Context: an optimization exercise on an open-source flow, tuned for small area and a short achievable clock period. The choices shown serve that exercise and are no tape-out recipe.
At most, simulation tests tie the RTL to the original design; equivalence was not proved.
The series may have gaps, and a smaller design here may also do less where the tests do not look.
For runs 3, 4 and 9, only the layout was checked, not whether the RTL still works.

## flow/design.v

```verilog
module Synchroniser(clk, x, y);
	parameter n = 1;
	input clk;
	input [n-1:0] x;
	output reg [n-1:0] y;
	reg [n-1:0] buff;
	always @(posedge clk) begin
		buff <= x;
		y <= buff;
	end
endmodule
module Debounce(input clk, x, output reg y);
	localparam millisecond = 1;
	localparam period = 30*millisecond-1;
	localparam size = $clog2(period);
	reg [size-1:0] cnt;
	wire x_syn;
	Synchroniser sync(.clk(clk), .x(x), .y(x_syn));
	always @(posedge clk) begin
		cnt <= ((y == x_syn)|(cnt == period)) ? 1'b0 : cnt + 1'b1;
	end
	always @(posedge clk) begin
		if (cnt == period) y <= !y;
	end
endmodule
module Disp2cNum(input enable, input signed [7:0]x, output [6:0]H0, H1, H2, H3);
	wire neg = (x < 0);
	wire [7:0] ux = neg ? -x : x;
	wire [7:0] xo0, xo1, xo2, xo3;
	wire eno0, eno1, eno2, eno3;
    DispDec dd0(.x(ux), .neg(neg), .enable(enable), .xo(xo0), .eno(eno0), .segs(H0));
    DispDec dd1(.x(xo0), .neg(neg), .enable(eno0), .xo(xo1), .eno(eno1), .segs(H1));
    DispDec dd2(.x(xo1), .neg(neg), .enable(eno1), .xo(xo2), .eno(eno2), .segs(H2));
    DispDec dd3(.x(xo2), .neg(neg), .enable(eno2), .xo(xo3), .eno(eno3), .segs(H3));
endmodule
module DispDec(input [7:0] x, input neg, enable, output reg [7:0] xo, output reg eno, 
					output [6:0] segs);
	wire [3:0] digit = x % 10;   
	wire n = (neg) && (x == 0);   
	SSeg converter(digit, n, enable, segs);
	always @(*) begin
		xo = x / 10;
		eno = (enable != 0) & ((xo != 0) | ((neg)&&(x != 0)));   
	end
endmodule
module DispHex(input [7:0]x, output [6:0]H0, H1);
	SSeg disp0(.bin(x[3:0]), .neg(1'b0), .enable(1'b1), .segs(H0));
   SSeg disp1(.bin(x[7:4]), .neg(1'b0), .enable(1'b1), .segs(H1));
endmodule
module SSeg(input [3:0] bin, input neg, input enable, output reg [6:0] segs);
	always @(*)
		if (enable) begin
			if (neg) segs = 7'b011_1111;
			else begin
				case (bin)
					0: segs = 7'b100_0000;
					1: segs = 7'b111_1001;
					2: segs = 7'b010_0100;
					3: segs = 7'b011_0000;
					4: segs = 7'b001_1001;
					5: segs = 7'b001_0010;
					6: segs = 7'b000_0010;
					7: segs = 7'b111_1000;
					8: segs = 7'b000_0000;
					9: segs = 7'b001_1000;
					10: segs = 7'b000_1000;
					11: segs = 7'b000_0011;
					12: segs = 7'b100_0110;
					13: segs = 7'b010_0001;
					14: segs = 7'b000_0110;
					15: segs = 7'b000_1110;
				endcase
			end
		end
		else segs = 7'b111_1111;
endmodule
module DetectFallingEdge(input clk, x, output y);
    reg buff;
    always @(posedge clk) begin
        buff <= x;
    end
	 assign y = buff && ~x; 
endmodule
module AsyncROM(input [7:0] addr, output reg [34:0] data);
	always @(addr)
		case (addr)
			0  : data = set(8'd29, 8'd0);								 
			1  : data = set(8'd0, 8'd0);  							
			2  : data = set(8'd1, 8'd0);
			3  : data = set(8'd2, 8'd0);
			4  : data = set(8'd3, 8'd0);
			5  : data = set(8'd4, 8'd0);  							 
			6  : data = set(8'd30, 8'd0);
			7  : data = jmp(10);             	 					 
			10 : data = atc(3'd3, 20);  								 
			11 : data = atc(8'd2, 50);									 
			12 : data = atc(8'd1, 70);    							 
			13 : data = atc(8'd0, 90);									 
			14 : data = jmp(10);											 
			20 : data = mov(8'd2, 8'd3);  					 
			21 : data = mov(8'd1, 8'd2);
			22 : data = mov(8'd0, 8'd1);
			23 : data = mov(8'd28, 8'd0);  						 
			24 : data = mov(8'd0, 8'd30);  						 
			25 : data = jmp_eq(8'd4, 8, 40);						 
			26 : data = clr_bit(8'd29, 3'd4);  					 
			27 : data = clr_bit(8'd29, 3'd5);  					 
			28 : data = jmp_eq(8'd4, 0, 31);						 
			29 : data = mov_shift(3'b001, 8'd4, 8'd4);      
			30 : data = jmp(110);		
			31 : data = mov_shift(3'b010, 8'd4, 8'd4);		 
			32 : data = set(8'd4, 1);     						 
			33 : data = jmp(110);						             
			40 : data = set_bit(8'd29, 3'd4);  					 
			41 : data = clr_bit(8'd29, 3'd5);  					 
			42 : data = jmp(10);											 
			50 : data = jmp_eq(8'd4, 0, 10);						 
			51 : data = clr_bit(8'd29, 3'd4);  					 
			52 : data = clr_bit(8'd29, 3'd5);  					 
			53 : data = mov(8'd1, 8'd0);                  
			54 : data = mov(8'd2, 8'd1);
			55 : data = mov(8'd3, 8'd2);
			56 : data = mov_shift(3'b010, 8'd4, 8'd4);		 
			57 : data = set_bit(8'd4, 3'd7);             	 
			58 : data = mov(8'd4, 8'd29);
			59 : data = clr_bit(8'd4, 3'd7);		
			60 : data = clr_bit(8'd29, 3'd7);						 
			61 : data = mov(8'd0, 8'd30);							 
			62 : data = jmp_eq(8'd4, 0, 10); 					 
			63 : data = set_bit(8'd29, 3'd7);						 
			64 : data = jmp(10);											 
			70 : data = clr_bit(8'd29, 3'd5);						 
			71 : data = jmp_eq(8'd4, 0, 10);						 
			72 : data = jmp_eq(8'd4, 1, 10);
			73 : data = acc_reg(3'b001, 8'd0, 8'd1);			 
			74 : data = mov(8'd0, 8'd30);							 
			75 : data = jmp_eq(8'd31, 8'b0000_0000, 78);			 
			76 : data = set_bit(8'd29, 3'd5);  					 
			77 : data = clr_bit(8'd29, 3'd4);  					 
			78 : data = mov(8'd2, 8'd1);						 
			79 : data = mov(8'd3, 8'd2);																
			80 : data = mov_shift(3'b010, 8'd4, 8'd4);		 
			81 : data = jmp_eq(8'd31, 8'b0000_0000, 83);			 
			82 : data = set_bit(8'd4, 3'd5); 
			83 : data = jmp(110);										 
			90 : data = jmp_eq(8'd4, 0, 10);						 
			91 : data = clr_bit(8'd29, 3'd5);						 
			92 : data = jmp_eq(8'd4, 2, 100);					 
			93 : data = jmp_eq(8'd4, 4, 100);
			94 : data = jmp_eq(8'd4, 8, 100);
			95 : data = set(8'd0, 8'd0); 							 
			96 : data = set(8'd30, 8'd0);								 
			97 : data = jmp(10);											 
			100: data = acc_reg(3'b011, 8'd0, 8'd1); 		 
			101: data = jmp_eq(8'd31, 8'b0000_0000, 104);		 
			102: data = set_bit(8'd29, 3'd5);  					 
			103: data = clr_bit(8'd29, 3'd4);  					 
			104: data = mov(8'd0, 8'd30);							 
			105: data = mov(8'd2, 8'd1);						 
			106: data = mov(8'd3, 8'd2);																
			107: data = mov_shift(3'b010, 8'd4, 8'd4);		 
			108: data = jmp_eq(8'd31, 8'b0000_0000, 110);		 
			109: data = set_bit(8'd4, 3'd5); 
			110: data = set_bit(8'd4, 3'd7);             	
			111: data = mov(8'd4, 8'd29);
			112: data = clr_bit(8'd4, 3'd7);
			113: data = clr_bit(8'd4, 3'd5);
			114: data = jmp(10);
			default: data = 35'b0;
		endcase
	function [34:0] set;
		input [7:0] reg_num;
		input [7:0] value;
		set = {4'b0010, 3'b000, 2'b00, value, 2'b01, reg_num, 8'd0};
	endfunction
	function [34:0] mov;
		input [7:0] src_reg;
		input [7:0] dst_reg;
		mov = {4'b0010, 3'b000, 2'b01, src_reg, 2'b01, dst_reg, 8'd0};
	endfunction
	function [34:0] jmp;
		input [7:0] addr;
		jmp = {4'b1000, 3'b000, 10'd0, 10'd0, addr};
	endfunction
	function [34:0] atc;
		input [2:0] bitn;
		input [7:0] addr;
		atc = {4'b0100, bitn, 10'd0, 10'd0, addr};
	endfunction
	function [34:0] acc;
		input [2:0] op;
		input [7:0] reg_num;
		input [7:0] value;
		acc = {4'b0001, op, 2'b01, reg_num, 2'b01, value, 8'd0};
	endfunction
	function [34:0] set_bit;
		input [7:0] reg_num;
		input [2:0] bitn;
		set_bit = {4'b0001, 3'b101, 2'b01, reg_num, 2'b00, 8'b1 << bitn, 8'd0};
	endfunction
	function [34:0] clr_bit;
		input [7:0] reg_num;
		input [2:0] bitn;
		clr_bit = {4'b0001, 3'b100, 2'b01, reg_num, 2'b00, ~(8'b1 << bitn), 8'd0};
	endfunction
	function [34:0] jmp_eq;
		 input [7:0] reg_num;
		 input [7:0] value;
		 input [7:0] addr;
		 jmp_eq = {4'b1000, 3'b010, 2'b01, reg_num, 2'b00, value, addr};
	endfunction
	function [34:0] mov_shift;
		 input [2:0] op;
		 input [7:0] src_reg;
		 input [7:0] dst_reg;
		 mov_shift = {4'b0010, op, 2'b01, src_reg, 2'b01, dst_reg, 8'd0};
	endfunction	
	function [34:0] acc_reg;
		 input [2:0] op;
		 input [7:0] reg1;
		 input [7:0] reg2;
		 acc_reg = {4'b0001, op, 2'b01, reg1, 2'b01, reg2, 8'd0};
	endfunction
endmodule
module CPU(
	input [2:0]Btns,
	input Clock,
	input [7:0]Din,
	input Reset,
	input Sample,
	input Turbo,
	output [3:0]Debug,
	output [7:0]Dout,
	output Dval,
	output [5:0]GPO,
	output reg [7:0]IP_OUT
);	
	wire [7:0] din_safe;
	wire [3:0] pb_safe;
	Synchroniser #(.n(8)) sync_din(.clk(Clock), .x(Din), .y(din_safe));
   Synchroniser #(.n(4)) sync_btns(.clk(Clock), .x({Sample, Btns}), .y(pb_safe));
	genvar i;
	integer j;
	wire [3:0] pb_activated;
	generate
		for(i=0; i<=3; i=i+1) begin :pb
			DetectFallingEdge dfe(Clock, pb_safe[i], pb_activated[i]);
		end
	endgenerate
	wire turbo_safe;
	Synchroniser tbo(Clock, Turbo, turbo_safe);
	reg [7:0]IP;
	reg [23:0] cnt;
	localparam CntMax = 250;
	always @(posedge Clock)
		cnt <= Reset ? 24'd1 : (cnt == CntMax) ? 0 : cnt + 1;
	wire go = !Reset && ((cnt == 0) || turbo_safe);
	wire [34:0] instruction;
	AsyncROM Pmem(IP, instruction);
	reg [7:0] Reg [0:31];
	reg [7:0] cnum, cnum1, cnum2;   
	reg [5:0] cloc;  					  
	reg cond;  							  
	reg [15:0] word, s_word;  		  
	wire [7:0] Rgout = Reg[29];
	wire [7:0] Rdout = Reg[30];
	wire [7:0] Rflag = Reg[31];
	assign Dout = Rdout;
	assign GPO = Rgout[5:0];
	assign Dval = Rgout[3'd7];
	assign Debug[3] = Rflag[3'd5];
	assign Debug[2] = Rflag[3'd4];
	assign Debug[1] = Rflag[3'd3];
	assign Debug[0] = go;
	wire [3:0] cmd_grp = instruction[34:31];
	wire [2:0] cmd = instruction[30:28];
	wire [1:0] arg1_typ = instruction[27:26];
	wire [7:0] arg1 = instruction[25:18];
	wire [1:0] arg2_typ = instruction[17:16];
	wire [7:0] arg2 = instruction[15:8];
	wire [7:0] addr = instruction[7:0];
	always @(posedge Clock) begin		
		if (go) begin 
			IP <= IP + 8'b1;  																 
			case (cmd_grp)
					4'b0010: begin																	 
							cnum = get_number(arg1_typ, arg1);
							case (cmd)
								3'b001: begin  													 
									Reg[31][3'd5] <= cnum[7];
									cnum = {cnum[6:0], 1'b0};
								end
								3'b010: begin  													 
									Reg[31][3'd5] <= cnum[0];
									cnum = {1'b0, cnum[7:1]};
								end
							endcase
							Reg[get_location(arg2_typ, arg2)] <= cnum;
					end
					4'b0001: begin  																 
						cnum = get_number(arg2_typ, arg2);
						cloc = get_location(arg1_typ, arg1);
						case (cmd)
							3'b000: word = Reg[cloc] + cnum;  							 	 
							3'b001: s_word = $signed(Reg[cloc]) + $signed(cnum);     
							3'b010: word = Reg[cloc] * cnum;  								 
							3'b011: s_word = $signed(Reg[cloc] ) * $signed(cnum);    
							3'b100: cnum = Reg[cloc] & cnum;  								 
							3'b101: cnum = Reg[cloc] | cnum;  								 
							3'b110: cnum = Reg[cloc] ^ cnum;  								 
						endcase
						if (cmd[2] == 0)
							if (cmd[0] == 0) begin 											 
								cnum = word[7:0];
								Reg[31][3'd4] <= (word > 255);
							end
							else begin 															 
								cnum = s_word[7:0];
								Reg[31][3'd4] <= ($signed(s_word) > 127 || $signed(s_word) < -128);
							end
						Reg[cloc] <= cnum;
					end
					4'b1000: begin																	 
					cnum1 = get_number(arg1_typ, arg1);
					cnum2 = get_number(arg2_typ, arg2);
						case (cmd)
							3'b000: cond = 1;  													 
							3'b010 : cond = cnum1 == cnum2;  								 
							3'b100: cond = cnum1 < cnum2;  									 
							3'b101: cond = $signed(cnum1) < $signed(cnum2);  			 
							3'b110: cond = cnum1 <= cnum2;  								 
							3'b111: cond = $signed(cnum1) <= $signed(cnum2);  		 
							default: cond = 0;
						endcase
							if (cond) IP <= addr;
					end
					4'b0100: begin  																 
						if (Reg[31][cmd]) IP <= addr;
						Reg[31][cmd] <= 0;
					end
			endcase
		end
		if (Reset) begin
			IP <= 8'b0;
			Reg[31] <= 0;
		end
		else begin
			for(j=0; j<=3; j=j+1)
				if (pb_activated[j]) Reg[31][j] <= 1;
			if (pb_activated[3]) Reg[28] <= din_safe;
		end
	end
	always @(posedge Clock) begin
		IP_OUT <= IP;
	end
	function [7:0] get_number;
		input [1:0] arg_type;
		input [7:0] arg;
		begin
			case (arg_type)
				2'b01: get_number = Reg[arg[4:0]];
				2'b10: get_number = Reg[ Reg[arg[4:0]][4:0] ];
				default: get_number = arg;
			endcase
		end
	endfunction
	function [5:0] get_location;
		input [1:0] arg_type;
		input [7:0] arg;
		begin
			case (arg_type)
				2'b01: get_location = arg[4:0];
				2'b10: get_location = Reg[arg[4:0]][4:0];
				default: get_location = 0;
			endcase
		end
	endfunction
endmodule
module MyComputer(
	input Clock,
	output [9:0]LEDR,
	input [9:0]SW,
	input [3:0]KEY,
	output [6:0]HEX0,
	output [6:0]HEX1,
	output [6:0]HEX2,
	output [6:0]HEX3,
	output [6:0]HEX4,
	output [6:0]HEX5
);
	wire [2:0]Btns;   
	wire [7:0]Din;   
	wire Rest;   
	wire Sample;   
	wire Turbo;   
	wire Reset;
	wire [3:0]Debug;   
	wire [7:0]Dout;   
	wire Dval;   
	wire [5:0]GPO;   
	wire [7:0]IP;   
	Debounce db(.clk(Clock), .x(SW[9]), .y(Reset));
	CPU cpu(.Btns(~KEY[2:0]), .Clock(Clock), .Din(SW[7:0]), .Reset(Reset), .Sample(KEY[3]), 
			.Turbo(SW[8]), .Debug(Debug), .Dout(Dout), .Dval(Dval), .GPO(GPO), .IP_OUT(IP));
	Disp2cNum dnum(.enable(Dval), .x(Dout), .H0(HEX0), .H1(HEX1), .H2(HEX2), .H3(HEX3));
	DispHex dh(.x(IP), .H0(HEX4), .H1(HEX5));
	assign LEDR = {Debug, GPO};
endmodule
```

## flow/config.mk

```make
export PLATFORM = sky130hd
export DESIGN_NAME = MyComputer
export DESIGN_NICKNAME = MyComputer
export VERILOG_FILES = /design/flow/design.v
export SDC_FILE = /design/flow/constraint.sdc
export NUM_CORES = 4
export LEC_CHECK = 0
export CAP_MARGIN = 20
export CORE_MARGIN = 2
export CORE_UTILIZATION = 40
export PLACE_DENSITY = 0.6
export SLEW_MARGIN = 20
```

## flow/constraint.sdc

```tcl
create_clock -name core_clock -period 11.0 [get_ports {Clock}]
set_input_delay 2.2000 -clock core_clock [delete_from_list [all_inputs] [get_ports {Clock}]]
set_output_delay 2.2000 -clock core_clock [all_outputs]
set_load 0.01 [all_outputs]
```

## flow/run.sh

```bash
#!/bin/bash
# synth_recipe.tcl (not shown) runs the flow's synth.tcl, then flattens the netlist and writes it again
# the make line also repeats each setting of config.mk as NAME=value (left out here)
make -C /OpenROAD-flow-scripts/flow DESIGN_CONFIG=/design/flow/config.mk WORK_HOME=/design/flow/orfs CLKGATE_MAP_FILE= SYNTH_SCRIPT=/design/flow/synth_recipe.tcl finish
```

Fig. 1: run 1, hierarchy map of the flops
(2 px per um) Other sequential cells in the stronger grey, the rest of the logic in the fainter grey.
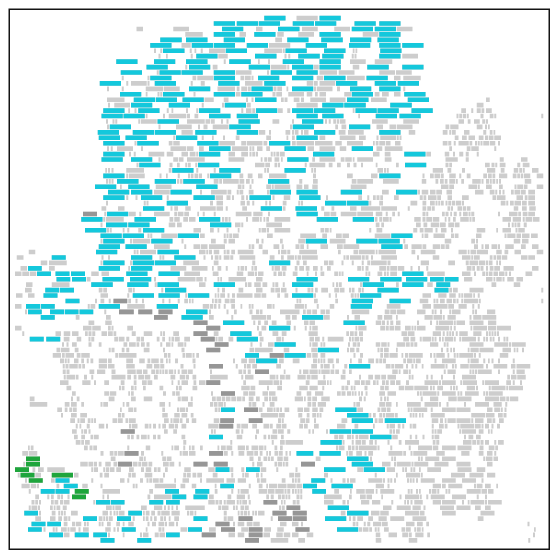
| scope | colour | placed flops |
|---|---|---|
| `db` | green | 8 |
| `cpu` | cyan | 335 |
die area: 0.0725 mm^2
final non-filler cell total: 3859
Core Util, Final: 44.5%

Fig. 2: run 1, routing congestion map
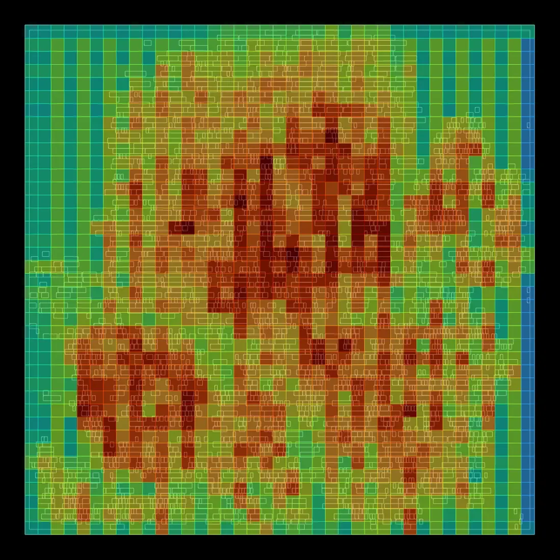
GR Layer Usage met1: 35.7%
grt met2 use: 41.1%
met3 usage: 5.33%
global routing's busiest layer: met2
Global Route Usage Sum: 26.3%

Fig. 3: run 1, placement by cell class
(2 px per um)
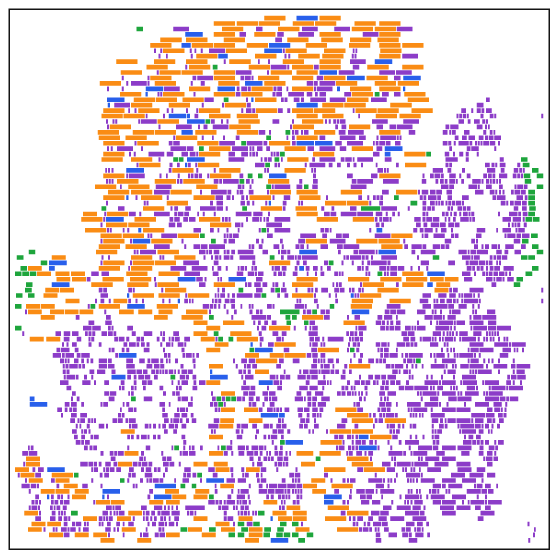
| class | colour | cells | share of their area |
|---|---|---|---|
| clock drivers and dummy loads | blue | 78 | 4.7% |
| flops | orange | 385 | 35% |
| other buffers and delay cells | green | 122 | 3.7% |
| all other logic | purple | 2334 | 57% |

==> flow_metrics.py, run 1 <==
metrics = {
    "sta": {
        "maxSlewViolCount": 0,
        "fmax_mhz": 98.3,
        "fin_ws_ns": 0.826,
        "worst_pin_slew_ns": 1.23,
        "skew_ns": 0.0408,
        "rsz0062_at_grt": "no",
        "fin_crit_sh_pct": 92.5,
        "slew_headroom_pct": 17.6,
        "setup_viol": 0,
        "setup-tns-final_ns": 0,
    },
    "layout": {
        "layout_common_cells": "nor2_1 (374), edfxtp_1 (274), nand2_1 (260)",
        "multi_input_area_share_pct": 51.8,
        "syn_to_final_growth_pct": 10.2,
        "regMostFlops": "cpu.Reg",
        "seq_area_share_pct": 33.7,
        "largest_register_ffs": 256,
        "mostFrequentLayoutCell": "nor2_1",
        "nClkBuffers": 57,
        "top_area_cell_class": "multi-input gates",
        "buf_share_pct": 3.56,
    },
    "floorplanning": {
        "rows": 97,
        "die_w_um": 269,
        "dieHeight_um": 269,
        "tap_cells": 940,
        "start_util_pct": 40.3,
    },
    "min_path": {
        "min_path_cells": 0,
        "min-delay-path-class": "flop to flop",
        "hp-start": "cpu.sync_din.buff[1]",
    },
    "synth": {
        "synth_edf_count": 274,
        "ys_seq_area_share_pct": 37.1,
        "ys_ff_latch": 385,
        "synth.most_common_cell": "nor2_1",
        "synth_top_family_by_area": "simple AND/OR/NAND/NOR gates",
        "synth_xor_area_share_pct": 2.02,
        "syn_inst": 2913,
        "synth.area.mux_share_pct": 10.0,
        "yosys.area_share.simple_pct": 16.3,
        "syn_area_mm2": 0.0281,
        "yosysWarnings": 9,
        "yosys.area.top_type": "edfxtp_1",
        "ys_top_cells_by_area": "edfxtp_1 (29%), dfxtp_1 (7.9%), mux4_2 (6.6%)",
        "synth_common_cells": "nor2_1 (376), edfxtp_1 (274), nand2_1 (260)",
        "ys_types": 104,
    },
    "route": {
        "wl_per_cell_um": 25.3,
        "num_vias": 24000,
        "wl_um": 97500,
        "drc": 0,
        "met1Wirelength_um": 40100,
    },
    "setup_path": {
        "crit_type": "flop to flop",
        "r2r_end": "cpu.Reg[31][4]",
        "path_depth": 25,
        "end_kind": "flop",
        "crit_end": "cpu.Reg[31][4]",
        "r2r_cells": 25,
        "critPathTopFamily": "compound AO/OA/AOI/OAI gates",
        "r2r_start": "cpu.IP[7]",
        "cp_data_required_time_ns": 11.31,
        "critPathMaxFanout": 47,
        "rrSetupSlack_ns": 0.83,
    },
    "clock_network": {
        "clk_latency_ns": 0.60,
        "postCtsHoldBufs": 0,
        "cts-root-buf": "clkbuf_16",
        "tritoncts": "yes",
        "postCtsSetupBuffers": 0,
        "clockBufferDepth": 3,
    },
    "placement": {
        "routabilityCongestion": 0.988,
        "placed_cells": 3780,
        "place_ws_ns": 1.21,
        "port_buffers": 59,
        "placed_area_mm2": 0.0296,
    },
    "flow_run": {
        "drv_cap": 0,
    },
    "global_route": {
        "grt_pass1_wl_um": 148000,
    },
    "status": {
        "outcome": "no timing/DRC/antenna violations",
    },
}
==> run 2: a larger rewrite; changed files in full <==
==> flow/design.v <==
module Disp2cNum(input enable, input signed [7:0]x, output [6:0]H0, H1, H2, H3);
	wire neg = (x < 0);
	wire [7:0] ux = neg ? -x : x;
	wire [7:0] xo0, xo1, xo2, xo3;
	wire eno0, eno1, eno2, eno3;
    DispDec dd0(.x(ux), .neg(neg), .enable(enable), .xo(xo0), .eno(eno0), .segs(H0));
    DispDec dd1(.x(xo0), .neg(neg), .enable(eno0), .xo(xo1), .eno(eno1), .segs(H1));
    DispDec dd2(.x(xo1), .neg(neg), .enable(eno1), .xo(xo2), .eno(eno2), .segs(H2));
    DispDec dd3(.x(xo2), .neg(neg), .enable(eno2), .xo(xo3), .eno(eno3), .segs(H3));
endmodule
module DispDec(input [7:0] x, input neg, enable, output reg [7:0] xo, output reg eno, 
					output [6:0] segs);
	wire [3:0] digit = x % 10;   
	wire n = (neg) && (x == 0);   
	SSeg converter(digit, n, enable, segs);
	always @(*) begin
		xo = x / 10;
		eno = (enable != 0) & ((xo != 0) | ((neg)&&(x != 0)));   
	end
endmodule
module DispHex(input [7:0]x, output [6:0]H0, H1);
	SSeg disp0(.bin(x[3:0]), .neg(1'b0), .enable(1'b1), .segs(H0));
   SSeg disp1(.bin(x[7:4]), .neg(1'b0), .enable(1'b1), .segs(H1));
endmodule
module SSeg(input [3:0] bin, input neg, input enable, output reg [6:0] segs);
	always @(*)
		if (enable) begin
			if (neg) segs = 7'b011_1111;
			else begin
				case (bin)
					0: segs = 7'b100_0000;
					1: segs = 7'b111_1001;
					2: segs = 7'b010_0100;
					3: segs = 7'b011_0000;
					4: segs = 7'b001_1001;
					5: segs = 7'b001_0010;
					6: segs = 7'b000_0010;
					7: segs = 7'b111_1000;
					8: segs = 7'b000_0000;
					9: segs = 7'b001_1000;
					10: segs = 7'b000_1000;
					11: segs = 7'b000_0011;
					12: segs = 7'b100_0110;
					13: segs = 7'b010_0001;
					14: segs = 7'b000_0110;
					15: segs = 7'b000_1110;
				endcase
			end
		end
		else segs = 7'b111_1111;
endmodule
module DetectFallingEdge(input clk, x, output y);
    reg buff;
    always @(posedge clk) begin
        buff <= x;
    end
	 assign y = buff && ~x; 
endmodule
module MyComputer(
	input Clock,
	output [9:0] LEDR,
	input [9:0] SW,
	input [3:0] KEY,
	output [6:0] HEX0,
	output [6:0] HEX1,
	output [6:0] HEX2,
	output [6:0] HEX3,
	output [6:0] HEX4,
	output [6:0] HEX5
);
	reg rs1, rs2, rst;
	reg [4:0] dcnt;
	always @(posedge Clock) begin
		rs1 <= SW[9];
		rs2 <= rs1;
		dcnt <= ((rst == rs2) | (dcnt == 5'd29)) ? 5'd0 : dcnt + 5'd1;
		if (dcnt == 5'd29) rst <= !rst;
	end
	reg ts1, turbo;
	reg [7:0] ds1, din;
	reg [3:0] ks1, ks2, ks3;
	always @(posedge Clock) begin
		ts1 <= SW[8];
		turbo <= ts1;
		ds1 <= SW[7:0];
		din <= ds1;
		ks1 <= {KEY[3], ~KEY[2:0]};
		ks2 <= ks1;
		ks3 <= ks2;
	end
	wire [3:0] pb = ks3 & ~ks2;
	reg [7:0] cnt;
	always @(posedge Clock)
		cnt <= rst ? 8'd1 : (cnt == 8'd250) ? 8'd0 : cnt + 8'd1;
	wire go = !rst && ((cnt == 8'd0) || turbo);
	reg [6:0] ip, ipo;
	reg [7:0] s0, s1, s2, s3;    
	reg [3:0] sz;                
	reg sz5;                     
	reg [7:0] dinp;
	reg [7:0] dout;
	reg [7:0] gout;              
	reg [5:0] flag;
	wire sz0 = (sz == 4'd0);
	wire fz = (flag == 6'd0);
	wire [8:0] sum = {s0[7], s0} + {s1[7], s1};
	wire sum_ov = sum[8] ^ sum[7];
	wire signed [15:0] prod = $signed(s0) * $signed(s1);
	wire prod_ov = (prod[15:7] != 9'd0) && (prod[15:7] != 9'h1ff);
	reg [6:0] nip;
	always @(*) begin
		nip = ip + 7'd1;
		case (ip)
			7'd7, 7'd14, 7'd42, 7'd64, 7'd97, 7'd114: nip = 7'd10;
			7'd30, 7'd33, 7'd83: nip = 7'd110;
			7'd10: if (flag[3]) nip = 7'd20;
			7'd11: if (flag[2]) nip = 7'd50;
			7'd12: if (flag[1]) nip = 7'd70;
			7'd13: if (flag[0]) nip = 7'd90;
			7'd25: if (sz[3]) nip = 7'd40;
			7'd28: if (sz0) nip = 7'd31;
			7'd50, 7'd62, 7'd71, 7'd90: if (sz0) nip = 7'd10;
			7'd72: if (sz == 4'd1) nip = 7'd10;
			7'd75: if (fz) nip = 7'd78;
			7'd81: if (fz) nip = 7'd83;
			7'd101: if (fz) nip = 7'd104;
			7'd108: if (fz) nip = 7'd110;
			7'd92: if (sz[1]) nip = 7'd100;
			7'd93: if (sz[2]) nip = 7'd100;
			7'd94: if (sz[3]) nip = 7'd100;
			default: ;
		endcase
	end
	always @(posedge Clock) begin
		ipo <= ip;
		if (go) begin
			ip <= nip;
			case (ip)
				7'd0: gout <= 8'd0;
				7'd1: s0 <= 8'd0;
				7'd2: s1 <= 8'd0;
				7'd3: s2 <= 8'd0;
				7'd4: s3 <= 8'd0;
				7'd5: begin sz <= 4'd0; sz5 <= 1'b0; end
				7'd6: dout <= 8'd0;
				7'd10: flag[3] <= 1'b0;
				7'd11: flag[2] <= 1'b0;
				7'd12: flag[1] <= 1'b0;
				7'd13: flag[0] <= 1'b0;
				7'd20: s3 <= s2;
				7'd21: s2 <= s1;
				7'd22: s1 <= s0;
				7'd23: s0 <= dinp;
				7'd24: dout <= s0;
				7'd26: gout[4] <= 1'b0;
				7'd27: gout[5] <= 1'b0;
				7'd29: begin flag[5] <= 1'b0; sz <= {sz[2:0], 1'b0}; end
				7'd31: begin flag[5] <= sz[0]; sz <= {1'b0, sz[3:1]}; end
				7'd32: sz <= 4'd1;
				7'd40: gout[4] <= 1'b1;
				7'd41: gout[5] <= 1'b0;
				7'd51: gout[4] <= 1'b0;
				7'd52: gout[5] <= 1'b0;
				7'd53: s0 <= s1;
				7'd54: s1 <= s2;
				7'd55: s2 <= s3;
				7'd56: begin flag[5] <= sz[0]; sz <= {1'b0, sz[3:1]}; end
				7'd58: gout <= {1'b1, 1'b0, sz5, 1'b0, sz};
				7'd60: gout[7] <= 1'b0;
				7'd61: dout <= s0;
				7'd63: gout[7] <= 1'b1;
				7'd70: gout[5] <= 1'b0;
				7'd73: begin s0 <= sum[7:0]; flag[4] <= sum_ov; end
				7'd74: dout <= s0;
				7'd76: gout[5] <= 1'b1;
				7'd77: gout[4] <= 1'b0;
				7'd78: s1 <= s2;
				7'd79: s2 <= s3;
				7'd80: begin flag[5] <= sz[0]; sz <= {1'b0, sz[3:1]}; end
				7'd82: sz5 <= 1'b1;
				7'd91: gout[5] <= 1'b0;
				7'd95: s0 <= 8'd0;
				7'd96: dout <= 8'd0;
				7'd100: begin s0 <= prod[7:0]; flag[4] <= prod_ov; end
				7'd102: gout[5] <= 1'b1;
				7'd103: gout[4] <= 1'b0;
				7'd104: dout <= s0;
				7'd105: s1 <= s2;
				7'd106: s2 <= s3;
				7'd107: begin flag[5] <= sz[0]; sz <= {1'b0, sz[3:1]}; end
				7'd109: sz5 <= 1'b1;
				7'd111: gout <= {1'b1, 1'b0, sz5, 1'b0, sz};
				7'd113: sz5 <= 1'b0;
				default: ;
			endcase
		end
		if (rst) begin
			ip <= 7'd0;
			flag <= 6'd0;
		end else begin
			if (pb[0]) flag[0] <= 1'b1;
			if (pb[1]) flag[1] <= 1'b1;
			if (pb[2]) flag[2] <= 1'b1;
			if (pb[3]) begin flag[3] <= 1'b1; dinp <= din; end
		end
	end
	assign LEDR = {flag[5], flag[4], flag[3], go, gout[5:0]};
	Disp2cNum dnum(.enable(gout[7]), .x(dout), .H0(HEX0), .H1(HEX1), .H2(HEX2), .H3(HEX3));
	SSeg hx0(.bin(ipo[3:0]), .neg(1'b0), .enable(1'b1), .segs(HEX4));
	SSeg hx1(.bin({1'b0, ipo[6:4]}), .neg(1'b0), .enable(1'b1), .segs(HEX5));
endmodule
Fig. 4: run 2, metal 2
(4 px per um)
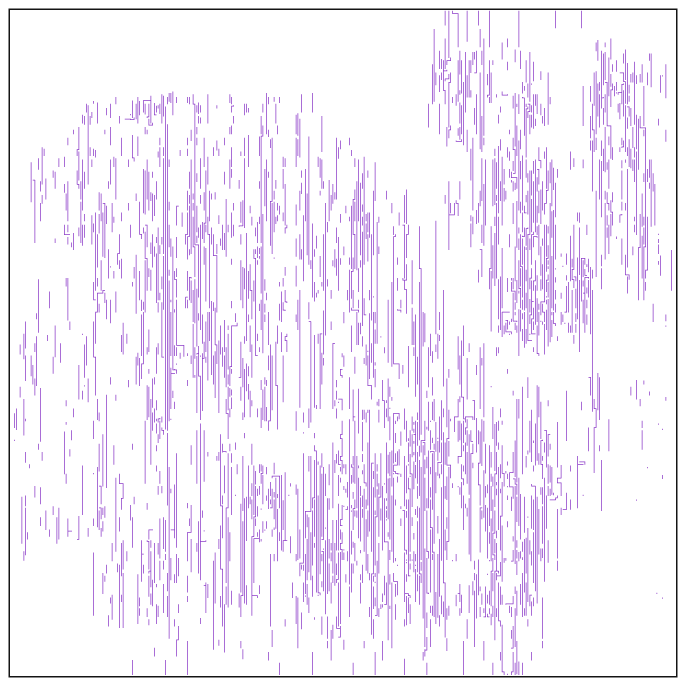
share of all routed wire: 45%
wire length on this layer: 12000 um
main direction: vertical
nets with wire on the layer: 1116
longest straight run: 80.6 um
vias after detailed routing: 8759
Post-Route WL: 26700 um
grt met2 use: 30.4%

Fig. 5: run 2, wires after detailed routing
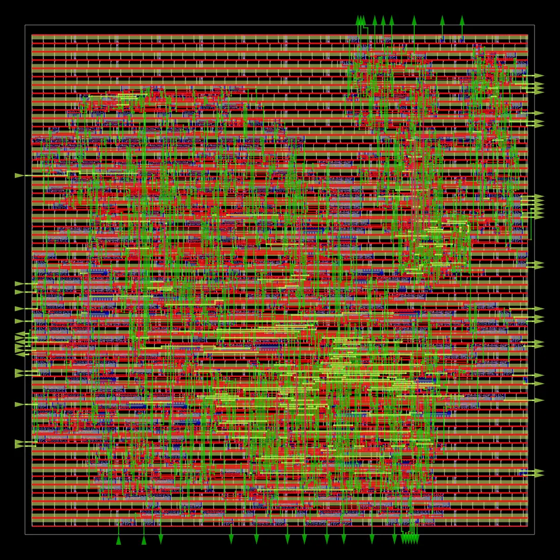
Global Route Usage Sum: 19.6%
metal1 wirelength: 12600 um
WL met3: 1680 um

Fig. 6: run 2, placement by cell class
(4 px per um)
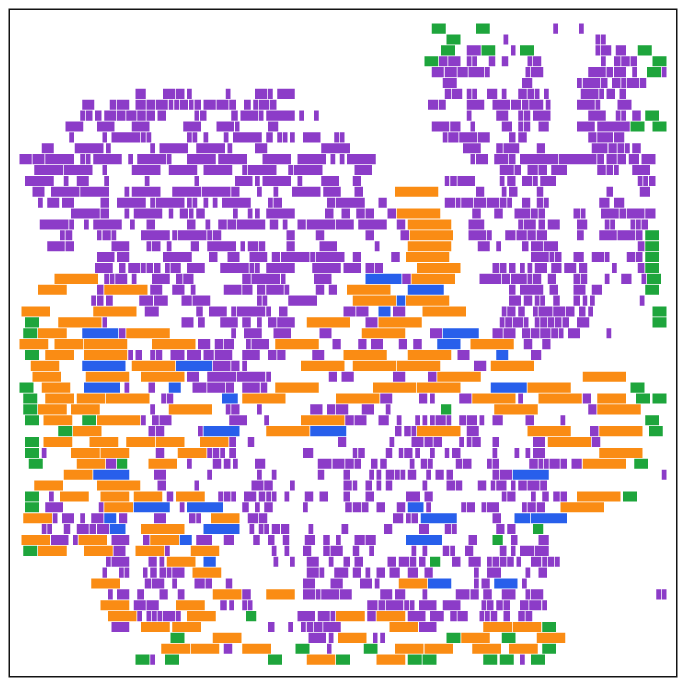
| class | colour | cells | share of their area |
|---|---|---|---|
| other buffers and delay cells | green | 65 | 5.5% |
| all other logic | purple | 991 | 61% |
| flops | orange | 133 | 28% |
| clock drivers and dummy loads | blue | 32 | 5.3% |
row cnt: 59
Core Box Area: 0.0260 mm^2

==> run 2 against run 1 <==
Net effect: first-iteration DRC count shrank 80%; cell area down 62%; non-clock buffer count shrank 57; worst hold slack about the same; via count down 63%; critical path depth is 4 lower; synthesized area decreased by 62%.
==> flow_metrics.py, run 2 <==
metrics = {
    "status": {
        "outcome": "no timing/DRC/antenna violations",
    },
    "setup_path": {
        "critPathTopFamily": "compound AO/OA/AOI/OAI gates",
        "r2r_end": "flag[4]",
        "cp_data_required_time_ns": 8.80,
        "crit_type": "flop to output pin",
        "worst_ep_arrival_time_ns": 7.33,
        "end_kind": "output pin",
        "r2r_cells": 18,
        "rrSetupSlack_ns": 5.25,
        "crit_end": "HEX1[3]",
        "path_depth": 21,
        "critPathMaxFanout": 14,
        "r2r_start": "s1[7]",
    },
    "floorplanning": {
        "die_w_um": 166,
        "tap_cells": 335,
        "dieHeight_um": 166,
        "die-area_mm2": 0.0277,
        "start_util_pct": 40.6,
    },
    "layout": {
        "layout_common_cells": "inv_1 (109), nor2_1 (104), nand2_1 (92)",
        "final_util_pct": 45.9,
        "seq_area_share_pct": 27.4,
        "layoutNonFillerInstCount": 1556,
        "buf_share_pct": 5.33,
        "mostFrequentLayoutCell": "inv_1",
        "top_area_cell_class": "multi-input gates",
        "nClkBuffers": 17,
        "clk_share_pct": 5.10,
        "syn_to_final_growth_pct": 13.0,
        "multi_input_area_share_pct": 55.1,
    },
    "synth": {
        "ys_top_cells_by_area": "edfxtp_1 (17%), dfxtp_1 (14%), fa_1 (11%)",
        "syn_inst": 1175,
        "ys_types": 90,
        "synth_common_cells": "inv_1 (109), nor2_1 (104), nand2_1 (92)",
        "yosys.area_share.simple_pct": 19.5,
        "yosysWarnings": 3,
        "ys_seq_area_share_pct": 31.0,
        "synth_edf_count": 61,
        "syn_area_mm2": 0.0106,
        "synth_xor_area_share_pct": 3.81,
        "synthFlopType": "dfxtp_1",
        "yosys.area.top_type": "edfxtp_1",
        "synth_top_family_by_area": "simple AND/OR/NAND/NOR gates",
        "synth.most_common_cell": "inv_1",
        "ys_ff_latch": 133,
    },
    "global_route": {
        "globalRouteMet3Util_pct": 3.94,
        "grt_pass1_wl_um": 44400,
        "busiest_layer": "met2",
        "grtUsageMet1_pct": 27.6,
        "grt_pass1_vias": 8531,
    },
    "clock_network": {
        "postCtsSetupBuffers": 0,
        "postCtsHoldBufs": 0,
        "cts-root-buf": "clkbuf_16",
        "clk_latency_ns": 0.42,
        "clockBufferDepth": 2,
        "tritoncts": "yes",
    },
    "route": {
        "drc": 0,
    },
    "sta": {
        "fin_crit_sh_pct": 86.6,
        "fin_ws_ns": 1.47,
        "maxSlewViolCount": 0,
        "worst_pin_slew_ns": 0.954,
        "setup_viol": 0,
        "slew_headroom_pct": 36.4,
        "fmax_mhz": 105,
        "rsz0062_at_grt": "no",
        "setup-tns-final_ns": 0,
    },
    "min_path": {
        "hp-start": "ks1[3]",
        "min-delay-path-class": "flop to flop",
        "min_path_cells": 0,
    },
    "placement": {
        "port_buffers": 59,
        "place_ws_ns": 1.95,
        "placed_area_mm2": 0.0113,
        "placed_cells": 1524,
        "routabilityCongestion": 0.944,
    },
    "flow_run": {
        "drv_cap": 0,
    },
}
## Run 3: files that changed since run 2, shown whole
removed: flow/run.sh
==> flow/design.v <==
module DecTab(input [7:0] x, output [3:0] ones, output [3:0] tens,
	output ge10, output ge100);
	wire [7:0] z = {x[7], x[6:0] ^ {7{x[7]}}};
	wire [9:0] y;
	wire n0 = z[7];
	wire n1 = !z[7];
	wire n2 = z[0] ? n1 : n0;
	wire n3 = z[0] & n0;
	wire n4 = !z[0] | n1;
	wire n5 = z[1] ? n4 : n3;
	wire n6 = z[1] & n3;
	wire n7 = z[1] ? n3 : n4;
	wire n8 = z[2] ? n7 : n6;
	wire n9 = z[3] ? n8 : n5;
	wire n10 = !z[1] & n4;
	wire n11 = z[2] ? n5 : n10;
	wire n12 = z[2] ? n6 : n5;
	wire n13 = z[3] ? n12 : n11;
	wire n14 = z[4] ? n13 : n9;
	wire n15 = z[2] ? n10 : n7;
	wire n16 = z[3] ? n5 : n15;
	wire n17 = z[3] ? n11 : n8;
	wire n18 = z[4] ? n17 : n16;
	wire n19 = z[5] ? n18 : n14;
	wire n20 = z[3] ? n15 : n12;
	wire n21 = z[4] ? n9 : n20;
	wire n22 = z[4] ? n16 : n13;
	wire n23 = z[5] ? n22 : n21;
	wire n24 = z[6] ? n23 : n19;
	wire n25 = !z[1] | n4;
	wire n26 = z[2] ? n25 : n6;
	wire n27 = z[1] | n3;
	wire n28 = z[2] & n27;
	wire n29 = z[3] ? n28 : n26;
	wire n30 = z[2] ? n6 : n10;
	wire n31 = !z[2] & n25;
	wire n32 = z[3] ? n31 : n30;
	wire n33 = z[4] ? n32 : n29;
	wire n34 = z[2] ? n10 : n27;
	wire n35 = z[3] ? n26 : n34;
	wire n36 = z[3] ? n30 : n28;
	wire n37 = z[4] ? n36 : n35;
	wire n38 = z[5] ? n37 : n33;
	wire n39 = z[3] ? n34 : n31;
	wire n40 = z[4] ? n29 : n39;
	wire n41 = z[4] ? n35 : n32;
	wire n42 = z[5] ? n41 : n40;
	wire n43 = z[6] ? n42 : n38;
	wire n44 = z[2] & n6;
	wire n45 = !z[2] & n10;
	wire n46 = z[3] ? n45 : n44;
	wire n47 = !z[2] & n5;
	wire n48 = z[2] ? n10 : n6;
	wire n49 = z[3] ? n48 : n47;
	wire n50 = z[4] ? n49 : n46;
	wire n51 = z[2] & n5;
	wire n52 = z[3] ? n44 : n51;
	wire n53 = z[3] ? n47 : n45;
	wire n54 = z[4] ? n53 : n52;
	wire n55 = z[5] ? n54 : n50;
	wire n56 = z[3] ? n51 : n48;
	wire n57 = z[4] ? n46 : n56;
	wire n58 = z[4] ? n52 : n49;
	wire n59 = z[5] ? n58 : n57;
	wire n60 = z[6] ? n59 : n55;
	wire n61 = z[2] | n27;
	wire n62 = z[3] & n61;
	wire n63 = z[3] ? n28 : n31;
	wire n64 = z[4] ? n63 : n62;
	wire n65 = !z[2] | n25;
	wire n66 = !z[3] & n65;
	wire n67 = z[3] ? n31 : n61;
	wire n68 = z[4] ? n67 : n66;
	wire n69 = z[5] ? n68 : n64;
	wire n70 = z[3] ? n65 : n28;
	wire n71 = z[4] ? n62 : n70;
	wire n72 = z[4] ? n66 : n63;
	wire n73 = z[5] ? n72 : n71;
	wire n74 = z[6] ? n73 : n69;
	wire n75 = z[2] | n6;
	wire n76 = z[3] | n75;
	wire n77 = z[4] & n76;
	wire n78 = z[3] & n75;
	wire n79 = z[4] ? n78 : n66;
	wire n80 = z[5] ? n79 : n77;
	wire n81 = !z[3] | n65;
	wire n82 = !z[4] & n81;
	wire n83 = z[3] | n44;
	wire n84 = z[4] & n83;
	wire n85 = z[5] ? n84 : n82;
	wire n86 = z[6] ? n85 : n80;
	wire n87 = z[4] | n83;
	wire n88 = z[5] & n87;
	wire n89 = !z[5] & n82;
	wire n90 = z[6] ? n89 : n88;
	wire n91 = z[3] & n44;
	wire n92 = z[4] | n91;
	wire n93 = !z[3] & n31;
	wire n94 = !z[4] & n93;
	wire n95 = z[5] ? n94 : n92;
	wire n96 = z[6] & n95;
	wire n97 = z[4] | n62;
	wire n98 = z[5] | n97;
	wire n99 = z[6] | n98;
	wire n100 = z[4] | n76;
	wire n101 = z[5] & n100;
	wire n102 = z[6] & n101;
	assign y[0] = n2;
	assign y[1] = n24;
	assign y[2] = n43;
	assign y[3] = n60;
	assign y[4] = n74;
	assign y[5] = n86;
	assign y[6] = n90;
	assign y[7] = n96;
	assign y[8] = n99;
	assign y[9] = n102;
	assign ones = y[3:0];
	assign tens = y[7:4];
	assign ge10 = y[8];
	assign ge100 = y[9];
endmodule
module BcdSeg(input [3:0] d, output [6:0] segs);
	wire A = d[3], B = d[2], C = d[1], D = d[0];
	assign segs[0] = !(A | C | (B & D) | (!B & !D));
	assign segs[1] = !(!B | (!C & !D) | (C & D));
	assign segs[2] = !(B | !C | D);
	assign segs[3] = !((!B & !D) | (!B & C) | (C & !D) | (B & !C & D));
	assign segs[4] = !((!B & !D) | (C & !D));
	assign segs[5] = !(A | (!C & !D) | (B & !C) | (B & !D));
	assign segs[6] = !(A | (B & !C) | (!B & C) | (C & !D));
endmodule
module HexSeg(input [3:0] bin, output [6:0] segs);
	wire n0 = bin[0];
	wire n1 = !bin[1] & n0;
	wire n2 = !bin[0];
	wire n3 = !bin[1] & n2;
	wire n4 = bin[2] ? n3 : n1;
	wire n5 = bin[1] & n0;
	wire n6 = bin[2] ? n1 : n5;
	wire n7 = bin[3] ? n6 : n4;
	wire n8 = bin[1] ? n2 : n0;
	wire n9 = bin[2] & n8;
	wire n10 = bin[1] | n2;
	wire n11 = bin[2] ? n10 : n5;
	wire n12 = bin[3] ? n11 : n9;
	wire n13 = bin[1] & n2;
	wire n14 = !bin[2] & n13;
	wire n15 = bin[2] & n10;
	wire n16 = bin[3] ? n15 : n14;
	wire n17 = bin[1] ? n0 : n2;
	wire n18 = bin[2] ? n17 : n1;
	wire n19 = bin[2] ? n5 : n8;
	wire n20 = bin[3] ? n19 : n18;
	wire n21 = !bin[1] | n0;
	wire n22 = bin[2] ? n21 : n0;
	wire n23 = !bin[2] & n1;
	wire n24 = bin[3] ? n23 : n22;
	wire n25 = bin[1] | n0;
	wire n26 = bin[2] ? n5 : n25;
	wire n27 = bin[2] & n1;
	wire n28 = bin[3] ? n27 : n26;
	wire n29 = !bin[1];
	wire n30 = bin[2] ? n5 : n29;
	wire n31 = bin[2] & n3;
	wire n32 = bin[3] ? n31 : n30;
	assign segs[0] = n7;
	assign segs[1] = n12;
	assign segs[2] = n16;
	assign segs[3] = n20;
	assign segs[4] = n24;
	assign segs[5] = n28;
	assign segs[6] = n32;
endmodule
module MyComputer(
	input Clock,
	output [9:0] LEDR,
	input [9:0] SW,
	input [3:0] KEY,
	output [6:0] HEX0,
	output [6:0] HEX1,
	output [6:0] HEX2,
	output [6:0] HEX3,
	output [6:0] HEX4,
	output [6:0] HEX5
);
	reg rs1, rs2, rst;
	reg [4:0] dcnt;
	wire dtog = (dcnt == 5'd29);
	wire rst_n = dtog ? !rst : rst;      
	always @(posedge Clock) begin
		rs1 <= SW[9];
		rs2 <= rs1;
		dcnt <= ((rst == rs2) | dtog) ? 5'd0 : dcnt + 5'd1;
		rst <= rst_n;
	end
	reg ts1;
	reg [3:0] k1, k2, k3;
	always @(posedge Clock) begin
		ts1 <= SW[8];
		k1 <= {KEY[3], ~KEY[2:0]};
		k2 <= k1;
		k3 <= k2;
	end
	wire [3:0] pb = k3 & ~k2;
	reg [7:0] pdat, dinp;
	always @(posedge Clock)
		if (k1[3] & ~KEY[3]) pdat <= SW[7:0];
	reg [7:0] cnt;
	reg go;
	wire cwrap = (cnt == 8'd250);
	always @(posedge Clock) begin
		cnt <= rst ? 8'd1 : cwrap ? 8'd0 : cnt + 8'd1;
		go <= !rst_n && ((!rst && cwrap) || ts1);
	end
	reg [6:0] ip;
	reg [7:0] s0, s1, s2, s3;    
	reg [3:0] sz;                
	reg sz5;                     
	reg [6:0] gout;              
	reg [5:0] flag;
	wire sz0 = (sz == 4'd0);
	wire fz = (flag == 6'd0);
	reg [8:0] ma;
	reg [7:0] mq;
	reg [3:0] mc;
	reg mrst;
	wire mdone = mc[3];
	wire we0 = go && (ip == 7'd1 || ip == 7'd23 || ip == 7'd53 || ip == 7'd73 || ip == 7'd95 || ip == 7'd100);
	wire we1 = go && (ip == 7'd2 || ip == 7'd22 || ip == 7'd54 || ip == 7'd78 || ip == 7'd105);
	wire msub = !mdone && mq[0] && (mc[2:0] == 3'd7);
	wire [8:0] aa = mdone ? {s1[7], s1} : ma;
	wire [8:0] ab = ({s0[7], s0} ^ {9{msub}}) & {9{mdone | mq[0]}};
	wire [8:0] msum;
	Add9 add(.a(aa), .b(ab), .cin(msub), .s(msum));
	wire sum_ov = msum[8] ^ msum[7];
	always @(posedge Clock) begin
		mrst <= we0 | we1;
		if (mrst) begin
			ma <= 9'd0;
			mq <= s1;
			mc <= 4'd0;
		end else if (!mdone) begin
			ma <= {msum[8], msum[8:1]};
			mq <= {msum[0], mq[7:1]};
			mc <= mc + 4'd1;
		end
	end
	wire prod_ov = !((&{ma[7:0], mq[7]}) | ~(|{ma[7:0], mq[7]}));
	reg [6:0] nip;
	always @(*) begin
		nip = ip + 7'd1;
		case (ip)
			7'd7, 7'd14, 7'd42, 7'd64, 7'd97, 7'd114: nip = 7'd10;
			7'd30, 7'd33, 7'd83: nip = 7'd110;
			7'd10: if (flag[3]) nip = 7'd20;
			7'd11: if (flag[2]) nip = 7'd50;
			7'd12: if (flag[1]) nip = 7'd70;
			7'd13: if (flag[0]) nip = 7'd90;
			7'd25: if (sz[3]) nip = 7'd40;
			7'd28: if (sz0) nip = 7'd31;
			7'd50, 7'd62, 7'd71, 7'd90: if (sz0) nip = 7'd10;
			7'd72: if (sz == 4'd1) nip = 7'd10;
			7'd75: if (fz) nip = 7'd78;
			7'd81: if (fz) nip = 7'd83;
			7'd101: if (fz) nip = 7'd104;
			7'd108: if (fz) nip = 7'd110;
			7'd92: if (sz[1]) nip = 7'd100;
			7'd93: if (sz[2]) nip = 7'd100;
			7'd94: if (sz[3]) nip = 7'd100;
			default: ;
		endcase
	end
	reg [6:0] so, st;      
	reg h2one, h2neg;      
	reg h3neg;             
	wire neg = s0[7];
	wire [3:0] ones, tens;
	wire ge10, ge100;
	wire [6:0] so_n, st_n;
	DecTab dec(.x(s0), .ones(ones), .tens(tens), .ge10(ge10), .ge100(ge100));
	BcdSeg sg0(.d(ones), .segs(so_n));
	BcdSeg sg1(.d(tens), .segs(st_n));
	always @(posedge Clock) begin
		if (go) begin
			ip <= nip;
			case (ip)
				7'd0: gout <= 7'd0;
				7'd1: s0 <= 8'd0;
				7'd2: s1 <= 8'd0;
				7'd3: s2 <= 8'd0;
				7'd4: s3 <= 8'd0;
				7'd5: begin sz <= 4'd0; sz5 <= 1'b0; end
				7'd10: flag[3] <= 1'b0;
				7'd11: flag[2] <= 1'b0;
				7'd12: flag[1] <= 1'b0;
				7'd13: flag[0] <= 1'b0;
				7'd20: s3 <= s2;
				7'd21: s2 <= s1;
				7'd22: s1 <= s0;
				7'd23: s0 <= dinp;
				7'd26: gout[4] <= 1'b0;
				7'd27: gout[5] <= 1'b0;
				7'd29: begin flag[5] <= 1'b0; sz <= {sz[2:0], 1'b0}; end
				7'd31: begin flag[5] <= sz[0]; sz <= {1'b0, sz[3:1]}; end
				7'd32: sz <= 4'd1;
				7'd40: gout[4] <= 1'b1;
				7'd41: gout[5] <= 1'b0;
				7'd51: gout[4] <= 1'b0;
				7'd52: gout[5] <= 1'b0;
				7'd53: s0 <= s1;
				7'd54: s1 <= s2;
				7'd55: s2 <= s3;
				7'd56: begin flag[5] <= sz[0]; sz <= {1'b0, sz[3:1]}; end
				7'd58: gout <= {1'b1, sz5, 1'b0, sz};
				7'd60: gout[6] <= 1'b0;
				7'd63: gout[6] <= 1'b1;
				7'd70: gout[5] <= 1'b0;
				7'd73: begin s0 <= msum[7:0]; flag[4] <= sum_ov; end
				7'd76: gout[5] <= 1'b1;
				7'd77: gout[4] <= 1'b0;
				7'd78: s1 <= s2;
				7'd79: s2 <= s3;
				7'd80: begin flag[5] <= sz[0]; sz <= {1'b0, sz[3:1]}; end
				7'd82: sz5 <= 1'b1;
				7'd91: gout[5] <= 1'b0;
				7'd95: s0 <= 8'd0;
				7'd100: begin s0 <= mq; flag[4] <= prod_ov; end
				7'd102: gout[5] <= 1'b1;
				7'd103: gout[4] <= 1'b0;
				7'd105: s1 <= s2;
				7'd106: s2 <= s3;
				7'd107: begin flag[5] <= sz[0]; sz <= {1'b0, sz[3:1]}; end
				7'd109: sz5 <= 1'b1;
				7'd111: gout <= {1'b1, sz5, 1'b0, sz};
				7'd113: sz5 <= 1'b0;
				7'd6, 7'd24, 7'd61, 7'd74, 7'd96, 7'd104: begin
					so <= so_n;
					st <= ge10 ? st_n : neg ? 7'h3f : 7'h7f;
					h2one <= ge100;
					h2neg <= neg && ge10 && !ge100;
					h3neg <= neg && ge100;
				end
				default: ;
			endcase
		end
		if (rst) begin
			ip <= 7'd0;
			flag <= 6'd0;
		end else begin
			if (pb[0]) flag[0] <= 1'b1;
			if (pb[1]) flag[1] <= 1'b1;
			if (pb[2]) flag[2] <= 1'b1;
			if (pb[3]) begin flag[3] <= 1'b1; dinp <= pdat; end
		end
	end
	reg [6:0] hx4, hx5;
	wire [6:0] hx4_n, hx5_n;
	HexSeg sg4(.bin(ip[3:0]), .segs(hx4_n));
	HexSeg sg5(.bin({1'b0, ip[6:4]}), .segs(hx5_n));
	always @(posedge Clock) begin
		hx4 <= hx4_n;
		hx5 <= hx5_n;
	end
	wire en = gout[6];
	assign LEDR = {flag[5], flag[4], flag[3], go, gout[5:0]};
	assign HEX0 = so | {7{!en}};
	assign HEX1 = st | {7{!en}};
	assign HEX2 = {!(en && h2neg), 3'b111, !(en && h2one), !(en && h2one), 1'b1};
	assign HEX3 = {!(en && h3neg), 6'h3f};
	assign HEX4 = hx4;
	assign HEX5 = hx5;
endmodule
module Add9(input [8:0] a, input [8:0] b, input cin, output [8:0] s);
	wire [8:0] p = a ^ b;
	wire [8:0] g0 = a & b;
	wire [8:0] G0 = {g0[8:1], g0[0] | (p[0] & cin)};
	wire [8:0] P0 = {p[8:1], 1'b0};
	wire [8:0] G1, P1;
	wire [8:0] G2, P2, G3, P3, G4;
	genvar i;
	generate
		for (i = 0; i < 9; i = i + 1) begin : pf
			if (i % 2 == 1) begin : l1c
				assign G1[i] = G0[i] | (P0[i] & G0[i-1]);
				assign P1[i] = P0[i] & P0[i-1];
			end else begin : l1p
				assign G1[i] = G0[i];
				assign P1[i] = P0[i];
			end
			if ((i / 2) % 2 == 1) begin : l2c
				assign G2[i] = G1[i] | (P1[i] & G1[(i/4)*4+1]);
				assign P2[i] = P1[i] & P1[(i/4)*4+1];
			end else begin : l2p
				assign G2[i] = G1[i];
				assign P2[i] = P1[i];
			end
			if ((i / 4) % 2 == 1) begin : l3c
				assign G3[i] = G2[i] | (P2[i] & G2[(i/8)*8+3]);
				assign P3[i] = P2[i] & P2[(i/8)*8+3];
			end else begin : l3p
				assign G3[i] = G2[i];
				assign P3[i] = P2[i];
			end
			if (i == 8) begin : l4c
				assign G4[i] = G3[i] | (P3[i] & G3[7]);
			end else begin : l4p
				assign G4[i] = G3[i];
			end
		end
	endgenerate
	assign s = p ^ {G4[7:0], cin};
endmodule
==> flow/flow/run.sh <==
#!/bin/bash
# The standard layout (standard.sh), with buf_2 cells as the port buffers
# instead of the default delay buffers.
bash standard.sh "BUFFER_PORTS_ARGS=-buffer_cell sky130_fd_sc_hd__buf_2" finish > standard.log 2>&1
==> flow/standard.sh <==
#!/bin/bash
# synth_recipe.tcl (not shown) runs the flow's synth.tcl, then flattens the netlist and writes it again
# the make line also repeats each setting of config.mk as NAME=value (left out here)
make -C /OpenROAD-flow-scripts/flow DESIGN_CONFIG=/design/flow/config.mk WORK_HOME=/design/flow/orfs CLKGATE_MAP_FILE= SYNTH_SCRIPT=/design/flow/synth_recipe.tcl "${@:-finish}"
Fig. 7: run 3, close-up of the layout
Region (65, 33) to (95, 63) um. Cells in grey, sequential cells in the stronger grey; small squares are vias.
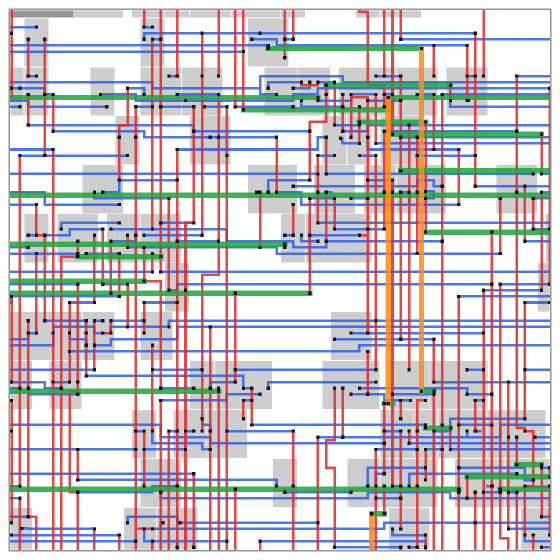
| layer | colour |
|---|---|
| met2 | red |
| met4 | orange |
| met1 | blue |
| met3 | green |
sequential cells in the window: 0
most frequent: nand2_1 (8), nor2_1 (6), nand3_1 (5)
cells with their middle in the window: 59

Fig. 8: run 3, placement by cell class
(4 px per um)
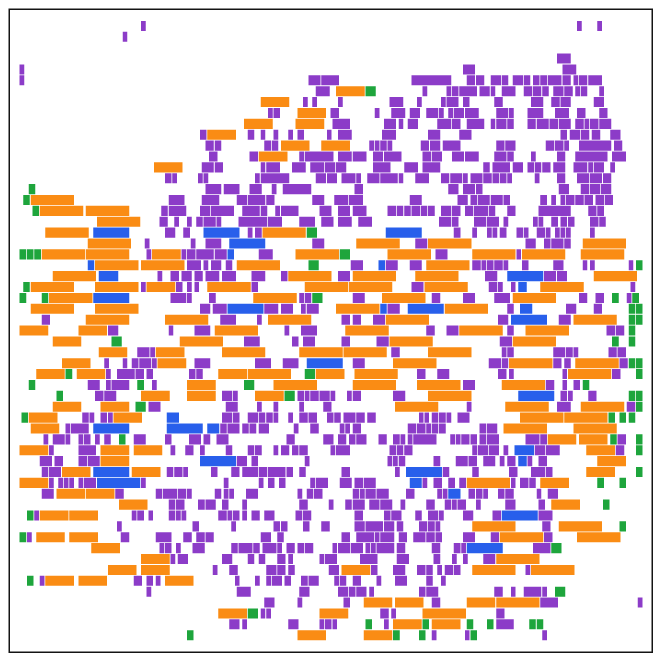
| class | colour | cells | share of their area |
|---|---|---|---|
| other buffers and delay cells | green | 69 | 3.7% |
| clock drivers and dummy loads | blue | 32 | 5.7% |
| all other logic | purple | 830 | 52% |
| flops | orange | 155 | 38% |

Fig. 9: run 3, routed metal, one colour a layer
(4 px per um) Only two layers are drawn.
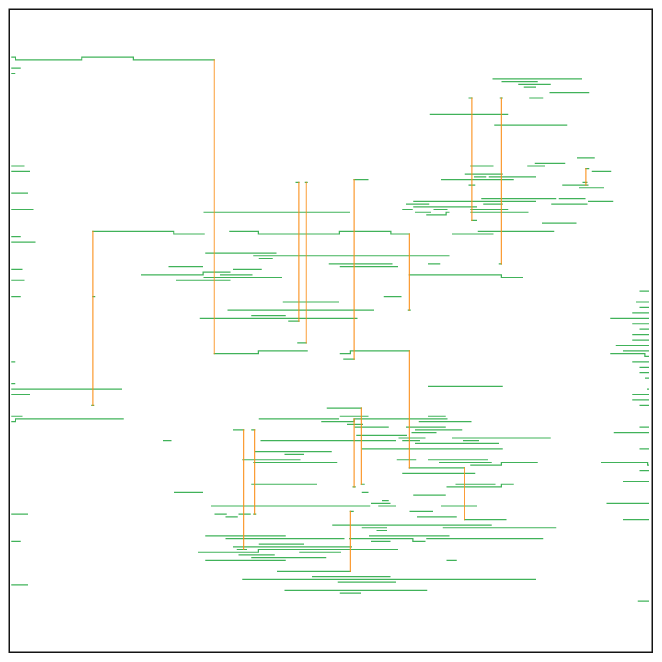
| layer | colour | wire length |
|---|---|---|
| met3 | green | 2210 um |
| met4 | orange | 476 um |
Global Route Usage Sum: 20.6%
vias after detailed routing: 8216

==> run 3 against run 2 <==
Net effect: via count decreased by 6.2%; maximum frequency is 140% higher; sequential share of layout area grew 9.6 points; cell count shrank 9.4%; routed wire length down 1.2%; worst hold slack improved by 0.0016 ns; clock-buffer cell count is 3 higher; synthesized cell count down 9.2%; die area shrank 7.2%; first-iteration DRC count is 45% higher; largest cell class unchanged.
==> flow_metrics.py, run 3 <==
metrics = {
    "status": {
        "outcome": "no timing/DRC/antenna violations",
    },
    "setup_path": {
        "r2r_end": "s0[7]",
        "path_depth": 14,
        "end_kind": "flop",
        "r2r_start": "mc[0]",
    },
    "layout": {
        "layoutNonFillerInstCount": 1410,
        "buf_share_pct": 3.53,
        "clk_share_pct": 5.47,
        "seq_area_share_pct": 37.0,
        "final_util_pct": 44.2,
        "mostFrequentLayoutCell": "nor2_1",
        "layout_common_cells": "nor2_1 (104), edfxtp_1 (85), nand2_1 (79)",
        "multi_input_area_share_pct": 49.1,
        "top_area_cell_class": "multi-input gates",
    },
    "flow_run": {
        "drv_cap": 0,
    },
    "synth": {
        "synth.area.mux_share_pct": 5.35,
        "syn_area_mm2": 0.00978,
        "synth_top_family_by_area": "simple AND/OR/NAND/NOR gates",
        "yosys.area_share.simple_pct": 22.0,
        "yosysWarnings": 1,
        "syn_inst": 1067,
        "synth_common_cells": "nor2_1 (104), edfxtp_1 (85), nand2_1 (79)",
        "synth_edf_count": 85,
        "synth_xor_area_share_pct": 2.97,
        "ys_types": 86,
        "ys_top_cells_by_area": "edfxtp_1 (26%), dfxtp_1 (14%), nor2_1 (4.0%)",
        "ys_seq_area_share_pct": 40.4,
        "synthFlopType": "edfxtp_1",
        "yosys.area.top_type": "edfxtp_1",
    },
    "route": {
        "met3_length_um": 2210,
        "wl_um": 26400,
        "drc": 0,
        "wl_per_cell_um": 18.7,
    },
    "min_path": {
        "min-delay-path-class": "flop to flop",
        "hp-start": "k1[1]",
        "min_path_cells": 0,
    },
    "sta": {
        "fin_ws_ns": 7.06,
        "worst_pin_slew_ns": 0.880,
        "slew_headroom_pct": 41.3,
        "setup_viol": 0,
        "maxSlewViolCount": 0,
        "setup-tns-final_ns": 0,
    },
    "floorplanning": {
        "die-area_mm2": 0.0257,
        "rows": 57,
        "die_w_um": 160,
        "dieHeight_um": 160,
        "tap_cells": 324,
        "core_mm2": 0.0242,
    },
    "clock_network": {
        "postCtsSetupBuffers": 0,
        "clk_latency_ns": 0.43,
    },
    "placement": {
        "place_ws_ns": 7.08,
        "placed_area_mm2": 0.0101,
    },
    "global_route": {
        "grtUsageMet1_pct": 29.8,
        "globalRouteMet3Util_pct": 4.42,
    },
}
--- run 4 (diff from run 3) ---
==> flow/flow/run.sh (replaced) <==
#!/bin/bash
# The standard layout (standard.sh), with buf_4 cells as the port buffers
# instead of the default delay buffers.
bash standard.sh "BUFFER_PORTS_ARGS=-buffer_cell sky130_fd_sc_hd__buf_4" finish > standard.log 2>&1
Fig. 10: run 4, wires after detailed routing
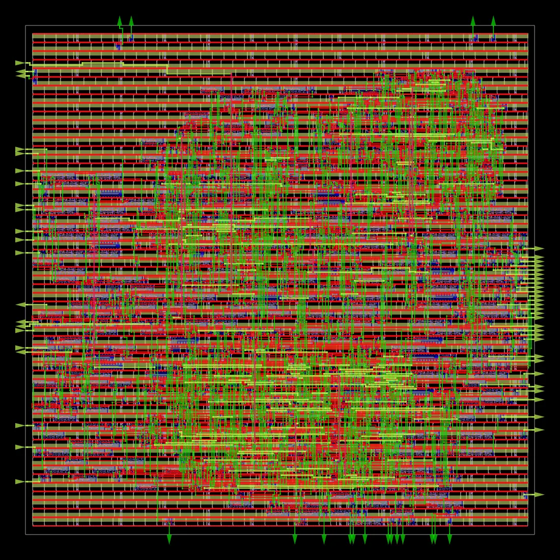
vias after detailed routing: 8129
met2 routed WL: 11600 um
metal1 wirelength: 11900 um
Max Used Layer: met4
Global Route Usage Sum: 20.1%

Fig. 11: run 4, close-up of the layout
Region (65, 33) to (95, 63) um. Cells in grey, sequential cells in the stronger grey; small squares are vias.
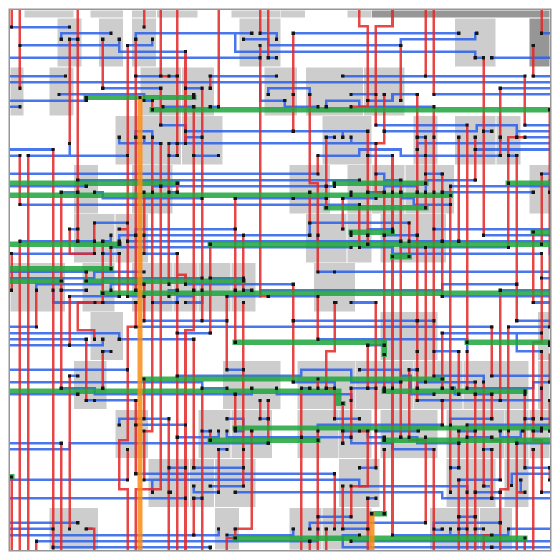
| layer | colour |
|---|---|
| met1 | blue |
| met4 | orange |
| met3 | green |
| met2 | red |
cells with their middle in the window: 67
sequential cells in the window: 0
most frequent: nand2_1 (10), nand3_1 (7), nor2_1 (6)

Fig. 12: run 4, routed metal, one colour a layer
(4 px per um) Only two layers are drawn.
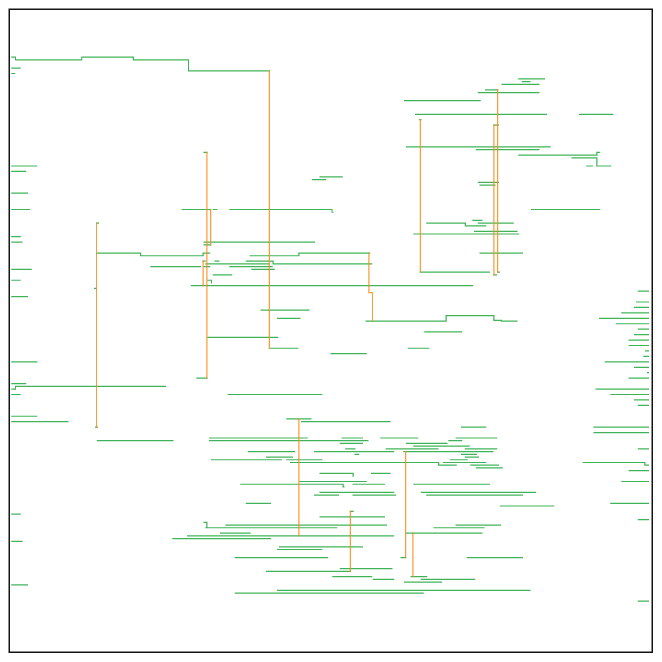
| layer | colour | wire length |
|---|---|---|
| met4 | orange | 412 um |
| met3 | green | 2100 um |
Post-Route WL: 26000 um
post-DR wirelength/cell: 18.4 um

==> run 4 against run 3 <==
Net effect: clock-buffer cell count unchanged; critical path depth stayed put; still clean; largest cell class unchanged; sequential share of layout area fell by 0.49 points; die area unchanged; highest routed layer unchanged.
==> flow_metrics.py, run 4 <==
metrics = {
    "min_path": {
        "min_path_cells": 0,
        "min-delay-path-class": "flop to flop",
        "hp-start": "rs1",
    },
    "sta": {
        "fin_ws_ns": 7.07,
        "setup-tns-final_ns": 0,
        "maxSlewViolCount": 0,
        "setup_viol": 0,
        "fin_crit_ns": 3.93,
        "skew_ns": 0.0125,
        "rsz0062_at_grt": "no",
        "slew_headroom_pct": 40.7,
        "worst_pin_slew_ns": 0.890,
        "fin_crit_sh_pct": 35.7,
    },
    "synth": {
        "synth_common_cells": "nor2_1 (104), edfxtp_1 (85), nand2_1 (79)",
        "ys_seq_area_share_pct": 40.4,
        "synth.area.mux_share_pct": 5.35,
        "synth.most_common_cell": "nor2_1",
        "synth_compound_gate_area_share_pct": 18.6,
        "syn_area_mm2": 0.00978,
        "yosys.area.top_type": "edfxtp_1",
        "synthAdderAreaFrac_pct": 4.39,
        "synth_top_family_by_area": "simple AND/OR/NAND/NOR gates",
        "synth_xor_area_share_pct": 2.97,
        "yosys.area_share.simple_pct": 22.0,
        "synthFlopType": "edfxtp_1",
        "ys_top_cells_by_area": "edfxtp_1 (26%), dfxtp_1 (14%), nor2_1 (4.0%)",
        "ys_types": 86,
        "yosysWarnings": 1,
        "syn_inst": 1067,
    },
    "route": {
        "met3_length_um": 2100,
        "vias_per_cell": 5.77,
        "drc": 0,
    },
    "placement": {
        "port_buffers": 56,
        "place_ws_ns": 7.11,
        "placed_cells": 1378,
        "routabilityCongestion": 0.935,
        "placed_area_mm2": 0.0102,
    },
    "layout": {
        "mostFrequentLayoutCell": "nor2_1",
        "buf_share_pct": 4.78,
        "syn_to_final_growth_pct": 10.8,
        "top_area_cell_class": "multi-input gates",
        "multi_input_area_share_pct": 48.5,
        "seq_area_share_pct": 36.5,
        "layoutNonFillerInstCount": 1410,
        "clk_share_pct": 5.42,
        "nClkBuffers": 20,
        "layout_common_cells": "nor2_1 (104), edfxtp_1 (85), nand2_1 (79)",
        "inv_count": 31,
        "final_util_pct": 44.8,
    },
    "setup_path": {
        "r2r_start": "mc[0]",
        "critPathLaunch": "mc[0]",
        "critPathMaxFanout": 10,
        "r2r_cells": 14,
        "critPathTopFamily": "adder cells",
        "rrSetupSlack_ns": 7.07,
        "crit_path_start_kind": "flop",
        "worst_ep_arrival_time_ns": 4.08,
        "cp_data_required_time_ns": 11.15,
        "crit_end": "s0[7]",
        "r2r_end": "s0[7]",
        "crit_type": "flop to flop",
        "path_depth": 14,
        "end_kind": "flop",
    },
    "global_route": {
        "globalRouteMet3Util_pct": 5.09,
        "antenna_found_initial": 0,
        "busiest_layer": "met2",
        "overflow": 0,
        "grtUsageMet1_pct": 28.9,
        "met2_usage_pct": 30.0,
        "grt_pass1_vias": 7526,
        "grt_pass1_wl_um": 41500,
        "grt_start_max_net_pins": 62,
    },
    "clock_network": {
        "tritoncts": "yes",
        "numCtsBuffers": 17,
        "cts-root-buf": "clkbuf_16",
        "postCtsSetupBuffers": 0,
        "clockBufferDepth": 2,
        "clk_latency_ns": 0.43,
    },
    "floorplanning": {
        "start_util_pct": 40.5,
        "tap_cells": 324,
        "die_w_um": 160,
        "core_mm2": 0.0242,
        "die-area_mm2": 0.0257,
        "dieHeight_um": 160,
        "rows": 57,
    },
    "status": {
        "outcome": "no timing/DRC/antenna violations",
    },
    "flow_run": {
        "drv_cap": 0,
    },
}
--- run 5 (changed files replaced; the others as in run 4) ---
==> flow/design.v <==
module DecTab(input [7:0] x, output [3:0] ones, output [3:0] tens,
	output ge10, output ge100);
	wire [7:0] z = {x[7], x[6:0] ^ {7{x[7]}}};
	wire [9:0] y;
	wire n0 = z[7];
	wire n1 = !z[7];
	wire n2 = z[0] ? n1 : n0;
	wire n3 = z[0] & n0;
	wire n4 = !z[0] | n1;
	wire n5 = z[1] ? n4 : n3;
	wire n6 = z[1] & n3;
	wire n7 = z[1] ? n3 : n4;
	wire n8 = z[2] ? n7 : n6;
	wire n9 = z[3] ? n8 : n5;
	wire n10 = !z[1] & n4;
	wire n11 = z[2] ? n5 : n10;
	wire n12 = z[2] ? n6 : n5;
	wire n13 = z[3] ? n12 : n11;
	wire n14 = z[4] ? n13 : n9;
	wire n15 = z[2] ? n10 : n7;
	wire n16 = z[3] ? n5 : n15;
	wire n17 = z[3] ? n11 : n8;
	wire n18 = z[4] ? n17 : n16;
	wire n19 = z[5] ? n18 : n14;
	wire n20 = z[3] ? n15 : n12;
	wire n21 = z[4] ? n9 : n20;
	wire n22 = z[4] ? n16 : n13;
	wire n23 = z[5] ? n22 : n21;
	wire n24 = z[6] ? n23 : n19;
	wire n25 = !z[1] | n4;
	wire n26 = z[2] ? n25 : n6;
	wire n27 = z[1] | n3;
	wire n28 = z[2] & n27;
	wire n29 = z[3] ? n28 : n26;
	wire n30 = z[2] ? n6 : n10;
	wire n31 = !z[2] & n25;
	wire n32 = z[3] ? n31 : n30;
	wire n33 = z[4] ? n32 : n29;
	wire n34 = z[2] ? n10 : n27;
	wire n35 = z[3] ? n26 : n34;
	wire n36 = z[3] ? n30 : n28;
	wire n37 = z[4] ? n36 : n35;
	wire n38 = z[5] ? n37 : n33;
	wire n39 = z[3] ? n34 : n31;
	wire n40 = z[4] ? n29 : n39;
	wire n41 = z[4] ? n35 : n32;
	wire n42 = z[5] ? n41 : n40;
	wire n43 = z[6] ? n42 : n38;
	wire n44 = z[2] & n6;
	wire n45 = !z[2] & n10;
	wire n46 = z[3] ? n45 : n44;
	wire n47 = !z[2] & n5;
	wire n48 = z[2] ? n10 : n6;
	wire n49 = z[3] ? n48 : n47;
	wire n50 = z[4] ? n49 : n46;
	wire n51 = z[2] & n5;
	wire n52 = z[3] ? n44 : n51;
	wire n53 = z[3] ? n47 : n45;
	wire n54 = z[4] ? n53 : n52;
	wire n55 = z[5] ? n54 : n50;
	wire n56 = z[3] ? n51 : n48;
	wire n57 = z[4] ? n46 : n56;
	wire n58 = z[4] ? n52 : n49;
	wire n59 = z[5] ? n58 : n57;
	wire n60 = z[6] ? n59 : n55;
	wire n61 = z[2] | n27;
	wire n62 = z[3] & n61;
	wire n63 = z[3] ? n28 : n31;
	wire n64 = z[4] ? n63 : n62;
	wire n65 = !z[2] | n25;
	wire n66 = !z[3] & n65;
	wire n67 = z[3] ? n31 : n61;
	wire n68 = z[4] ? n67 : n66;
	wire n69 = z[5] ? n68 : n64;
	wire n70 = z[3] ? n65 : n28;
	wire n71 = z[4] ? n62 : n70;
	wire n72 = z[4] ? n66 : n63;
	wire n73 = z[5] ? n72 : n71;
	wire n74 = z[6] ? n73 : n69;
	wire n75 = z[2] | n6;
	wire n76 = z[3] | n75;
	wire n77 = z[4] & n76;
	wire n78 = z[3] & n75;
	wire n79 = z[4] ? n78 : n66;
	wire n80 = z[5] ? n79 : n77;
	wire n81 = !z[3] | n65;
	wire n82 = !z[4] & n81;
	wire n83 = z[3] | n44;
	wire n84 = z[4] & n83;
	wire n85 = z[5] ? n84 : n82;
	wire n86 = z[6] ? n85 : n80;
	wire n87 = z[4] | n83;
	wire n88 = z[5] & n87;
	wire n89 = !z[5] & n82;
	wire n90 = z[6] ? n89 : n88;
	wire n91 = z[3] & n44;
	wire n92 = z[4] | n91;
	wire n93 = !z[3] & n31;
	wire n94 = !z[4] & n93;
	wire n95 = z[5] ? n94 : n92;
	wire n96 = z[6] & n95;
	wire n97 = z[4] | n62;
	wire n98 = z[5] | n97;
	wire n99 = z[6] | n98;
	wire n100 = z[4] | n76;
	wire n101 = z[5] & n100;
	wire n102 = z[6] & n101;
	assign y[0] = n2;
	assign y[1] = n24;
	assign y[2] = n43;
	assign y[3] = n60;
	assign y[4] = n74;
	assign y[5] = n86;
	assign y[6] = n90;
	assign y[7] = n96;
	assign y[8] = n99;
	assign y[9] = n102;
	assign ones = y[3:0];
	assign tens = y[7:4];
	assign ge10 = y[8];
	assign ge100 = y[9];
endmodule
module BcdSeg(input [3:0] d, output [6:0] segs);
	wire A = d[3], B = d[2], C = d[1], D = d[0];
	assign segs[0] = !(A | C | (B & D) | (!B & !D));
	assign segs[1] = !(!B | (!C & !D) | (C & D));
	assign segs[2] = !(B | !C | D);
	assign segs[3] = !((!B & !D) | (!B & C) | (C & !D) | (B & !C & D));
	assign segs[4] = !((!B & !D) | (C & !D));
	assign segs[5] = !(A | (!C & !D) | (B & !C) | (B & !D));
	assign segs[6] = !(A | (B & !C) | (!B & C) | (C & !D));
endmodule
module HexSeg(input [3:0] bin, output [6:0] segs);
	wire n0 = bin[0];
	wire n1 = !bin[1] & n0;
	wire n2 = !bin[0];
	wire n3 = !bin[1] & n2;
	wire n4 = bin[2] ? n3 : n1;
	wire n5 = bin[1] & n0;
	wire n6 = bin[2] ? n1 : n5;
	wire n7 = bin[3] ? n6 : n4;
	wire n8 = bin[1] ? n2 : n0;
	wire n9 = bin[2] & n8;
	wire n10 = bin[1] | n2;
	wire n11 = bin[2] ? n10 : n5;
	wire n12 = bin[3] ? n11 : n9;
	wire n13 = bin[1] & n2;
	wire n14 = !bin[2] & n13;
	wire n15 = bin[2] & n10;
	wire n16 = bin[3] ? n15 : n14;
	wire n17 = bin[1] ? n0 : n2;
	wire n18 = bin[2] ? n17 : n1;
	wire n19 = bin[2] ? n5 : n8;
	wire n20 = bin[3] ? n19 : n18;
	wire n21 = !bin[1] | n0;
	wire n22 = bin[2] ? n21 : n0;
	wire n23 = !bin[2] & n1;
	wire n24 = bin[3] ? n23 : n22;
	wire n25 = bin[1] | n0;
	wire n26 = bin[2] ? n5 : n25;
	wire n27 = bin[2] & n1;
	wire n28 = bin[3] ? n27 : n26;
	wire n29 = !bin[1];
	wire n30 = bin[2] ? n5 : n29;
	wire n31 = bin[2] & n3;
	wire n32 = bin[3] ? n31 : n30;
	assign segs[0] = n7;
	assign segs[1] = n12;
	assign segs[2] = n16;
	assign segs[3] = n20;
	assign segs[4] = n24;
	assign segs[5] = n28;
	assign segs[6] = n32;
endmodule
module Ctrl(input [6:0] ip, output [6:0] tgt,
	output g_ld0, g_ldsz, g4_set, g4_clr, g5_set, g5_clr,
	output g6_set, g6_clr, s0_we, s1_we, s2_we, s3_we,
	output d_we, f0_clr, f1_clr, f2_clr, f3_clr, f4_we,
	output f5_we, sz_clr, sz_shl, sz_shr, sz_one, sz5_set,
	output sz5_clr, s0_dinp, s0_s1, s0_sum, s0_mq, s1_s0,
	output s2_s1, f4_sum, f5_shr, c_f0, c_f1, c_f2,
	output c_f3, c_sz0, c_szeq1, c_sz1, c_sz2, c_sz3,
	output c_fz, c_go);
	assign g_ld0 = (!ip[6] & !ip[5] & !ip[3] & !ip[2] & !ip[1] & !ip[0]);
	assign g_ldsz = (ip[6] & ip[5] & ip[3] & ip[2] & ip[1] & ip[0]) | (ip[5] & ip[4] & ip[3] & !ip[2] & ip[1] & !ip[0]);
	assign g4_set = (!ip[6] & !ip[4] & ip[3] & !ip[2] & !ip[1] & !ip[0]);
	assign g4_clr = (ip[5] & !ip[4] & !ip[3] & ip[1] & ip[0]) | (ip[5] & !ip[3] & !ip[2] & ip[1] & ip[0]) | (ip[6] & !ip[5] & !ip[4] & ip[2] & !ip[1] & ip[0]) | (!ip[6] & !ip[5] & ip[4] & !ip[2] & ip[1] & !ip[0]);
	assign g5_set = (ip[5] & !ip[4] & !ip[3] & ip[1] & !ip[0]) | (ip[6] & !ip[5] & !ip[4] & ip[2] & !ip[1] & !ip[0]);
	assign g5_clr = (!ip[5] & ip[4] & ip[3] & !ip[2] & ip[1] & ip[0]) | (!ip[6] & ip[5] & !ip[4] & ip[3] & ip[0]) | (ip[6] & !ip[5] & !ip[3] & ip[2] & !ip[0]) | (!ip[6] & ip[5] & ip[4] & !ip[3] & !ip[1] & !ip[0]);
	assign g6_set = (!ip[6] & ip[5] & ip[3] & ip[2] & ip[1] & ip[0]);
	assign g6_clr = (!ip[6] & ip[5] & ip[3] & ip[2] & !ip[1] & !ip[0]);
	assign s0_we = (ip[6] & !ip[3] & ip[2] & !ip[1] & !ip[0]) | (ip[6] & ip[4] & ip[2] & ip[1] & ip[0]) | (ip[6] & !ip[5] & !ip[4] & !ip[2] & !ip[1] & ip[0]) | (ip[5] & ip[4] & !ip[3] & ip[2] & !ip[1] & ip[0]) | (!ip[6] & !ip[5] & ip[4] & !ip[3] & ip[1] & ip[0]);
	assign s1_we = (ip[4] & !ip[3] & ip[2] & ip[1] & !ip[0]) | (ip[6] & ip[5] & ip[3] & !ip[2] & !ip[1] & ip[0]) | (ip[6] & !ip[5] & !ip[4] & ip[3] & ip[2] & ip[1] & !ip[0]);
	assign s2_we = (ip[6] & ip[5] & !ip[4] & !ip[2] & ip[1] & !ip[0]) | (!ip[6] & ip[5] & !ip[3] & ip[2] & ip[1] & ip[0]) | (!ip[6] & !ip[5] & ip[4] & !ip[3] & !ip[1] & ip[0]) | (!ip[5] & !ip[4] & ip[3] & ip[2] & ip[1] & ip[0]);
	assign s3_we = (!ip[5] & ip[4] & !ip[3] & ip[2] & !ip[1] & !ip[0]);
	assign d_we = (ip[6] & ip[5] & !ip[4] & !ip[2] & !ip[1] & !ip[0]) | (!ip[6] & ip[5] & ip[3] & ip[2] & !ip[1] & ip[0]) | (ip[6] & !ip[5] & !ip[4] & !ip[2] & ip[1] & !ip[0]) | (!ip[6] & !ip[5] & ip[3] & !ip[2] & !ip[1] & !ip[0]);
	assign f0_clr = (!ip[6] & !ip[4] & ip[3] & ip[2] & ip[0]);
	assign f1_clr = (!ip[6] & !ip[5] & !ip[4] & ip[3] & !ip[1] & !ip[0]);
	assign f2_clr = (!ip[6] & !ip[4] & ip[3] & ip[1] & ip[0]);
	assign f3_clr = (!ip[6] & !ip[5] & !ip[4] & ip[3] & !ip[2] & !ip[0]);
	assign f4_we = (ip[6] & !ip[3] & ip[2] & !ip[1] & !ip[0]) | (ip[6] & !ip[5] & !ip[4] & !ip[2] & !ip[1] & ip[0]);
	assign f5_we = (!ip[6] & !ip[5] & ip[4] & ip[3] & ip[2] & ip[0]) | (ip[5] & !ip[4] & !ip[2] & ip[1] & ip[0]) | (ip[6] & !ip[5] & ip[4] & !ip[3] & !ip[1] & !ip[0]) | (!ip[6] & ip[5] & ip[4] & !ip[2] & !ip[1] & !ip[0]);
	assign sz_clr = (!ip[6] & !ip[4] & !ip[3] & ip[2] & !ip[1] & ip[0]);
	assign sz_shl = (!ip[6] & !ip[5] & ip[4] & ip[3] & ip[2] & !ip[1] & ip[0]);
	assign sz_shr = (ip[5] & !ip[4] & !ip[2] & ip[1] & ip[0]) | (ip[6] & !ip[5] & ip[4] & !ip[3] & !ip[1] & !ip[0]) | (!ip[6] & !ip[5] & ip[3] & ip[2] & ip[1] & ip[0]) | (!ip[6] & ip[5] & ip[4] & !ip[2] & !ip[1] & !ip[0]);
	assign sz_one = (!ip[6] & ip[5] & !ip[4] & !ip[3] & !ip[0]);
	assign sz5_set = (ip[6] & ip[5] & ip[3] & ip[2] & !ip[1] & ip[0]) | (ip[6] & !ip[5] & !ip[3] & !ip[2] & ip[1] & !ip[0]);
	assign sz5_clr = (ip[6] & ip[5] & ip[4] & ip[0]) | (!ip[6] & !ip[4] & !ip[3] & ip[2] & !ip[1] & ip[0]);
	assign s0_dinp = (!ip[5] & !ip[3]);
	assign s0_s1 = (!ip[6] & ip[5]);
	assign s0_sum = (!ip[2]);
	assign s0_mq = (!ip[0]);
	assign s1_s0 = (!ip[5] & !ip[3]);
	assign s2_s1 = (!ip[1]);
	assign f4_sum = (ip[0]);
	assign f5_shr = (!ip[2]) | (ip[1]);
	assign c_f0 = (!ip[6] & !ip[4] & ip[3] & ip[2] & ip[0]);
	assign c_f1 = (!ip[6] & !ip[4] & ip[3] & ip[2] & !ip[0]);
	assign c_f2 = (!ip[6] & !ip[4] & ip[3] & ip[1] & ip[0]);
	assign c_f3 = (!ip[6] & !ip[4] & ip[3] & ip[1] & !ip[0]);
	assign c_sz0 = (ip[5] & !ip[3] & !ip[2] & ip[1] & !ip[0]) | (!ip[6] & ip[3] & ip[2] & ip[1] & !ip[0]) | (ip[6] & !ip[5] & !ip[4] & !ip[3] & ip[0]) | (ip[6] & ip[4] & ip[3] & !ip[2] & !ip[0]) | (!ip[6] & !ip[5] & ip[4] & ip[3] & ip[2] & !ip[0]);
	assign c_szeq1 = (!ip[5] & !ip[4] & ip[3] & !ip[2] & !ip[1] & !ip[0]);
	assign c_sz1 = (ip[6] & ip[4] & ip[3] & !ip[1] & !ip[0]);
	assign c_sz2 = (ip[6] & ip[4] & ip[2] & !ip[1] & ip[0]);
	assign c_sz3 = (ip[6] & ip[4] & ip[2] & ip[1] & !ip[0]) | (!ip[6] & !ip[5] & ip[3] & !ip[2] & !ip[1] & ip[0]);
	assign c_fz = (ip[5] & !ip[4] & !ip[3] & !ip[1] & ip[0]) | (ip[6] & !ip[5] & !ip[3] & !ip[1] & ip[0]) | (ip[6] & ip[5] & ip[3] & ip[2] & !ip[1] & !ip[0]) | (ip[6] & !ip[5] & !ip[4] & !ip[2] & ip[1] & ip[0]);
	assign c_go = (ip[5] & !ip[4] & !ip[3] & !ip[2] & ip[0]) | (!ip[6] & !ip[5] & ip[3] & ip[2] & ip[1] & !ip[0]) | (!ip[6] & ip[5] & !ip[4] & ip[1]) | (ip[6] & ip[5] & ip[4] & ip[1]) | (ip[6] & !ip[5] & !ip[4] & !ip[3] & !ip[1]) | (ip[6] & !ip[3] & !ip[2] & ip[1] & ip[0]) | (!ip[6] & !ip[4] & ip[2] & ip[1] & ip[0]);
	assign tgt[0] = (ip[4] & !ip[3] & !ip[1]) | (!ip[6] & ip[4] & !ip[1] & !ip[0]);
	assign tgt[1] = (ip[6] & !ip[2]) | (!ip[6] & ip[2]) | (!ip[6] & ip[5]) | (ip[1] & ip[0]) | (ip[5] & ip[3]);
	assign tgt[2] = (!ip[5] & ip[4] & ip[2]) | (ip[2] & !ip[1] & !ip[0]) | (ip[6] & !ip[2] & ip[1] & ip[0]) | (!ip[6] & !ip[3] & !ip[1]) | (!ip[6] & !ip[5] & !ip[2] & !ip[0]);
	assign tgt[3] = (ip[5]) | (ip[6] & !ip[4]) | (!ip[6] & ip[4]) | (!ip[3] & ip[1]) | (!ip[4] & ip[2] & ip[1]) | (!ip[6] & !ip[1] & ip[0]) | (ip[6] & !ip[2] & !ip[0]);
	assign tgt[4] = (!ip[6] & !ip[5] & !ip[4] & !ip[2]) | (ip[4] & !ip[3] & !ip[1]) | (!ip[6] & ip[4] & !ip[1] & !ip[0]) | (!ip[6] & ip[3] & ip[2] & ip[0]);
	assign tgt[5] = (ip[6] & ip[2] & !ip[1]) | (!ip[6] & !ip[2] & ip[0]) | (!ip[5] & ip[4] & ip[2] & ip[1]) | (ip[4] & ip[1] & ip[0]);
	assign tgt[6] = (ip[6] & ip[2] & !ip[1]) | (!ip[6] & !ip[4] & !ip[1]) | (ip[6] & !ip[5] & !ip[2] & ip[0]) | (!ip[5] & ip[4] & ip[2] & ip[1]);
endmodule
module MyComputer(
	input Clock,
	output [9:0] LEDR,
	input [9:0] SW,
	input [3:0] KEY,
	output [6:0] HEX0,
	output [6:0] HEX1,
	output [6:0] HEX2,
	output [6:0] HEX3,
	output [6:0] HEX4,
	output [6:0] HEX5
);
	reg rs1, rs2, rst;
	reg [4:0] dcnt;
	wire dtog = (dcnt == 5'd29);
	wire rst_n = dtog ? !rst : rst;      
	always @(posedge Clock) begin
		rs1 <= SW[9];
		rs2 <= rs1;
		dcnt <= ((rst == rs2) | dtog) ? 5'd0 : dcnt + 5'd1;
		rst <= rst_n;
	end
	reg ts1;
	reg [3:0] k1, k2, k3;
	always @(posedge Clock) begin
		ts1 <= SW[8];
		k1 <= {KEY[3], ~KEY[2:0]};
		k2 <= k1;
		k3 <= k2;
	end
	wire [3:0] pb = k3 & ~k2;
	reg [7:0] pdat, dinp;
	always @(posedge Clock)
		if (k1[3] & ~KEY[3]) pdat <= SW[7:0];
	reg [7:0] cnt;
	reg go;
	wire cwrap = (cnt == 8'd250);
	always @(posedge Clock) begin
		cnt <= rst ? 8'd1 : cwrap ? 8'd0 : cnt + 8'd1;
		go <= !rst_n && ((!rst && cwrap) || ts1);
	end
	reg [6:0] ip;
	reg [7:0] s0, s1, s2, s3;    
	reg [3:0] sz;                
	reg sz5;                     
	reg [6:0] gout;              
	reg [5:0] flag;
	wire [6:0] tgt;
	wire g_ld0, g_ldsz, g4_set, g4_clr, g5_set, g5_clr, g6_set, g6_clr;
	wire s0_we, s1_we, s2_we, s3_we, d_we;
	wire f0_clr, f1_clr, f2_clr, f3_clr, f4_we, f5_we;
	wire sz_clr, sz_shl, sz_shr, sz_one, sz5_set, sz5_clr;
	wire s0_dinp, s0_s1, s0_sum, s0_mq, s1_s0, s2_s1, f4_sum, f5_shr;
	wire c_f0, c_f1, c_f2, c_f3, c_sz0, c_szeq1, c_sz1, c_sz2, c_sz3, c_fz, c_go;
	Ctrl ctl(.ip(ip), .tgt(tgt),
		.g_ld0(g_ld0), .g_ldsz(g_ldsz), .g4_set(g4_set), .g4_clr(g4_clr),
		.g5_set(g5_set), .g5_clr(g5_clr), .g6_set(g6_set), .g6_clr(g6_clr),
		.s0_we(s0_we), .s1_we(s1_we), .s2_we(s2_we), .s3_we(s3_we), .d_we(d_we),
		.f0_clr(f0_clr), .f1_clr(f1_clr), .f2_clr(f2_clr), .f3_clr(f3_clr),
		.f4_we(f4_we), .f5_we(f5_we),
		.sz_clr(sz_clr), .sz_shl(sz_shl), .sz_shr(sz_shr), .sz_one(sz_one),
		.sz5_set(sz5_set), .sz5_clr(sz5_clr),
		.s0_dinp(s0_dinp), .s0_s1(s0_s1), .s0_sum(s0_sum), .s0_mq(s0_mq),
		.s1_s0(s1_s0), .s2_s1(s2_s1), .f4_sum(f4_sum), .f5_shr(f5_shr),
		.c_f0(c_f0), .c_f1(c_f1), .c_f2(c_f2), .c_f3(c_f3), .c_sz0(c_sz0),
		.c_szeq1(c_szeq1), .c_sz1(c_sz1), .c_sz2(c_sz2), .c_sz3(c_sz3),
		.c_fz(c_fz), .c_go(c_go));
	wire sz0 = (sz == 4'd0);
	wire fz = (flag == 6'd0);
	wire taken = c_go | (c_f0 & flag[0]) | (c_f1 & flag[1]) | (c_f2 & flag[2]) |
		(c_f3 & flag[3]) | (c_sz0 & sz0) | (c_szeq1 & (sz == 4'd1)) |
		(c_sz1 & sz[1]) | (c_sz2 & sz[2]) | (c_sz3 & sz[3]) | (c_fz & fz);
	wire [6:0] nip = taken ? tgt : ip + 7'd1;
	reg [8:0] ma;
	reg [7:0] mq;
	reg [3:0] mc;
	reg mrst, mlast;
	wire mdone = mc[3];
	wire msub = mlast & mq[0];
	wire [8:0] aa = mdone ? {s1[7], s1} : ma;
	wire [8:0] ab = ({s0[7], s0} ^ {9{msub}}) & {9{mdone | mq[0]}};
	wire [8:0] msum;
	Add9 add(.a(aa), .b(ab), .cin(msub), .s(msum));
	wire sum_ov = msum[8] ^ msum[7];
	always @(posedge Clock) begin
		mrst <= go & (s0_we | s1_we);
		mlast <= !mrst && (mc == 4'd6);
		if (mrst) begin
			ma <= 9'd0;
			mq <= s1;
			mc <= 4'd0;
		end else if (!mdone) begin
			ma <= {msum[8], msum[8:1]};
			mq <= {msum[0], mq[7:1]};
			mc <= mc + 4'd1;
		end
	end
	wire prod_ov = !((&{ma[7:0], mq[7]}) | ~(|{ma[7:0], mq[7]}));
	reg [6:0] so, st;      
	reg h2one, h2neg;      
	reg h3neg;             
	wire neg = s0[7];
	wire [3:0] ones, tens;
	wire ge10, ge100;
	wire [6:0] so_n, st_n;
	DecTab dec(.x(s0), .ones(ones), .tens(tens), .ge10(ge10), .ge100(ge100));
	BcdSeg sg0(.d(ones), .segs(so_n));
	BcdSeg sg1(.d(tens), .segs(st_n));
	always @(posedge Clock) begin
		if (go) begin
			ip <= nip;
			if (s0_we) s0 <= ({8{s0_dinp}} & dinp) | ({8{s0_s1}} & s1) |
				({8{s0_sum}} & msum[7:0]) | ({8{s0_mq}} & mq);
			if (s1_we) s1 <= s1_s0 ? s0 : s2;
			if (s2_we) s2 <= s2_s1 ? s1 : s3;
			if (s3_we) s3 <= s2;
			if (d_we) begin
				so <= so_n;
				st <= ge10 ? st_n : neg ? 7'h3f : 7'h7f;
				h2one <= ge100;
				h2neg <= neg && ge10 && !ge100;
				h3neg <= neg && ge100;
			end
			if (g_ld0 | g_ldsz) gout[3:0] <= g_ldsz ? sz : 4'd0;
			if (g_ld0 | g_ldsz | g4_clr | g4_set) gout[4] <= g4_set;
			if (g_ld0 | g_ldsz | g5_clr | g5_set) gout[5] <= g5_set | (g_ldsz & sz5);
			if (g_ld0 | g_ldsz | g6_clr | g6_set) gout[6] <= g6_set | g_ldsz;
			if (f0_clr) flag[0] <= 1'b0;
			if (f1_clr) flag[1] <= 1'b0;
			if (f2_clr) flag[2] <= 1'b0;
			if (f3_clr) flag[3] <= 1'b0;
			if (f4_we) flag[4] <= f4_sum ? sum_ov : prod_ov;
			if (f5_we) flag[5] <= f5_shr & sz[0];
			if (sz_clr) sz <= 4'd0;
			if (sz_shl) sz <= {sz[2:0], 1'b0};
			if (sz_shr) sz <= {1'b0, sz[3:1]};
			if (sz_one) sz <= 4'd1;
			if (sz5_clr) sz5 <= 1'b0;
			if (sz5_set) sz5 <= 1'b1;
		end
		if (rst) begin
			ip <= 7'd0;
			flag <= 6'd0;
		end else begin
			if (pb[0]) flag[0] <= 1'b1;
			if (pb[1]) flag[1] <= 1'b1;
			if (pb[2]) flag[2] <= 1'b1;
			if (pb[3]) begin flag[3] <= 1'b1; dinp <= pdat; end
		end
	end
	reg [6:0] hx4, hx5;
	wire [6:0] hx4_n, hx5_n;
	HexSeg sg4(.bin(ip[3:0]), .segs(hx4_n));
	HexSeg sg5(.bin({1'b0, ip[6:4]}), .segs(hx5_n));
	always @(posedge Clock) begin
		hx4 <= hx4_n;
		hx5 <= hx5_n;
	end
	wire en = gout[6];
	assign LEDR = {flag[5], flag[4], flag[3], go, gout[5:0]};
	assign HEX0 = so | {7{!en}};
	assign HEX1 = st | {7{!en}};
	assign HEX2 = {!(en && h2neg), 3'b111, !(en && h2one), !(en && h2one), 1'b1};
	assign HEX3 = {!(en && h3neg), 6'h3f};
	assign HEX4 = hx4;
	assign HEX5 = hx5;
endmodule
module Add9(input [8:0] a, input [8:0] b, input cin, output [8:0] s);
	wire [8:0] p = a ^ b;
	wire [8:0] g0 = a & b;
	wire [8:0] G0 = {g0[8:1], g0[0] | (p[0] & cin)};
	wire [8:0] P0 = {p[8:1], 1'b0};
	wire [8:0] G1, P1;
	wire [8:0] G2, P2, G3, P3, G4;
	genvar i;
	generate
		for (i = 0; i < 9; i = i + 1) begin : pf
			if (i % 2 == 1) begin : l1c
				assign G1[i] = G0[i] | (P0[i] & G0[i-1]);
				assign P1[i] = P0[i] & P0[i-1];
			end else begin : l1p
				assign G1[i] = G0[i];
				assign P1[i] = P0[i];
			end
			if ((i / 2) % 2 == 1) begin : l2c
				assign G2[i] = G1[i] | (P1[i] & G1[(i/4)*4+1]);
				assign P2[i] = P1[i] & P1[(i/4)*4+1];
			end else begin : l2p
				assign G2[i] = G1[i];
				assign P2[i] = P1[i];
			end
			if ((i / 4) % 2 == 1) begin : l3c
				assign G3[i] = G2[i] | (P2[i] & G2[(i/8)*8+3]);
				assign P3[i] = P2[i] & P2[(i/8)*8+3];
			end else begin : l3p
				assign G3[i] = G2[i];
				assign P3[i] = P2[i];
			end
			if (i == 8) begin : l4c
				assign G4[i] = G3[i] | (P3[i] & G3[7]);
			end else begin : l4p
				assign G4[i] = G3[i];
			end
		end
	endgenerate
	assign s = p ^ {G4[7:0], cin};
endmodule
Fig. 13: run 5, routing congestion map
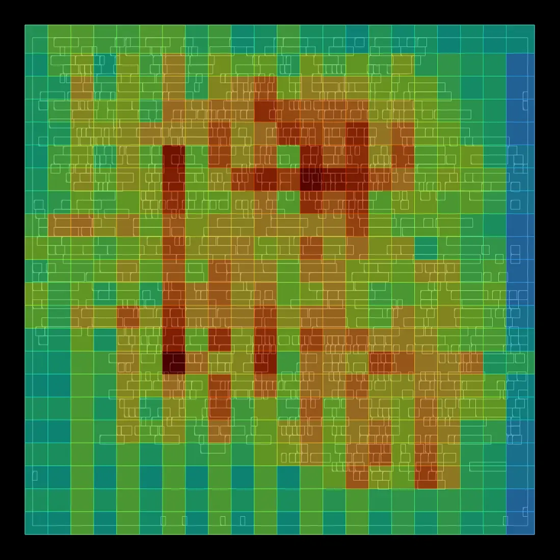
post-DR wirelength/cell: 17.2 um
Global Route Usage Sum: 18.4%
GR Layer Usage met1: 25.4%
grt met2 use: 28.0%
met3 usage: 5.64%

Fig. 14: run 5, placement by cell class
(4 px per um)
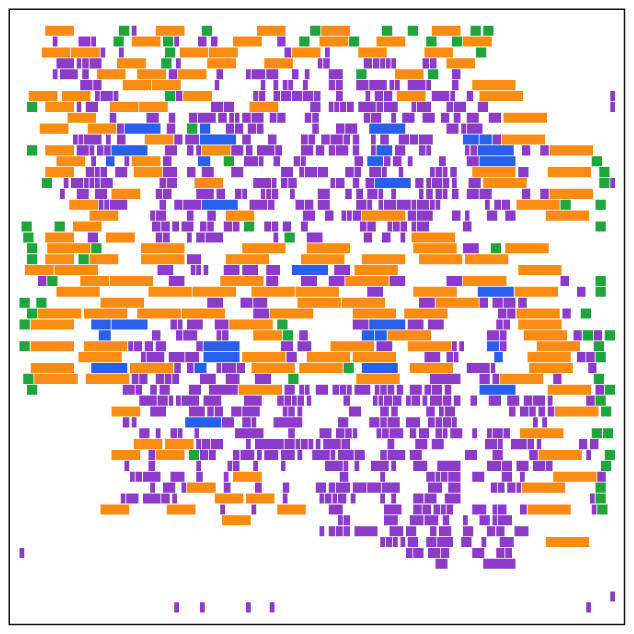
| class | colour | cells | share of their area |
|---|---|---|---|
| clock drivers and dummy loads | blue | 32 | 6.0% |
| all other logic | purple | 708 | 48% |
| other buffers and delay cells | green | 71 | 5.5% |
| flops | orange | 156 | 41% |

Fig. 15: run 5, close-up of the layout
Region (62, 31) to (92, 61) um. Cells in grey, sequential cells in the stronger grey; small squares are vias.
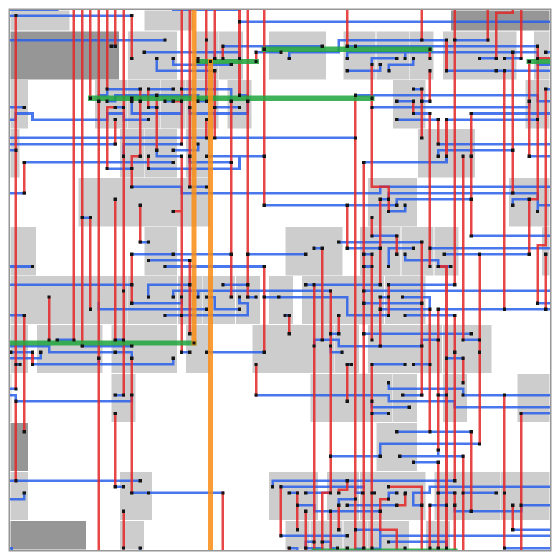
| layer | colour |
|---|---|
| met1 | blue |
| met4 | orange |
| met3 | green |
| met2 | red |
netlist names of flops here include: `ma` (1), `s0` (1)
cells with their middle in the window: 64
most frequent: nand2_1 (11), nor2_1 (6), a21oi_1 (6)
sequential cells in the window: 2

==> run 5 against run 4 <==
Net effect: still clean; synthesized area shrank 8.7%; clock skew is essentially flat; flip-flop and latch count is 1 higher; worst hold slack barely moved; non-clock buffer count is 2 higher; die area shrank 8.5%; via count is 13% lower; first-iteration DRC count fell by 24%.
==> flow_metrics.py, run 5 <==
metrics = {
    "status": {
        "outcome": "no timing/DRC/antenna violations",
    },
    "global_route": {
        "grt_pass1_vias": 6756,
        "antenna_found_initial": 0,
        "grt_pass1_wl_um": 35000,
        "grt_start_max_net_pins": 45,
        "overflow": 0,
        "busiest_layer": "met2",
    },
    "sta": {
        "fin_ws_ns": 7.41,
        "fmax_mhz": 278,
        "skew_ns": 0.0127,
        "hold_slack_ns": 0.328,
        "fin_crit_ns": 3.59,
        "maxSlewViolCount": 0,
        "slew_headroom_pct": 30.1,
        "setup-tns-final_ns": 0,
        "rsz0062_at_grt": "no",
        "fin_crit_sh_pct": 32.7,
    },
    "clock_network": {
        "tritoncts": "yes",
        "cts-root-buf": "clkbuf_16",
        "postCtsHoldBufs": 0,
        "clk_latency_ns": 0.44,
        "postCtsSetupBuffers": 0,
        "numCtsBuffers": 17,
        "clockBufferDepth": 2,
    },
    "floorplanning": {
        "tap_cells": 280,
        "rows": 54,
        "core_mm2": 0.0219,
        "die-area_mm2": 0.0235,
        "dieHeight_um": 153,
        "die_w_um": 153,
    },
    "synth": {
        "synthFlopType": "edfxtp_1",
        "synth_common_cells": "edfxtp_1 (85), nand2_1 (77), nor2_1 (73)",
        "ys_types": 79,
        "syn_area_mm2": 0.00893,
        "synth_xor_area_share_pct": 3.40,
        "synth_top_family_by_area": "simple AND/OR/NAND/NOR gates",
        "synth.area.mux_share_pct": 6.73,
        "yosys.area_share.simple_pct": 18.0,
        "ys_top_cells_by_area": "edfxtp_1 (29%), dfxtp_1 (16%), ha_1 (4.2%)",
        "syn_inst": 932,
        "synth_compound_gate_area_share_pct": 16.6,
        "ys_ff_latch": 156,
        "synth_edf_count": 85,
        "ys_seq_area_share_pct": 44.5,
        "yosys.area.top_type": "edfxtp_1",
    },
    "layout": {
        "nClkBuffers": 19,
        "clk_share_pct": 5.76,
        "layout_common_cells": "edfxtp_1 (85), nand2_1 (77), nor2_1 (72)",
        "multi_input_area_share_pct": 44.7,
        "buf_share_pct": 5.30,
        "top_area_cell_class": "multi-input gates",
        "seq_area_share_pct": 39.5,
        "mostFrequentLayoutCell": "edfxtp_1",
        "inv_count": 33,
    },
    "setup_path": {
        "critPathTopFamily": "flip-flops",
        "path_depth": 2,
        "end_kind": "output pin",
        "worst_ep_arrival_time_ns": 1.39,
        "crit_end": "HEX2[2]",
        "r2r_end": "s0[4]",
        "r2r_start": "mq[0]",
        "cp_data_required_time_ns": 8.80,
        "crit_type": "flop to output pin",
        "crit_path_start_kind": "flop",
    },
    "route": {
        "vias_per_cell": 5.70,
        "top_layer": "met4",
        "wl_met2_um": 9710,
        "met1Wirelength_um": 9940,
        "wl_um": 21500,
        "num_vias": 7102,
        "drc": 0,
    },
    "min_path": {
        "min-delay-path-class": "flop to flop",
        "hp-start": "k1[1]",
        "min_path_cells": 0,
        "holdPathEnd": "k2[1]",
    },
    "flow_run": {
        "drv_cap": 0,
    },
    "placement": {
        "port_buffers": 56,
        "place_ws_ns": 7.61,
        "routabilityCongestion": 0.876,
    },
}
--- run 6 (diff from run 5) ---
--- a/flow/config.mk
+++ b/flow/config.mk
@@ -9,4 +9,6 @@
 export CORE_MARGIN = 2
 export CORE_UTILIZATION = 40
+export CTS_BUF_LIST = sky130_fd_sc_hd__clkbuf_8
+export CTS_CLUSTER_SIZE = 20
 export PLACE_DENSITY = 0.6
 export SLEW_MARGIN = 20
Fig. 16: run 6, routing congestion map
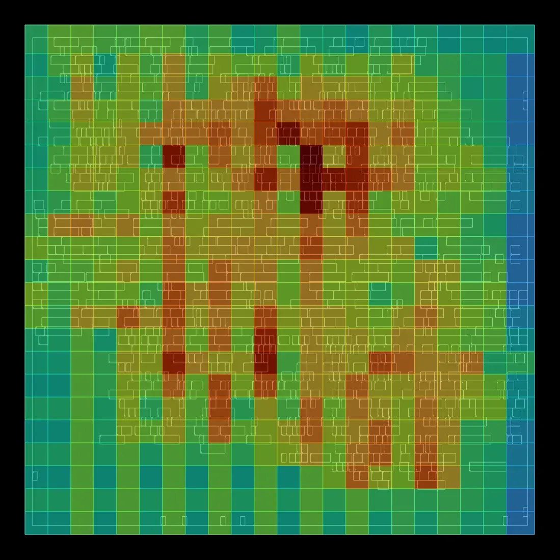
grt met2 use: 27.6%
post-DR wirelength/cell: 17.0 um
Core Util, Final: 45.1%
met3 usage: 5.02%
GR Layer Usage met1: 25.5%

Fig. 17: run 6, routed metal, one colour a layer
(4 px per um) Only two layers are drawn.
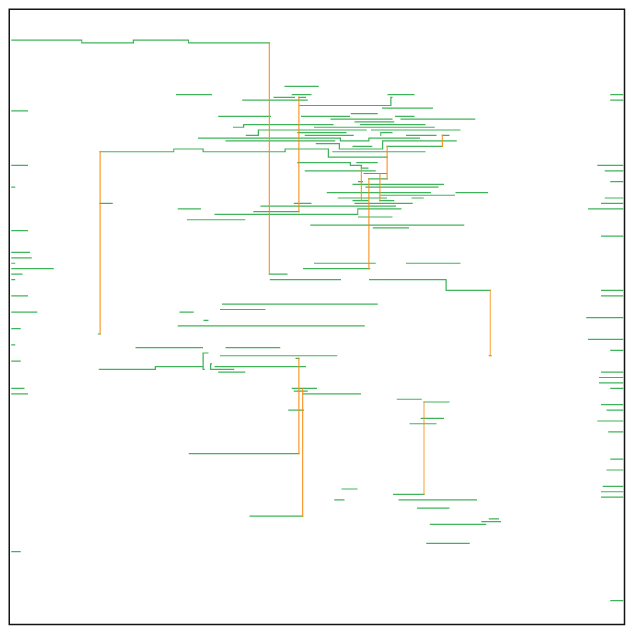
| layer | colour | wire length |
|---|---|---|
| met3 | green | 1680 um |
| met4 | orange | 275 um |

Fig. 18: run 6, placement by cell class
(4 px per um)
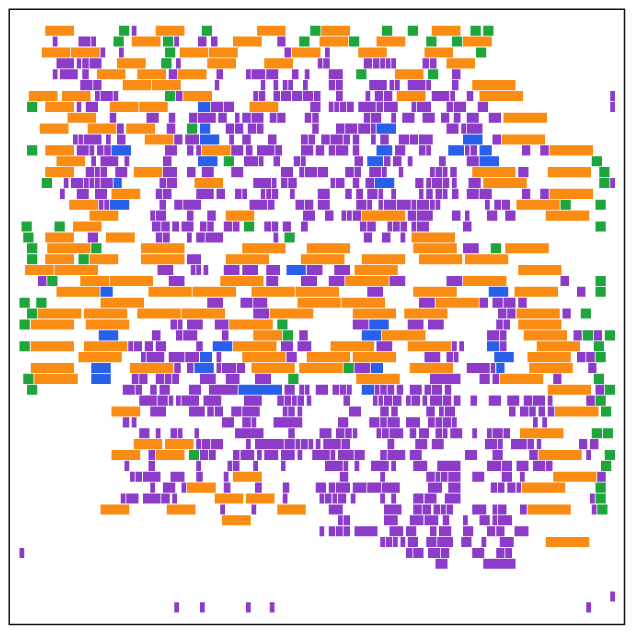
| class | colour | cells | share of their area |
|---|---|---|---|
| clock drivers and dummy loads | blue | 32 | 4.1% |
| other buffers and delay cells | green | 71 | 5.6% |
| flops | orange | 156 | 42% |
| all other logic | purple | 708 | 49% |

==> run 6 against run 5 <==
Net effect: via count fell by 0.20%; clock-buffer cell count shrank 1; cell area shrank 1.9%; clock skew grew 0.00070 ns; synthesized area did not move; sequential share of layout area up 0.75 points; die area unchanged; highest routed layer unchanged.
==> flow_metrics.py, run 6 <==
metrics = {
    "status": {
        "outcome": "no timing/DRC/antenna violations",
    },
    "synth": {
        "synth.most_common_cell": "edfxtp_1",
        "synth_compound_gate_area_share_pct": 16.6,
        "yosys.area_share.simple_pct": 18.0,
        "yosys.area.top_type": "edfxtp_1",
        "synth_top_family_by_area": "simple AND/OR/NAND/NOR gates",
        "synth_edf_count": 85,
        "syn_inst": 932,
        "syn_area_mm2": 0.00893,
        "synth.area.mux_share_pct": 6.73,
        "ys_types": 79,
        "synth_common_cells": "edfxtp_1 (85), nand2_1 (77), nor2_1 (73)",
    },
    "setup_path": {
        "rrSetupSlack_ns": 7.55,
        "crit_type": "flop to output pin",
        "critPathLaunch": "gout[6]",
        "critPathMaxFanout": 17,
        "crit_end": "HEX2[2]",
        "end_kind": "output pin",
        "r2r_start": "mq[0]",
        "worst_ep_arrival_time_ns": 1.43,
        "r2r_cells": 11,
        "path_depth": 2,
        "cp_data_required_time_ns": 8.80,
    },
    "global_route": {
        "grt_pass1_wl_um": 34800,
        "grt_start_max_net_pins": 45,
        "overflow": 0,
        "grt_pass1_vias": 6698,
    },
    "sta": {
        "setup-tns-final_ns": 0,
        "hold_slack_ns": 0.333,
        "skew_ns": 0.0134,
        "slew_headroom_pct": 34.2,
    },
    "min_path": {
        "min-delay-path-class": "flop to flop",
        "holdPathEnd": "k2[1]",
        "min_path_cells": 0,
        "hp-start": "k1[1]",
    },
    "floorplanning": {
        "die_w_um": 153,
        "rows": 54,
        "start_util_pct": 40.8,
    },
    "route": {
        "drc": 0,
        "wl_um": 21200,
        "vias_per_cell": 5.68,
    },
    "placement": {
        "placed_cells": 1215,
        "routabilityCongestion": 0.876,
        "placed_area_mm2": 0.00948,
        "port_buffers": 56,
    },
    "layout": {
        "inv_count": 33,
        "layoutNonFillerInstCount": 1247,
        "multi_input_area_share_pct": 45.6,
    },
    "clock_network": {
        "clk_latency_ns": 0.46,
        "postCtsSetupBuffers": 0,
    },
}
--- run 7 (diff from run 6) ---
==> flow/flow/run.sh (replaced) <==
#!/bin/bash
# The standard layout (standard.sh), with buf_4 cells as the port buffers
# instead of the default delay buffers, and timing repair aimed below the
# clock period.
bash standard.sh "BUFFER_PORTS_ARGS=-buffer_cell sky130_fd_sc_hd__buf_4" SETUP_SLACK_MARGIN=7.7 finish > standard.log 2>&1
Fig. 19: run 7, routing congestion map
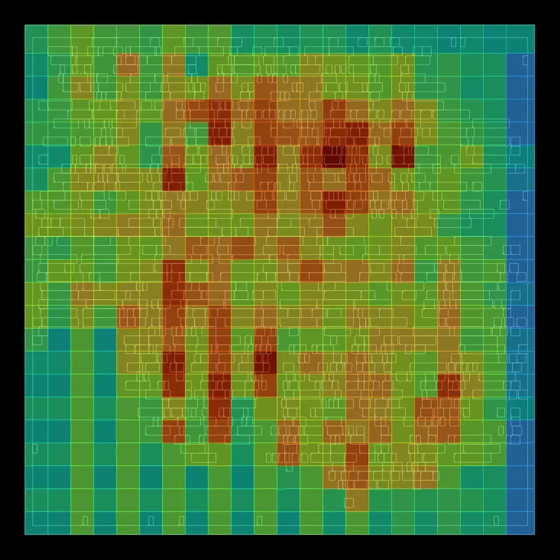
post-DR wirelength/cell: 17.0 um
Core Util, Final: 45.8%
Global Route Usage Sum: 18.1%
GR Layer Usage met1: 26.0%

Fig. 20: run 7, metal 2
(4 px per um)
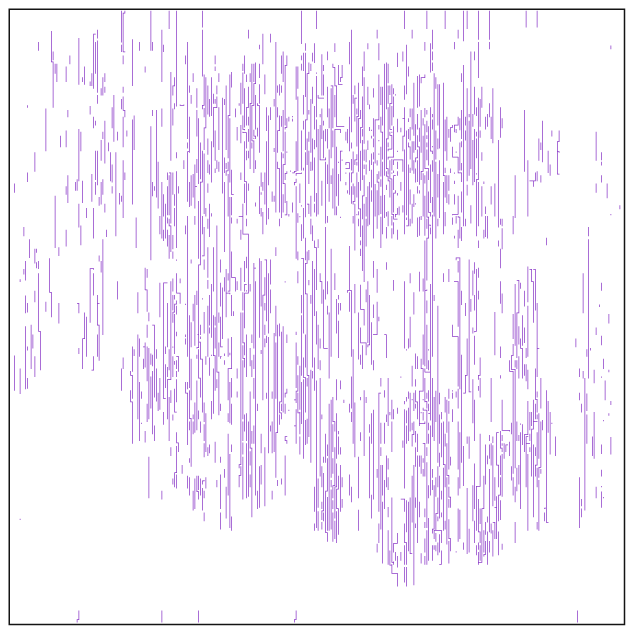
nets with wire on the layer: 806
wire length on this layer: 9620 um
longest straight run: 53.4 um

Fig. 21: run 7, close-up of the layout
Region (62, 31) to (92, 61) um. Cells in grey, sequential cells in the stronger grey; small squares are vias.
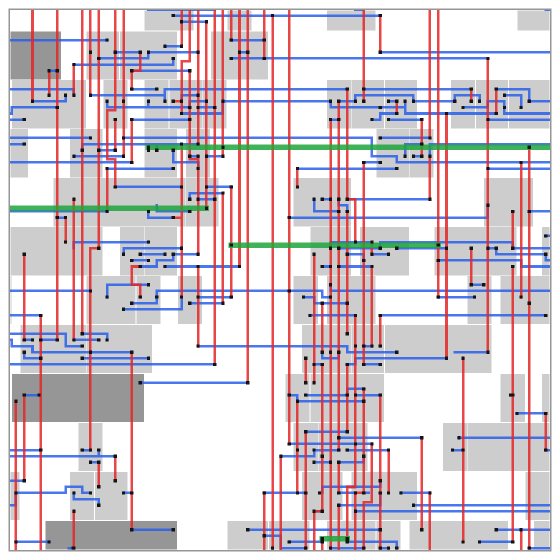
| layer | colour |
|---|---|
| met3 | green |
| met2 | red |
| met1 | blue |
sequential cells in the window: 2
most frequent: nand2_1 (9)
cells with their middle in the window: 59
netlist names of flops here include: `ma` (1), `mlast` (1)

==> run 7 against run 6 <==
Net effect: worst hold slack gained 0.0011 ns; die area is the same; maximum frequency grew 6.0%; via count shrank 0.49%; critical path depth grew 1; setup slack gained 0.21 ns; utilization grew 0.71 points; largest cell class unchanged; highest routed layer unchanged.
==> flow_metrics.py, run 7 <==
metrics = {
    "synth": {
        "synth_top_family_by_area": "simple AND/OR/NAND/NOR gates",
        "synth_edf_count": 85,
        "ys_top_cells_by_area": "edfxtp_1 (29%), dfxtp_1 (16%), ha_1 (4.2%)",
        "synth_top_area_share_pct": 28.6,
        "ys_types": 79,
        "ys_ff_latch": 156,
        "synth.most_common_cell": "edfxtp_1",
        "synth_xor_area_share_pct": 3.40,
        "syn_area_mm2": 0.00893,
        "synth_common_cells": "edfxtp_1 (85), nand2_1 (77), nor2_1 (73)",
        "ys_seq_area_share_pct": 44.5,
        "yosysWarnings": 1,
        "syn_inst": 932,
        "synth_compound_gate_area_share_pct": 16.6,
        "synthAdderAreaFrac_pct": 5.21,
        "synthFlopType": "edfxtp_1",
        "synth.area.mux_share_pct": 6.73,
        "yosys.area.top_type": "edfxtp_1",
    },
    "layout": {
        "multi_input_area_mm2": 0.00455,
        "multi_input_area_share_pct": 45.4,
        "layout_common_cells": "edfxtp_1 (85), buf_4 (77), nand2_1 (76)",
        "top_area_cell_class": "multi-input gates",
        "seq_area_share_pct": 39.7,
        "clk_share_pct": 4.07,
        "mostFrequentLayoutCell": "edfxtp_1",
        "buf_share_pct": 6.16,
        "nClkBuffers": 17,
        "syn_to_final_growth_pct": 12.3,
        "inv_count": 33,
        "layoutNonFillerInstCount": 1255,
    },
    "global_route": {
        "globalRouteMet3Util_pct": 4.00,
        "grt_pass1_wl_um": 34700,
        "met2_usage_pct": 27.0,
        "overflow": 0,
        "antenna_found_initial": 0,
        "busiest_layer": "met2",
        "grt_start_max_net_pins": 45,
    },
    "setup_path": {
        "r2r_cells": 11,
        "crit_end": "HEX2[2]",
        "critPathTopFamily": "flip-flops",
        "critPathMaxFanout": 17,
        "r2r_end": "s0[4]",
        "cp_data_required_time_ns": 8.80,
        "end_kind": "output pin",
        "rrSetupSlack_ns": 7.70,
        "worst_ep_arrival_time_ns": 1.22,
        "r2r_start": "mq[0]",
        "critPathLaunch": "gout[6]",
        "crit_type": "flop to output pin",
    },
    "placement": {
        "placed_cells": 1215,
        "placed_area_mm2": 0.00949,
        "routabilityCongestion": 0.891,
        "port_buffers": 56,
        "place_ws_ns": 7.55,
    },
    "floorplanning": {
        "die_w_um": 153,
        "die-area_mm2": 0.0235,
        "start_util_pct": 40.8,
        "rows": 54,
        "core_mm2": 0.0219,
        "tap_cells": 280,
        "dieHeight_um": 153,
    },
    "sta": {
        "worst_pin_slew_ns": 0.964,
        "fmax_mhz": 292,
        "fin_crit_ns": 3.42,
        "skew_ns": 0.0166,
        "rsz0062_at_grt": "yes",
        "hold_slack_ns": 0.335,
        "setup_viol": 0,
        "maxSlewViolCount": 0,
        "setup-tns-final_ns": 0,
        "fin_crit_sh_pct": 31.1,
        "fin_ws_ns": 7.58,
    },
    "route": {
        "vias_per_cell": 5.62,
        "met3_length_um": 1520,
        "wl_um": 21300,
        "top_layer": "met4",
        "met1Wirelength_um": 9820,
        "num_vias": 7053,
        "antenna_left": 0,
    },
    "clock_network": {
        "cts-root-buf": "clkbuf_8",
        "clockBufferDepth": 2,
        "numCtsBuffers": 17,
        "postCtsHoldBufs": 0,
        "tritoncts": "yes",
        "postCtsSetupBuffers": 1,
    },
    "min_path": {
        "hp-start": "k1[1]",
        "holdPathEnd": "k2[1]",
        "min_path_cells": 0,
        "min-delay-path-class": "flop to flop",
    },
    "flow_run": {
        "drv_cap": 0,
    },
    "status": {
        "outcome": "no timing/DRC/antenna violations",
    },
}
--- run 8 (diff from run 7) ---
--- a/flow/config.mk
+++ b/flow/config.mk
@@ -6,4 +6,5 @@
 export NUM_CORES = 4
 export LEC_CHECK = 0
+export ABC_AREA = 1
 export CAP_MARGIN = 20
 export CORE_MARGIN = 2
Fig. 22: run 8, metal 2
(4 px per um)
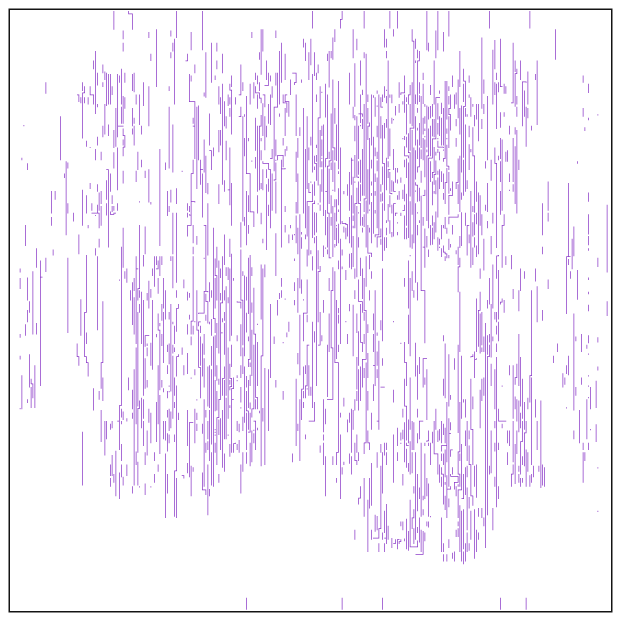
main direction: vertical
longest straight run: 56.1 um
share of all routed wire: 43%
wire length on this layer: 8950 um

Fig. 23: run 8, placement by cell class
(4 px per um)
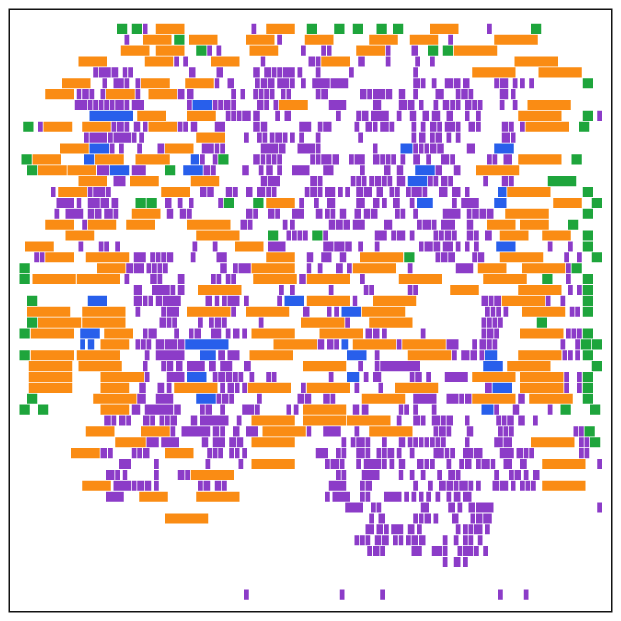
| class | colour | cells | share of their area |
|---|---|---|---|
| clock drivers and dummy loads | blue | 32 | 4.3% |
| other buffers and delay cells | green | 64 | 5.4% |
| all other logic | purple | 876 | 47% |
| flops | orange | 156 | 43% |
row cnt: 53
Finished Cell Area: 0.00953 mm^2

Fig. 24: run 8, wires after detailed routing
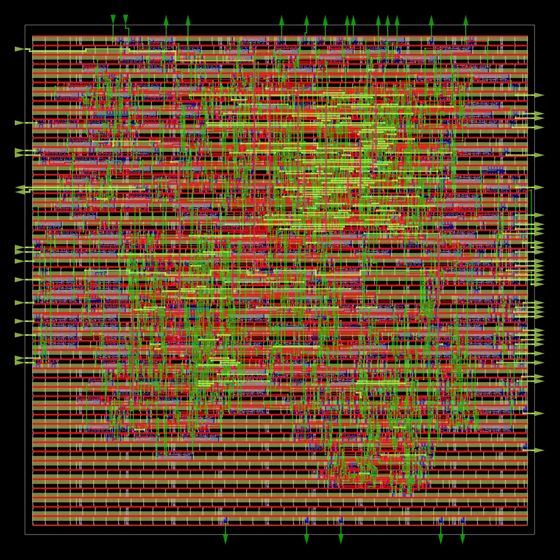
post-DR wirelength/cell: 15.0 um
WL met3: 1880 um

==> run 8 against run 7 <==
Net effect: sequential share of layout area increased by 2.1 points; flip-flop and latch count unchanged; global-route usage increased by 0.91 points; setup slack got worse by 0.012 ns; non-clock buffer count decreased by 15; cell area decreased by 5.0%.
==> flow_metrics.py, run 8 <==
metrics = {
    "synth": {
        "ys_ff_latch": 156,
        "yosys.area.top_type": "edfxtp_1",
        "yosysWarnings": 1,
        "syn_inst": 1078,
        "synth_top_area_share_pct": 29.8,
        "synthAdderAreaFrac_pct": 5.32,
        "ys_seq_area_share_pct": 46.5,
        "syn_area_mm2": 0.00855,
    },
    "placement": {
        "port_buffers": 56,
        "place_ws_ns": 7.64,
        "placed_area_mm2": 0.00910,
    },
    "global_route": {
        "antenna_found_initial": 0,
        "busiest_layer": "met2",
        "overflow": 0,
        "globalRouteMet3Util_pct": 4.85,
        "grt_pass1_vias": 6557,
        "grt.total_usage_pct": 19.0,
    },
    "clock_network": {
        "tritoncts": "yes",
        "cts-root-buf": "clkbuf_8",
        "postCtsSetupBuffers": 2,
    },
    "layout": {
        "mostFrequentLayoutCell": "nand2_1",
        "layout_common_cells": "nand2_1 (281), inv_1 (116), nor2_1 (106)",
        "buf_share_pct": 5.17,
        "seq_area_share_pct": 41.8,
    },
    "setup_path": {
        "critPathLaunch": "gout[6]",
        "worst_ep_arrival_time_ns": 1.23,
        "crit_path_start_kind": "flop",
        "r2r_cells": 5,
        "critPathTopFamily": "flip-flops",
        "r2r_start": "ip[3]",
    },
    "flow_run": {
        "drv_cap": 0,
    },
    "route": {
        "wl_um": 21000,
        "antenna_left": 0,
        "met1Wirelength_um": 9780,
    },
    "sta": {
        "fin_crit_ns": 3.43,
        "maxSlewViolCount": 0,
        "fin_ws_ns": 7.57,
        "fmax_mhz": 291,
        "setup-tns-final_ns": 0,
        "skew_ns": 0.0151,
        "hold_slack_ns": 0.325,
    },
    "floorplanning": {
        "core_mm2": 0.0210,
    },
    "min_path": {
        "holdPathEnd": "k2[0]",
        "min-delay-path-class": "flop to flop",
        "hp-start": "k1[0]",
    },
    "status": {
        "outcome": "no timing/DRC/antenna violations",
    },
}
## Run 9: large edit since run 8, in outline
flow/design.v: 442 -> 453 lines; modules unchanged: 5
  MyComputer: edited, 167 -> 178 lines
==> flow/flow/run.sh (replaced) <==
#!/bin/bash
# The standard layout (standard.sh), with buf_4 cells as the port buffers
# instead of the default delay buffers, and timing repair aimed below the
# clock period.
bash standard.sh "BUFFER_PORTS_ARGS=-buffer_cell sky130_fd_sc_hd__buf_4" SETUP_SLACK_MARGIN=7.9 finish > standard.log 2>&1
Fig. 25: run 9, metal 2
(4 px per um)
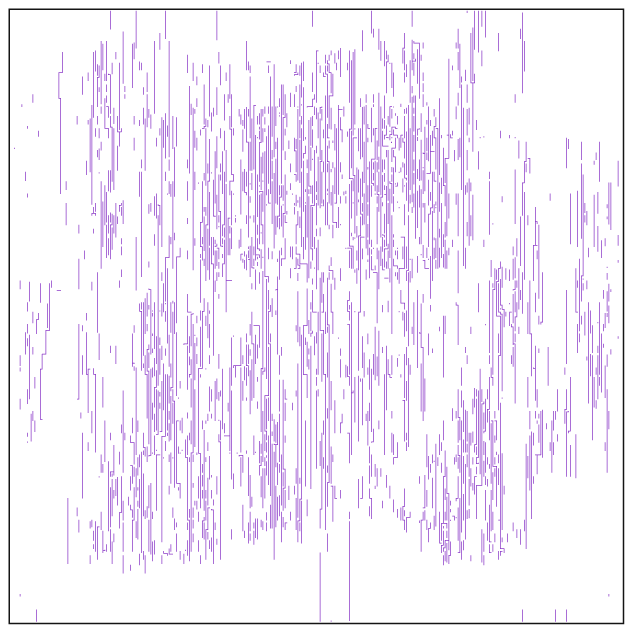
nets with wire on the layer: 953
main direction: vertical
share of all routed wire: 44%
longest straight run: 42.5 um

Fig. 26: run 9, wires after detailed routing
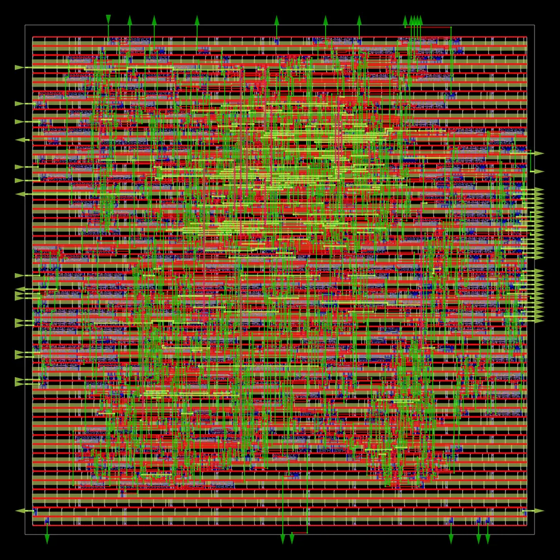
WL met3: 1710 um
met2 routed WL: 10300 um
metal1 wirelength: 10800 um
Global Route Usage Sum: 19.9%
vias after detailed routing: 7708

Fig. 27: run 9, placement by cell class
(4 px per um)
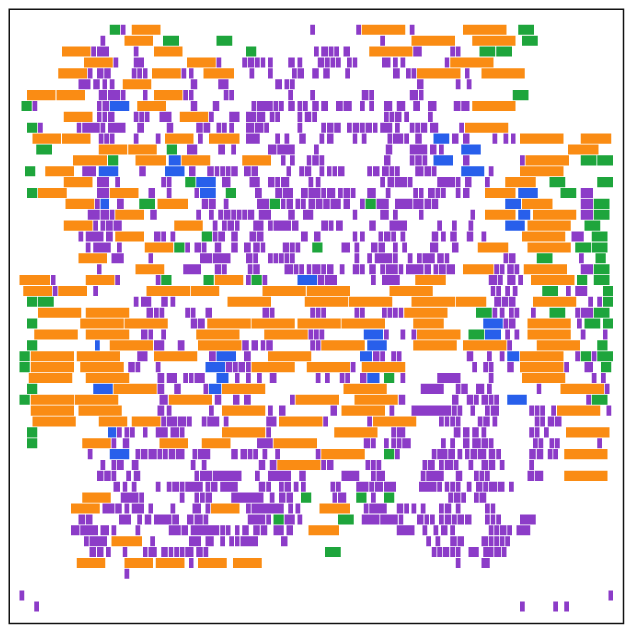
| class | colour | cells | share of their area |
|---|---|---|---|
| other buffers and delay cells | green | 75 | 7.1% |
| flops | orange | 161 | 42% |
| clock drivers and dummy loads | blue | 32 | 3.8% |
| all other logic | purple | 916 | 47% |

==> run 9 against run 8 <==
Net effect: still clean on timing, DRC and antenna; non-clock buffer count increased by 11; clock skew decreased by 0.0017 ns; critical path depth decreased by 1; cell count increased by 4.3%; synthesized area increased by 4.1%; highest routed layer unchanged.
==> flow_metrics.py, run 9 <==
metrics = {
    "floorplanning": {
        "die_w_um": 153,
        "core_mm2": 0.0218,
        "start_util_pct": 40.8,
        "rows": 54,
        "die-area_mm2": 0.0235,
    },
    "route": {
        "antenna_left": 0,
        "top_layer": "met4",
        "wl_per_cell_um": 15.8,
        "drc": 0,
        "wl_um": 23200,
    },
    "setup_path": {
        "r2r_cells": 12,
        "r2r_end": "ma[3]",
        "crit_end": "HEX1[2]",
        "path_depth": 2,
        "crit_type": "flop to output pin",
        "end_kind": "output pin",
        "rrSetupSlack_ns": 8.07,
        "cp_data_required_time_ns": 8.80,
        "r2r_start": "mq[0]",
        "worst_ep_arrival_time_ns": 1.26,
        "critPathLaunch": "enB_n",
        "critPathTopFamily": "flip-flops",
    },
    "placement": {
        "routabilityCongestion": 0.973,
        "placed_cells": 1421,
        "placed_area_mm2": 0.00947,
        "port_buffers": 56,
    },
    "layout": {
        "top_area_cell_class": "flip-flops and latches",
        "nClkBuffers": 17,
        "layout_common_cells": "nand2_1 (262), inv_1 (128), nor2_1 (111)",
        "multi_input_area_mm2": 0.00405,
        "buf_share_pct": 6.82,
        "seq_area_share_pct": 40.9,
        "multi_input_area_share_pct": 39.9,
        "regMostFlops": "ma",
        "layoutNonFillerInstCount": 1464,
        "syn_to_final_growth_pct": 13.8,
    },
    "clock_network": {
        "cts-root-buf": "clkbuf_8",
        "clk_latency_ns": 0.46,
        "clockBufferDepth": 2,
        "postCtsHoldBufs": 0,
        "tritoncts": "yes",
    },
    "synth": {
        "yosysWarnings": 1,
        "synth_edf_count": 89,
        "ys_ff_latch": 161,
        "yosys.area_share.simple_pct": 24.9,
        "syn_area_mm2": 0.00890,
        "synth.area.mux_share_pct": 0,
        "synth_xor_area_share_pct": 2.35,
        "syn_inst": 1122,
        "yosys.area.top_type": "edfxtp_1",
        "ys_types": 50,
        "synth_top_family_by_area": "simple AND/OR/NAND/NOR gates",
        "synth_top_area_share_pct": 30.0,
        "synth_compound_gate_area_share_pct": 12.1,
    },
    "sta": {
        "setup_viol": 0,
        "setup-tns-final_ns": 0,
        "maxSlewViolCount": 0,
        "fin_crit_sh_pct": 31.4,
        "skew_ns": 0.0134,
        "slew_headroom_pct": 33.7,
        "worst_pin_slew_ns": 0.995,
        "fmax_mhz": 289,
        "fin_crit_ns": 3.46,
        "rsz0062_at_grt": "yes",
        "hold_slack_ns": 0.335,
    },
    "global_route": {
        "grtUsageMet1_pct": 28.3,
        "overflow": 0,
        "antenna_found_initial": 0,
        "busiest_layer": "met2",
        "globalRouteMet3Util_pct": 4.37,
        "grt_start_max_net_pins": 37,
    },
    "flow_run": {
        "drv_cap": 0,
    },
    "min_path": {
        "holdPathEnd": "k2[1]",
        "min_path_cells": 0,
    },
    "status": {
        "outcome": "no timing/DRC/antenna violations",
    },
}

re-timing with driven ports:
In the flow no input, the clock included, has a driving cell. The finished layouts below were timed again as built, in two steps.
Step 1 assumes that a clkbuf_16 drives the clock port and a buf_2 every other input.
Step 2 moves the port delays by t, midway between the first and last clock arrival at a register: inputs arrive t later, outputs are due t later. That takes back most of the time a late clock gives input paths.
Three values: ideal, step 1, step 2; two values: the first two.
run	t, ns	slack for setup (ns)	latest minus earliest clock arrival (ns)	worst slew at a driven data input, ns
run 1	0.641	0.826 / 0.826 / 0.826	0.041 / 0.040	0.04
run 2	0.465	1.474 / 1.427 / 1.892	0.010 / 0.010	0.03
run 3	0.474	7.057 / 7.057 / 7.057	0.012 / 0.011	0.03
run 4	0.465	7.074 / 7.074 / 7.074	0.014 / 0.014	0.03
run 5	0.477	7.406 / 7.360 / 7.570	0.014 / 0.013	0.03
run 6	0.498	7.371 / 7.331 / 7.551	0.014 / 0.014	0.03
run 7	0.491	7.578 / 7.538 / 7.697	0.019 / 0.019	0.03
run 8	0.490	7.566 / 7.526 / 7.863	0.015 / 0.015	0.03
run 9	0.494	7.543 / 7.503 / 7.861	0.013 / 0.014	0.03
After both steps every run listed still meets setup and hold.
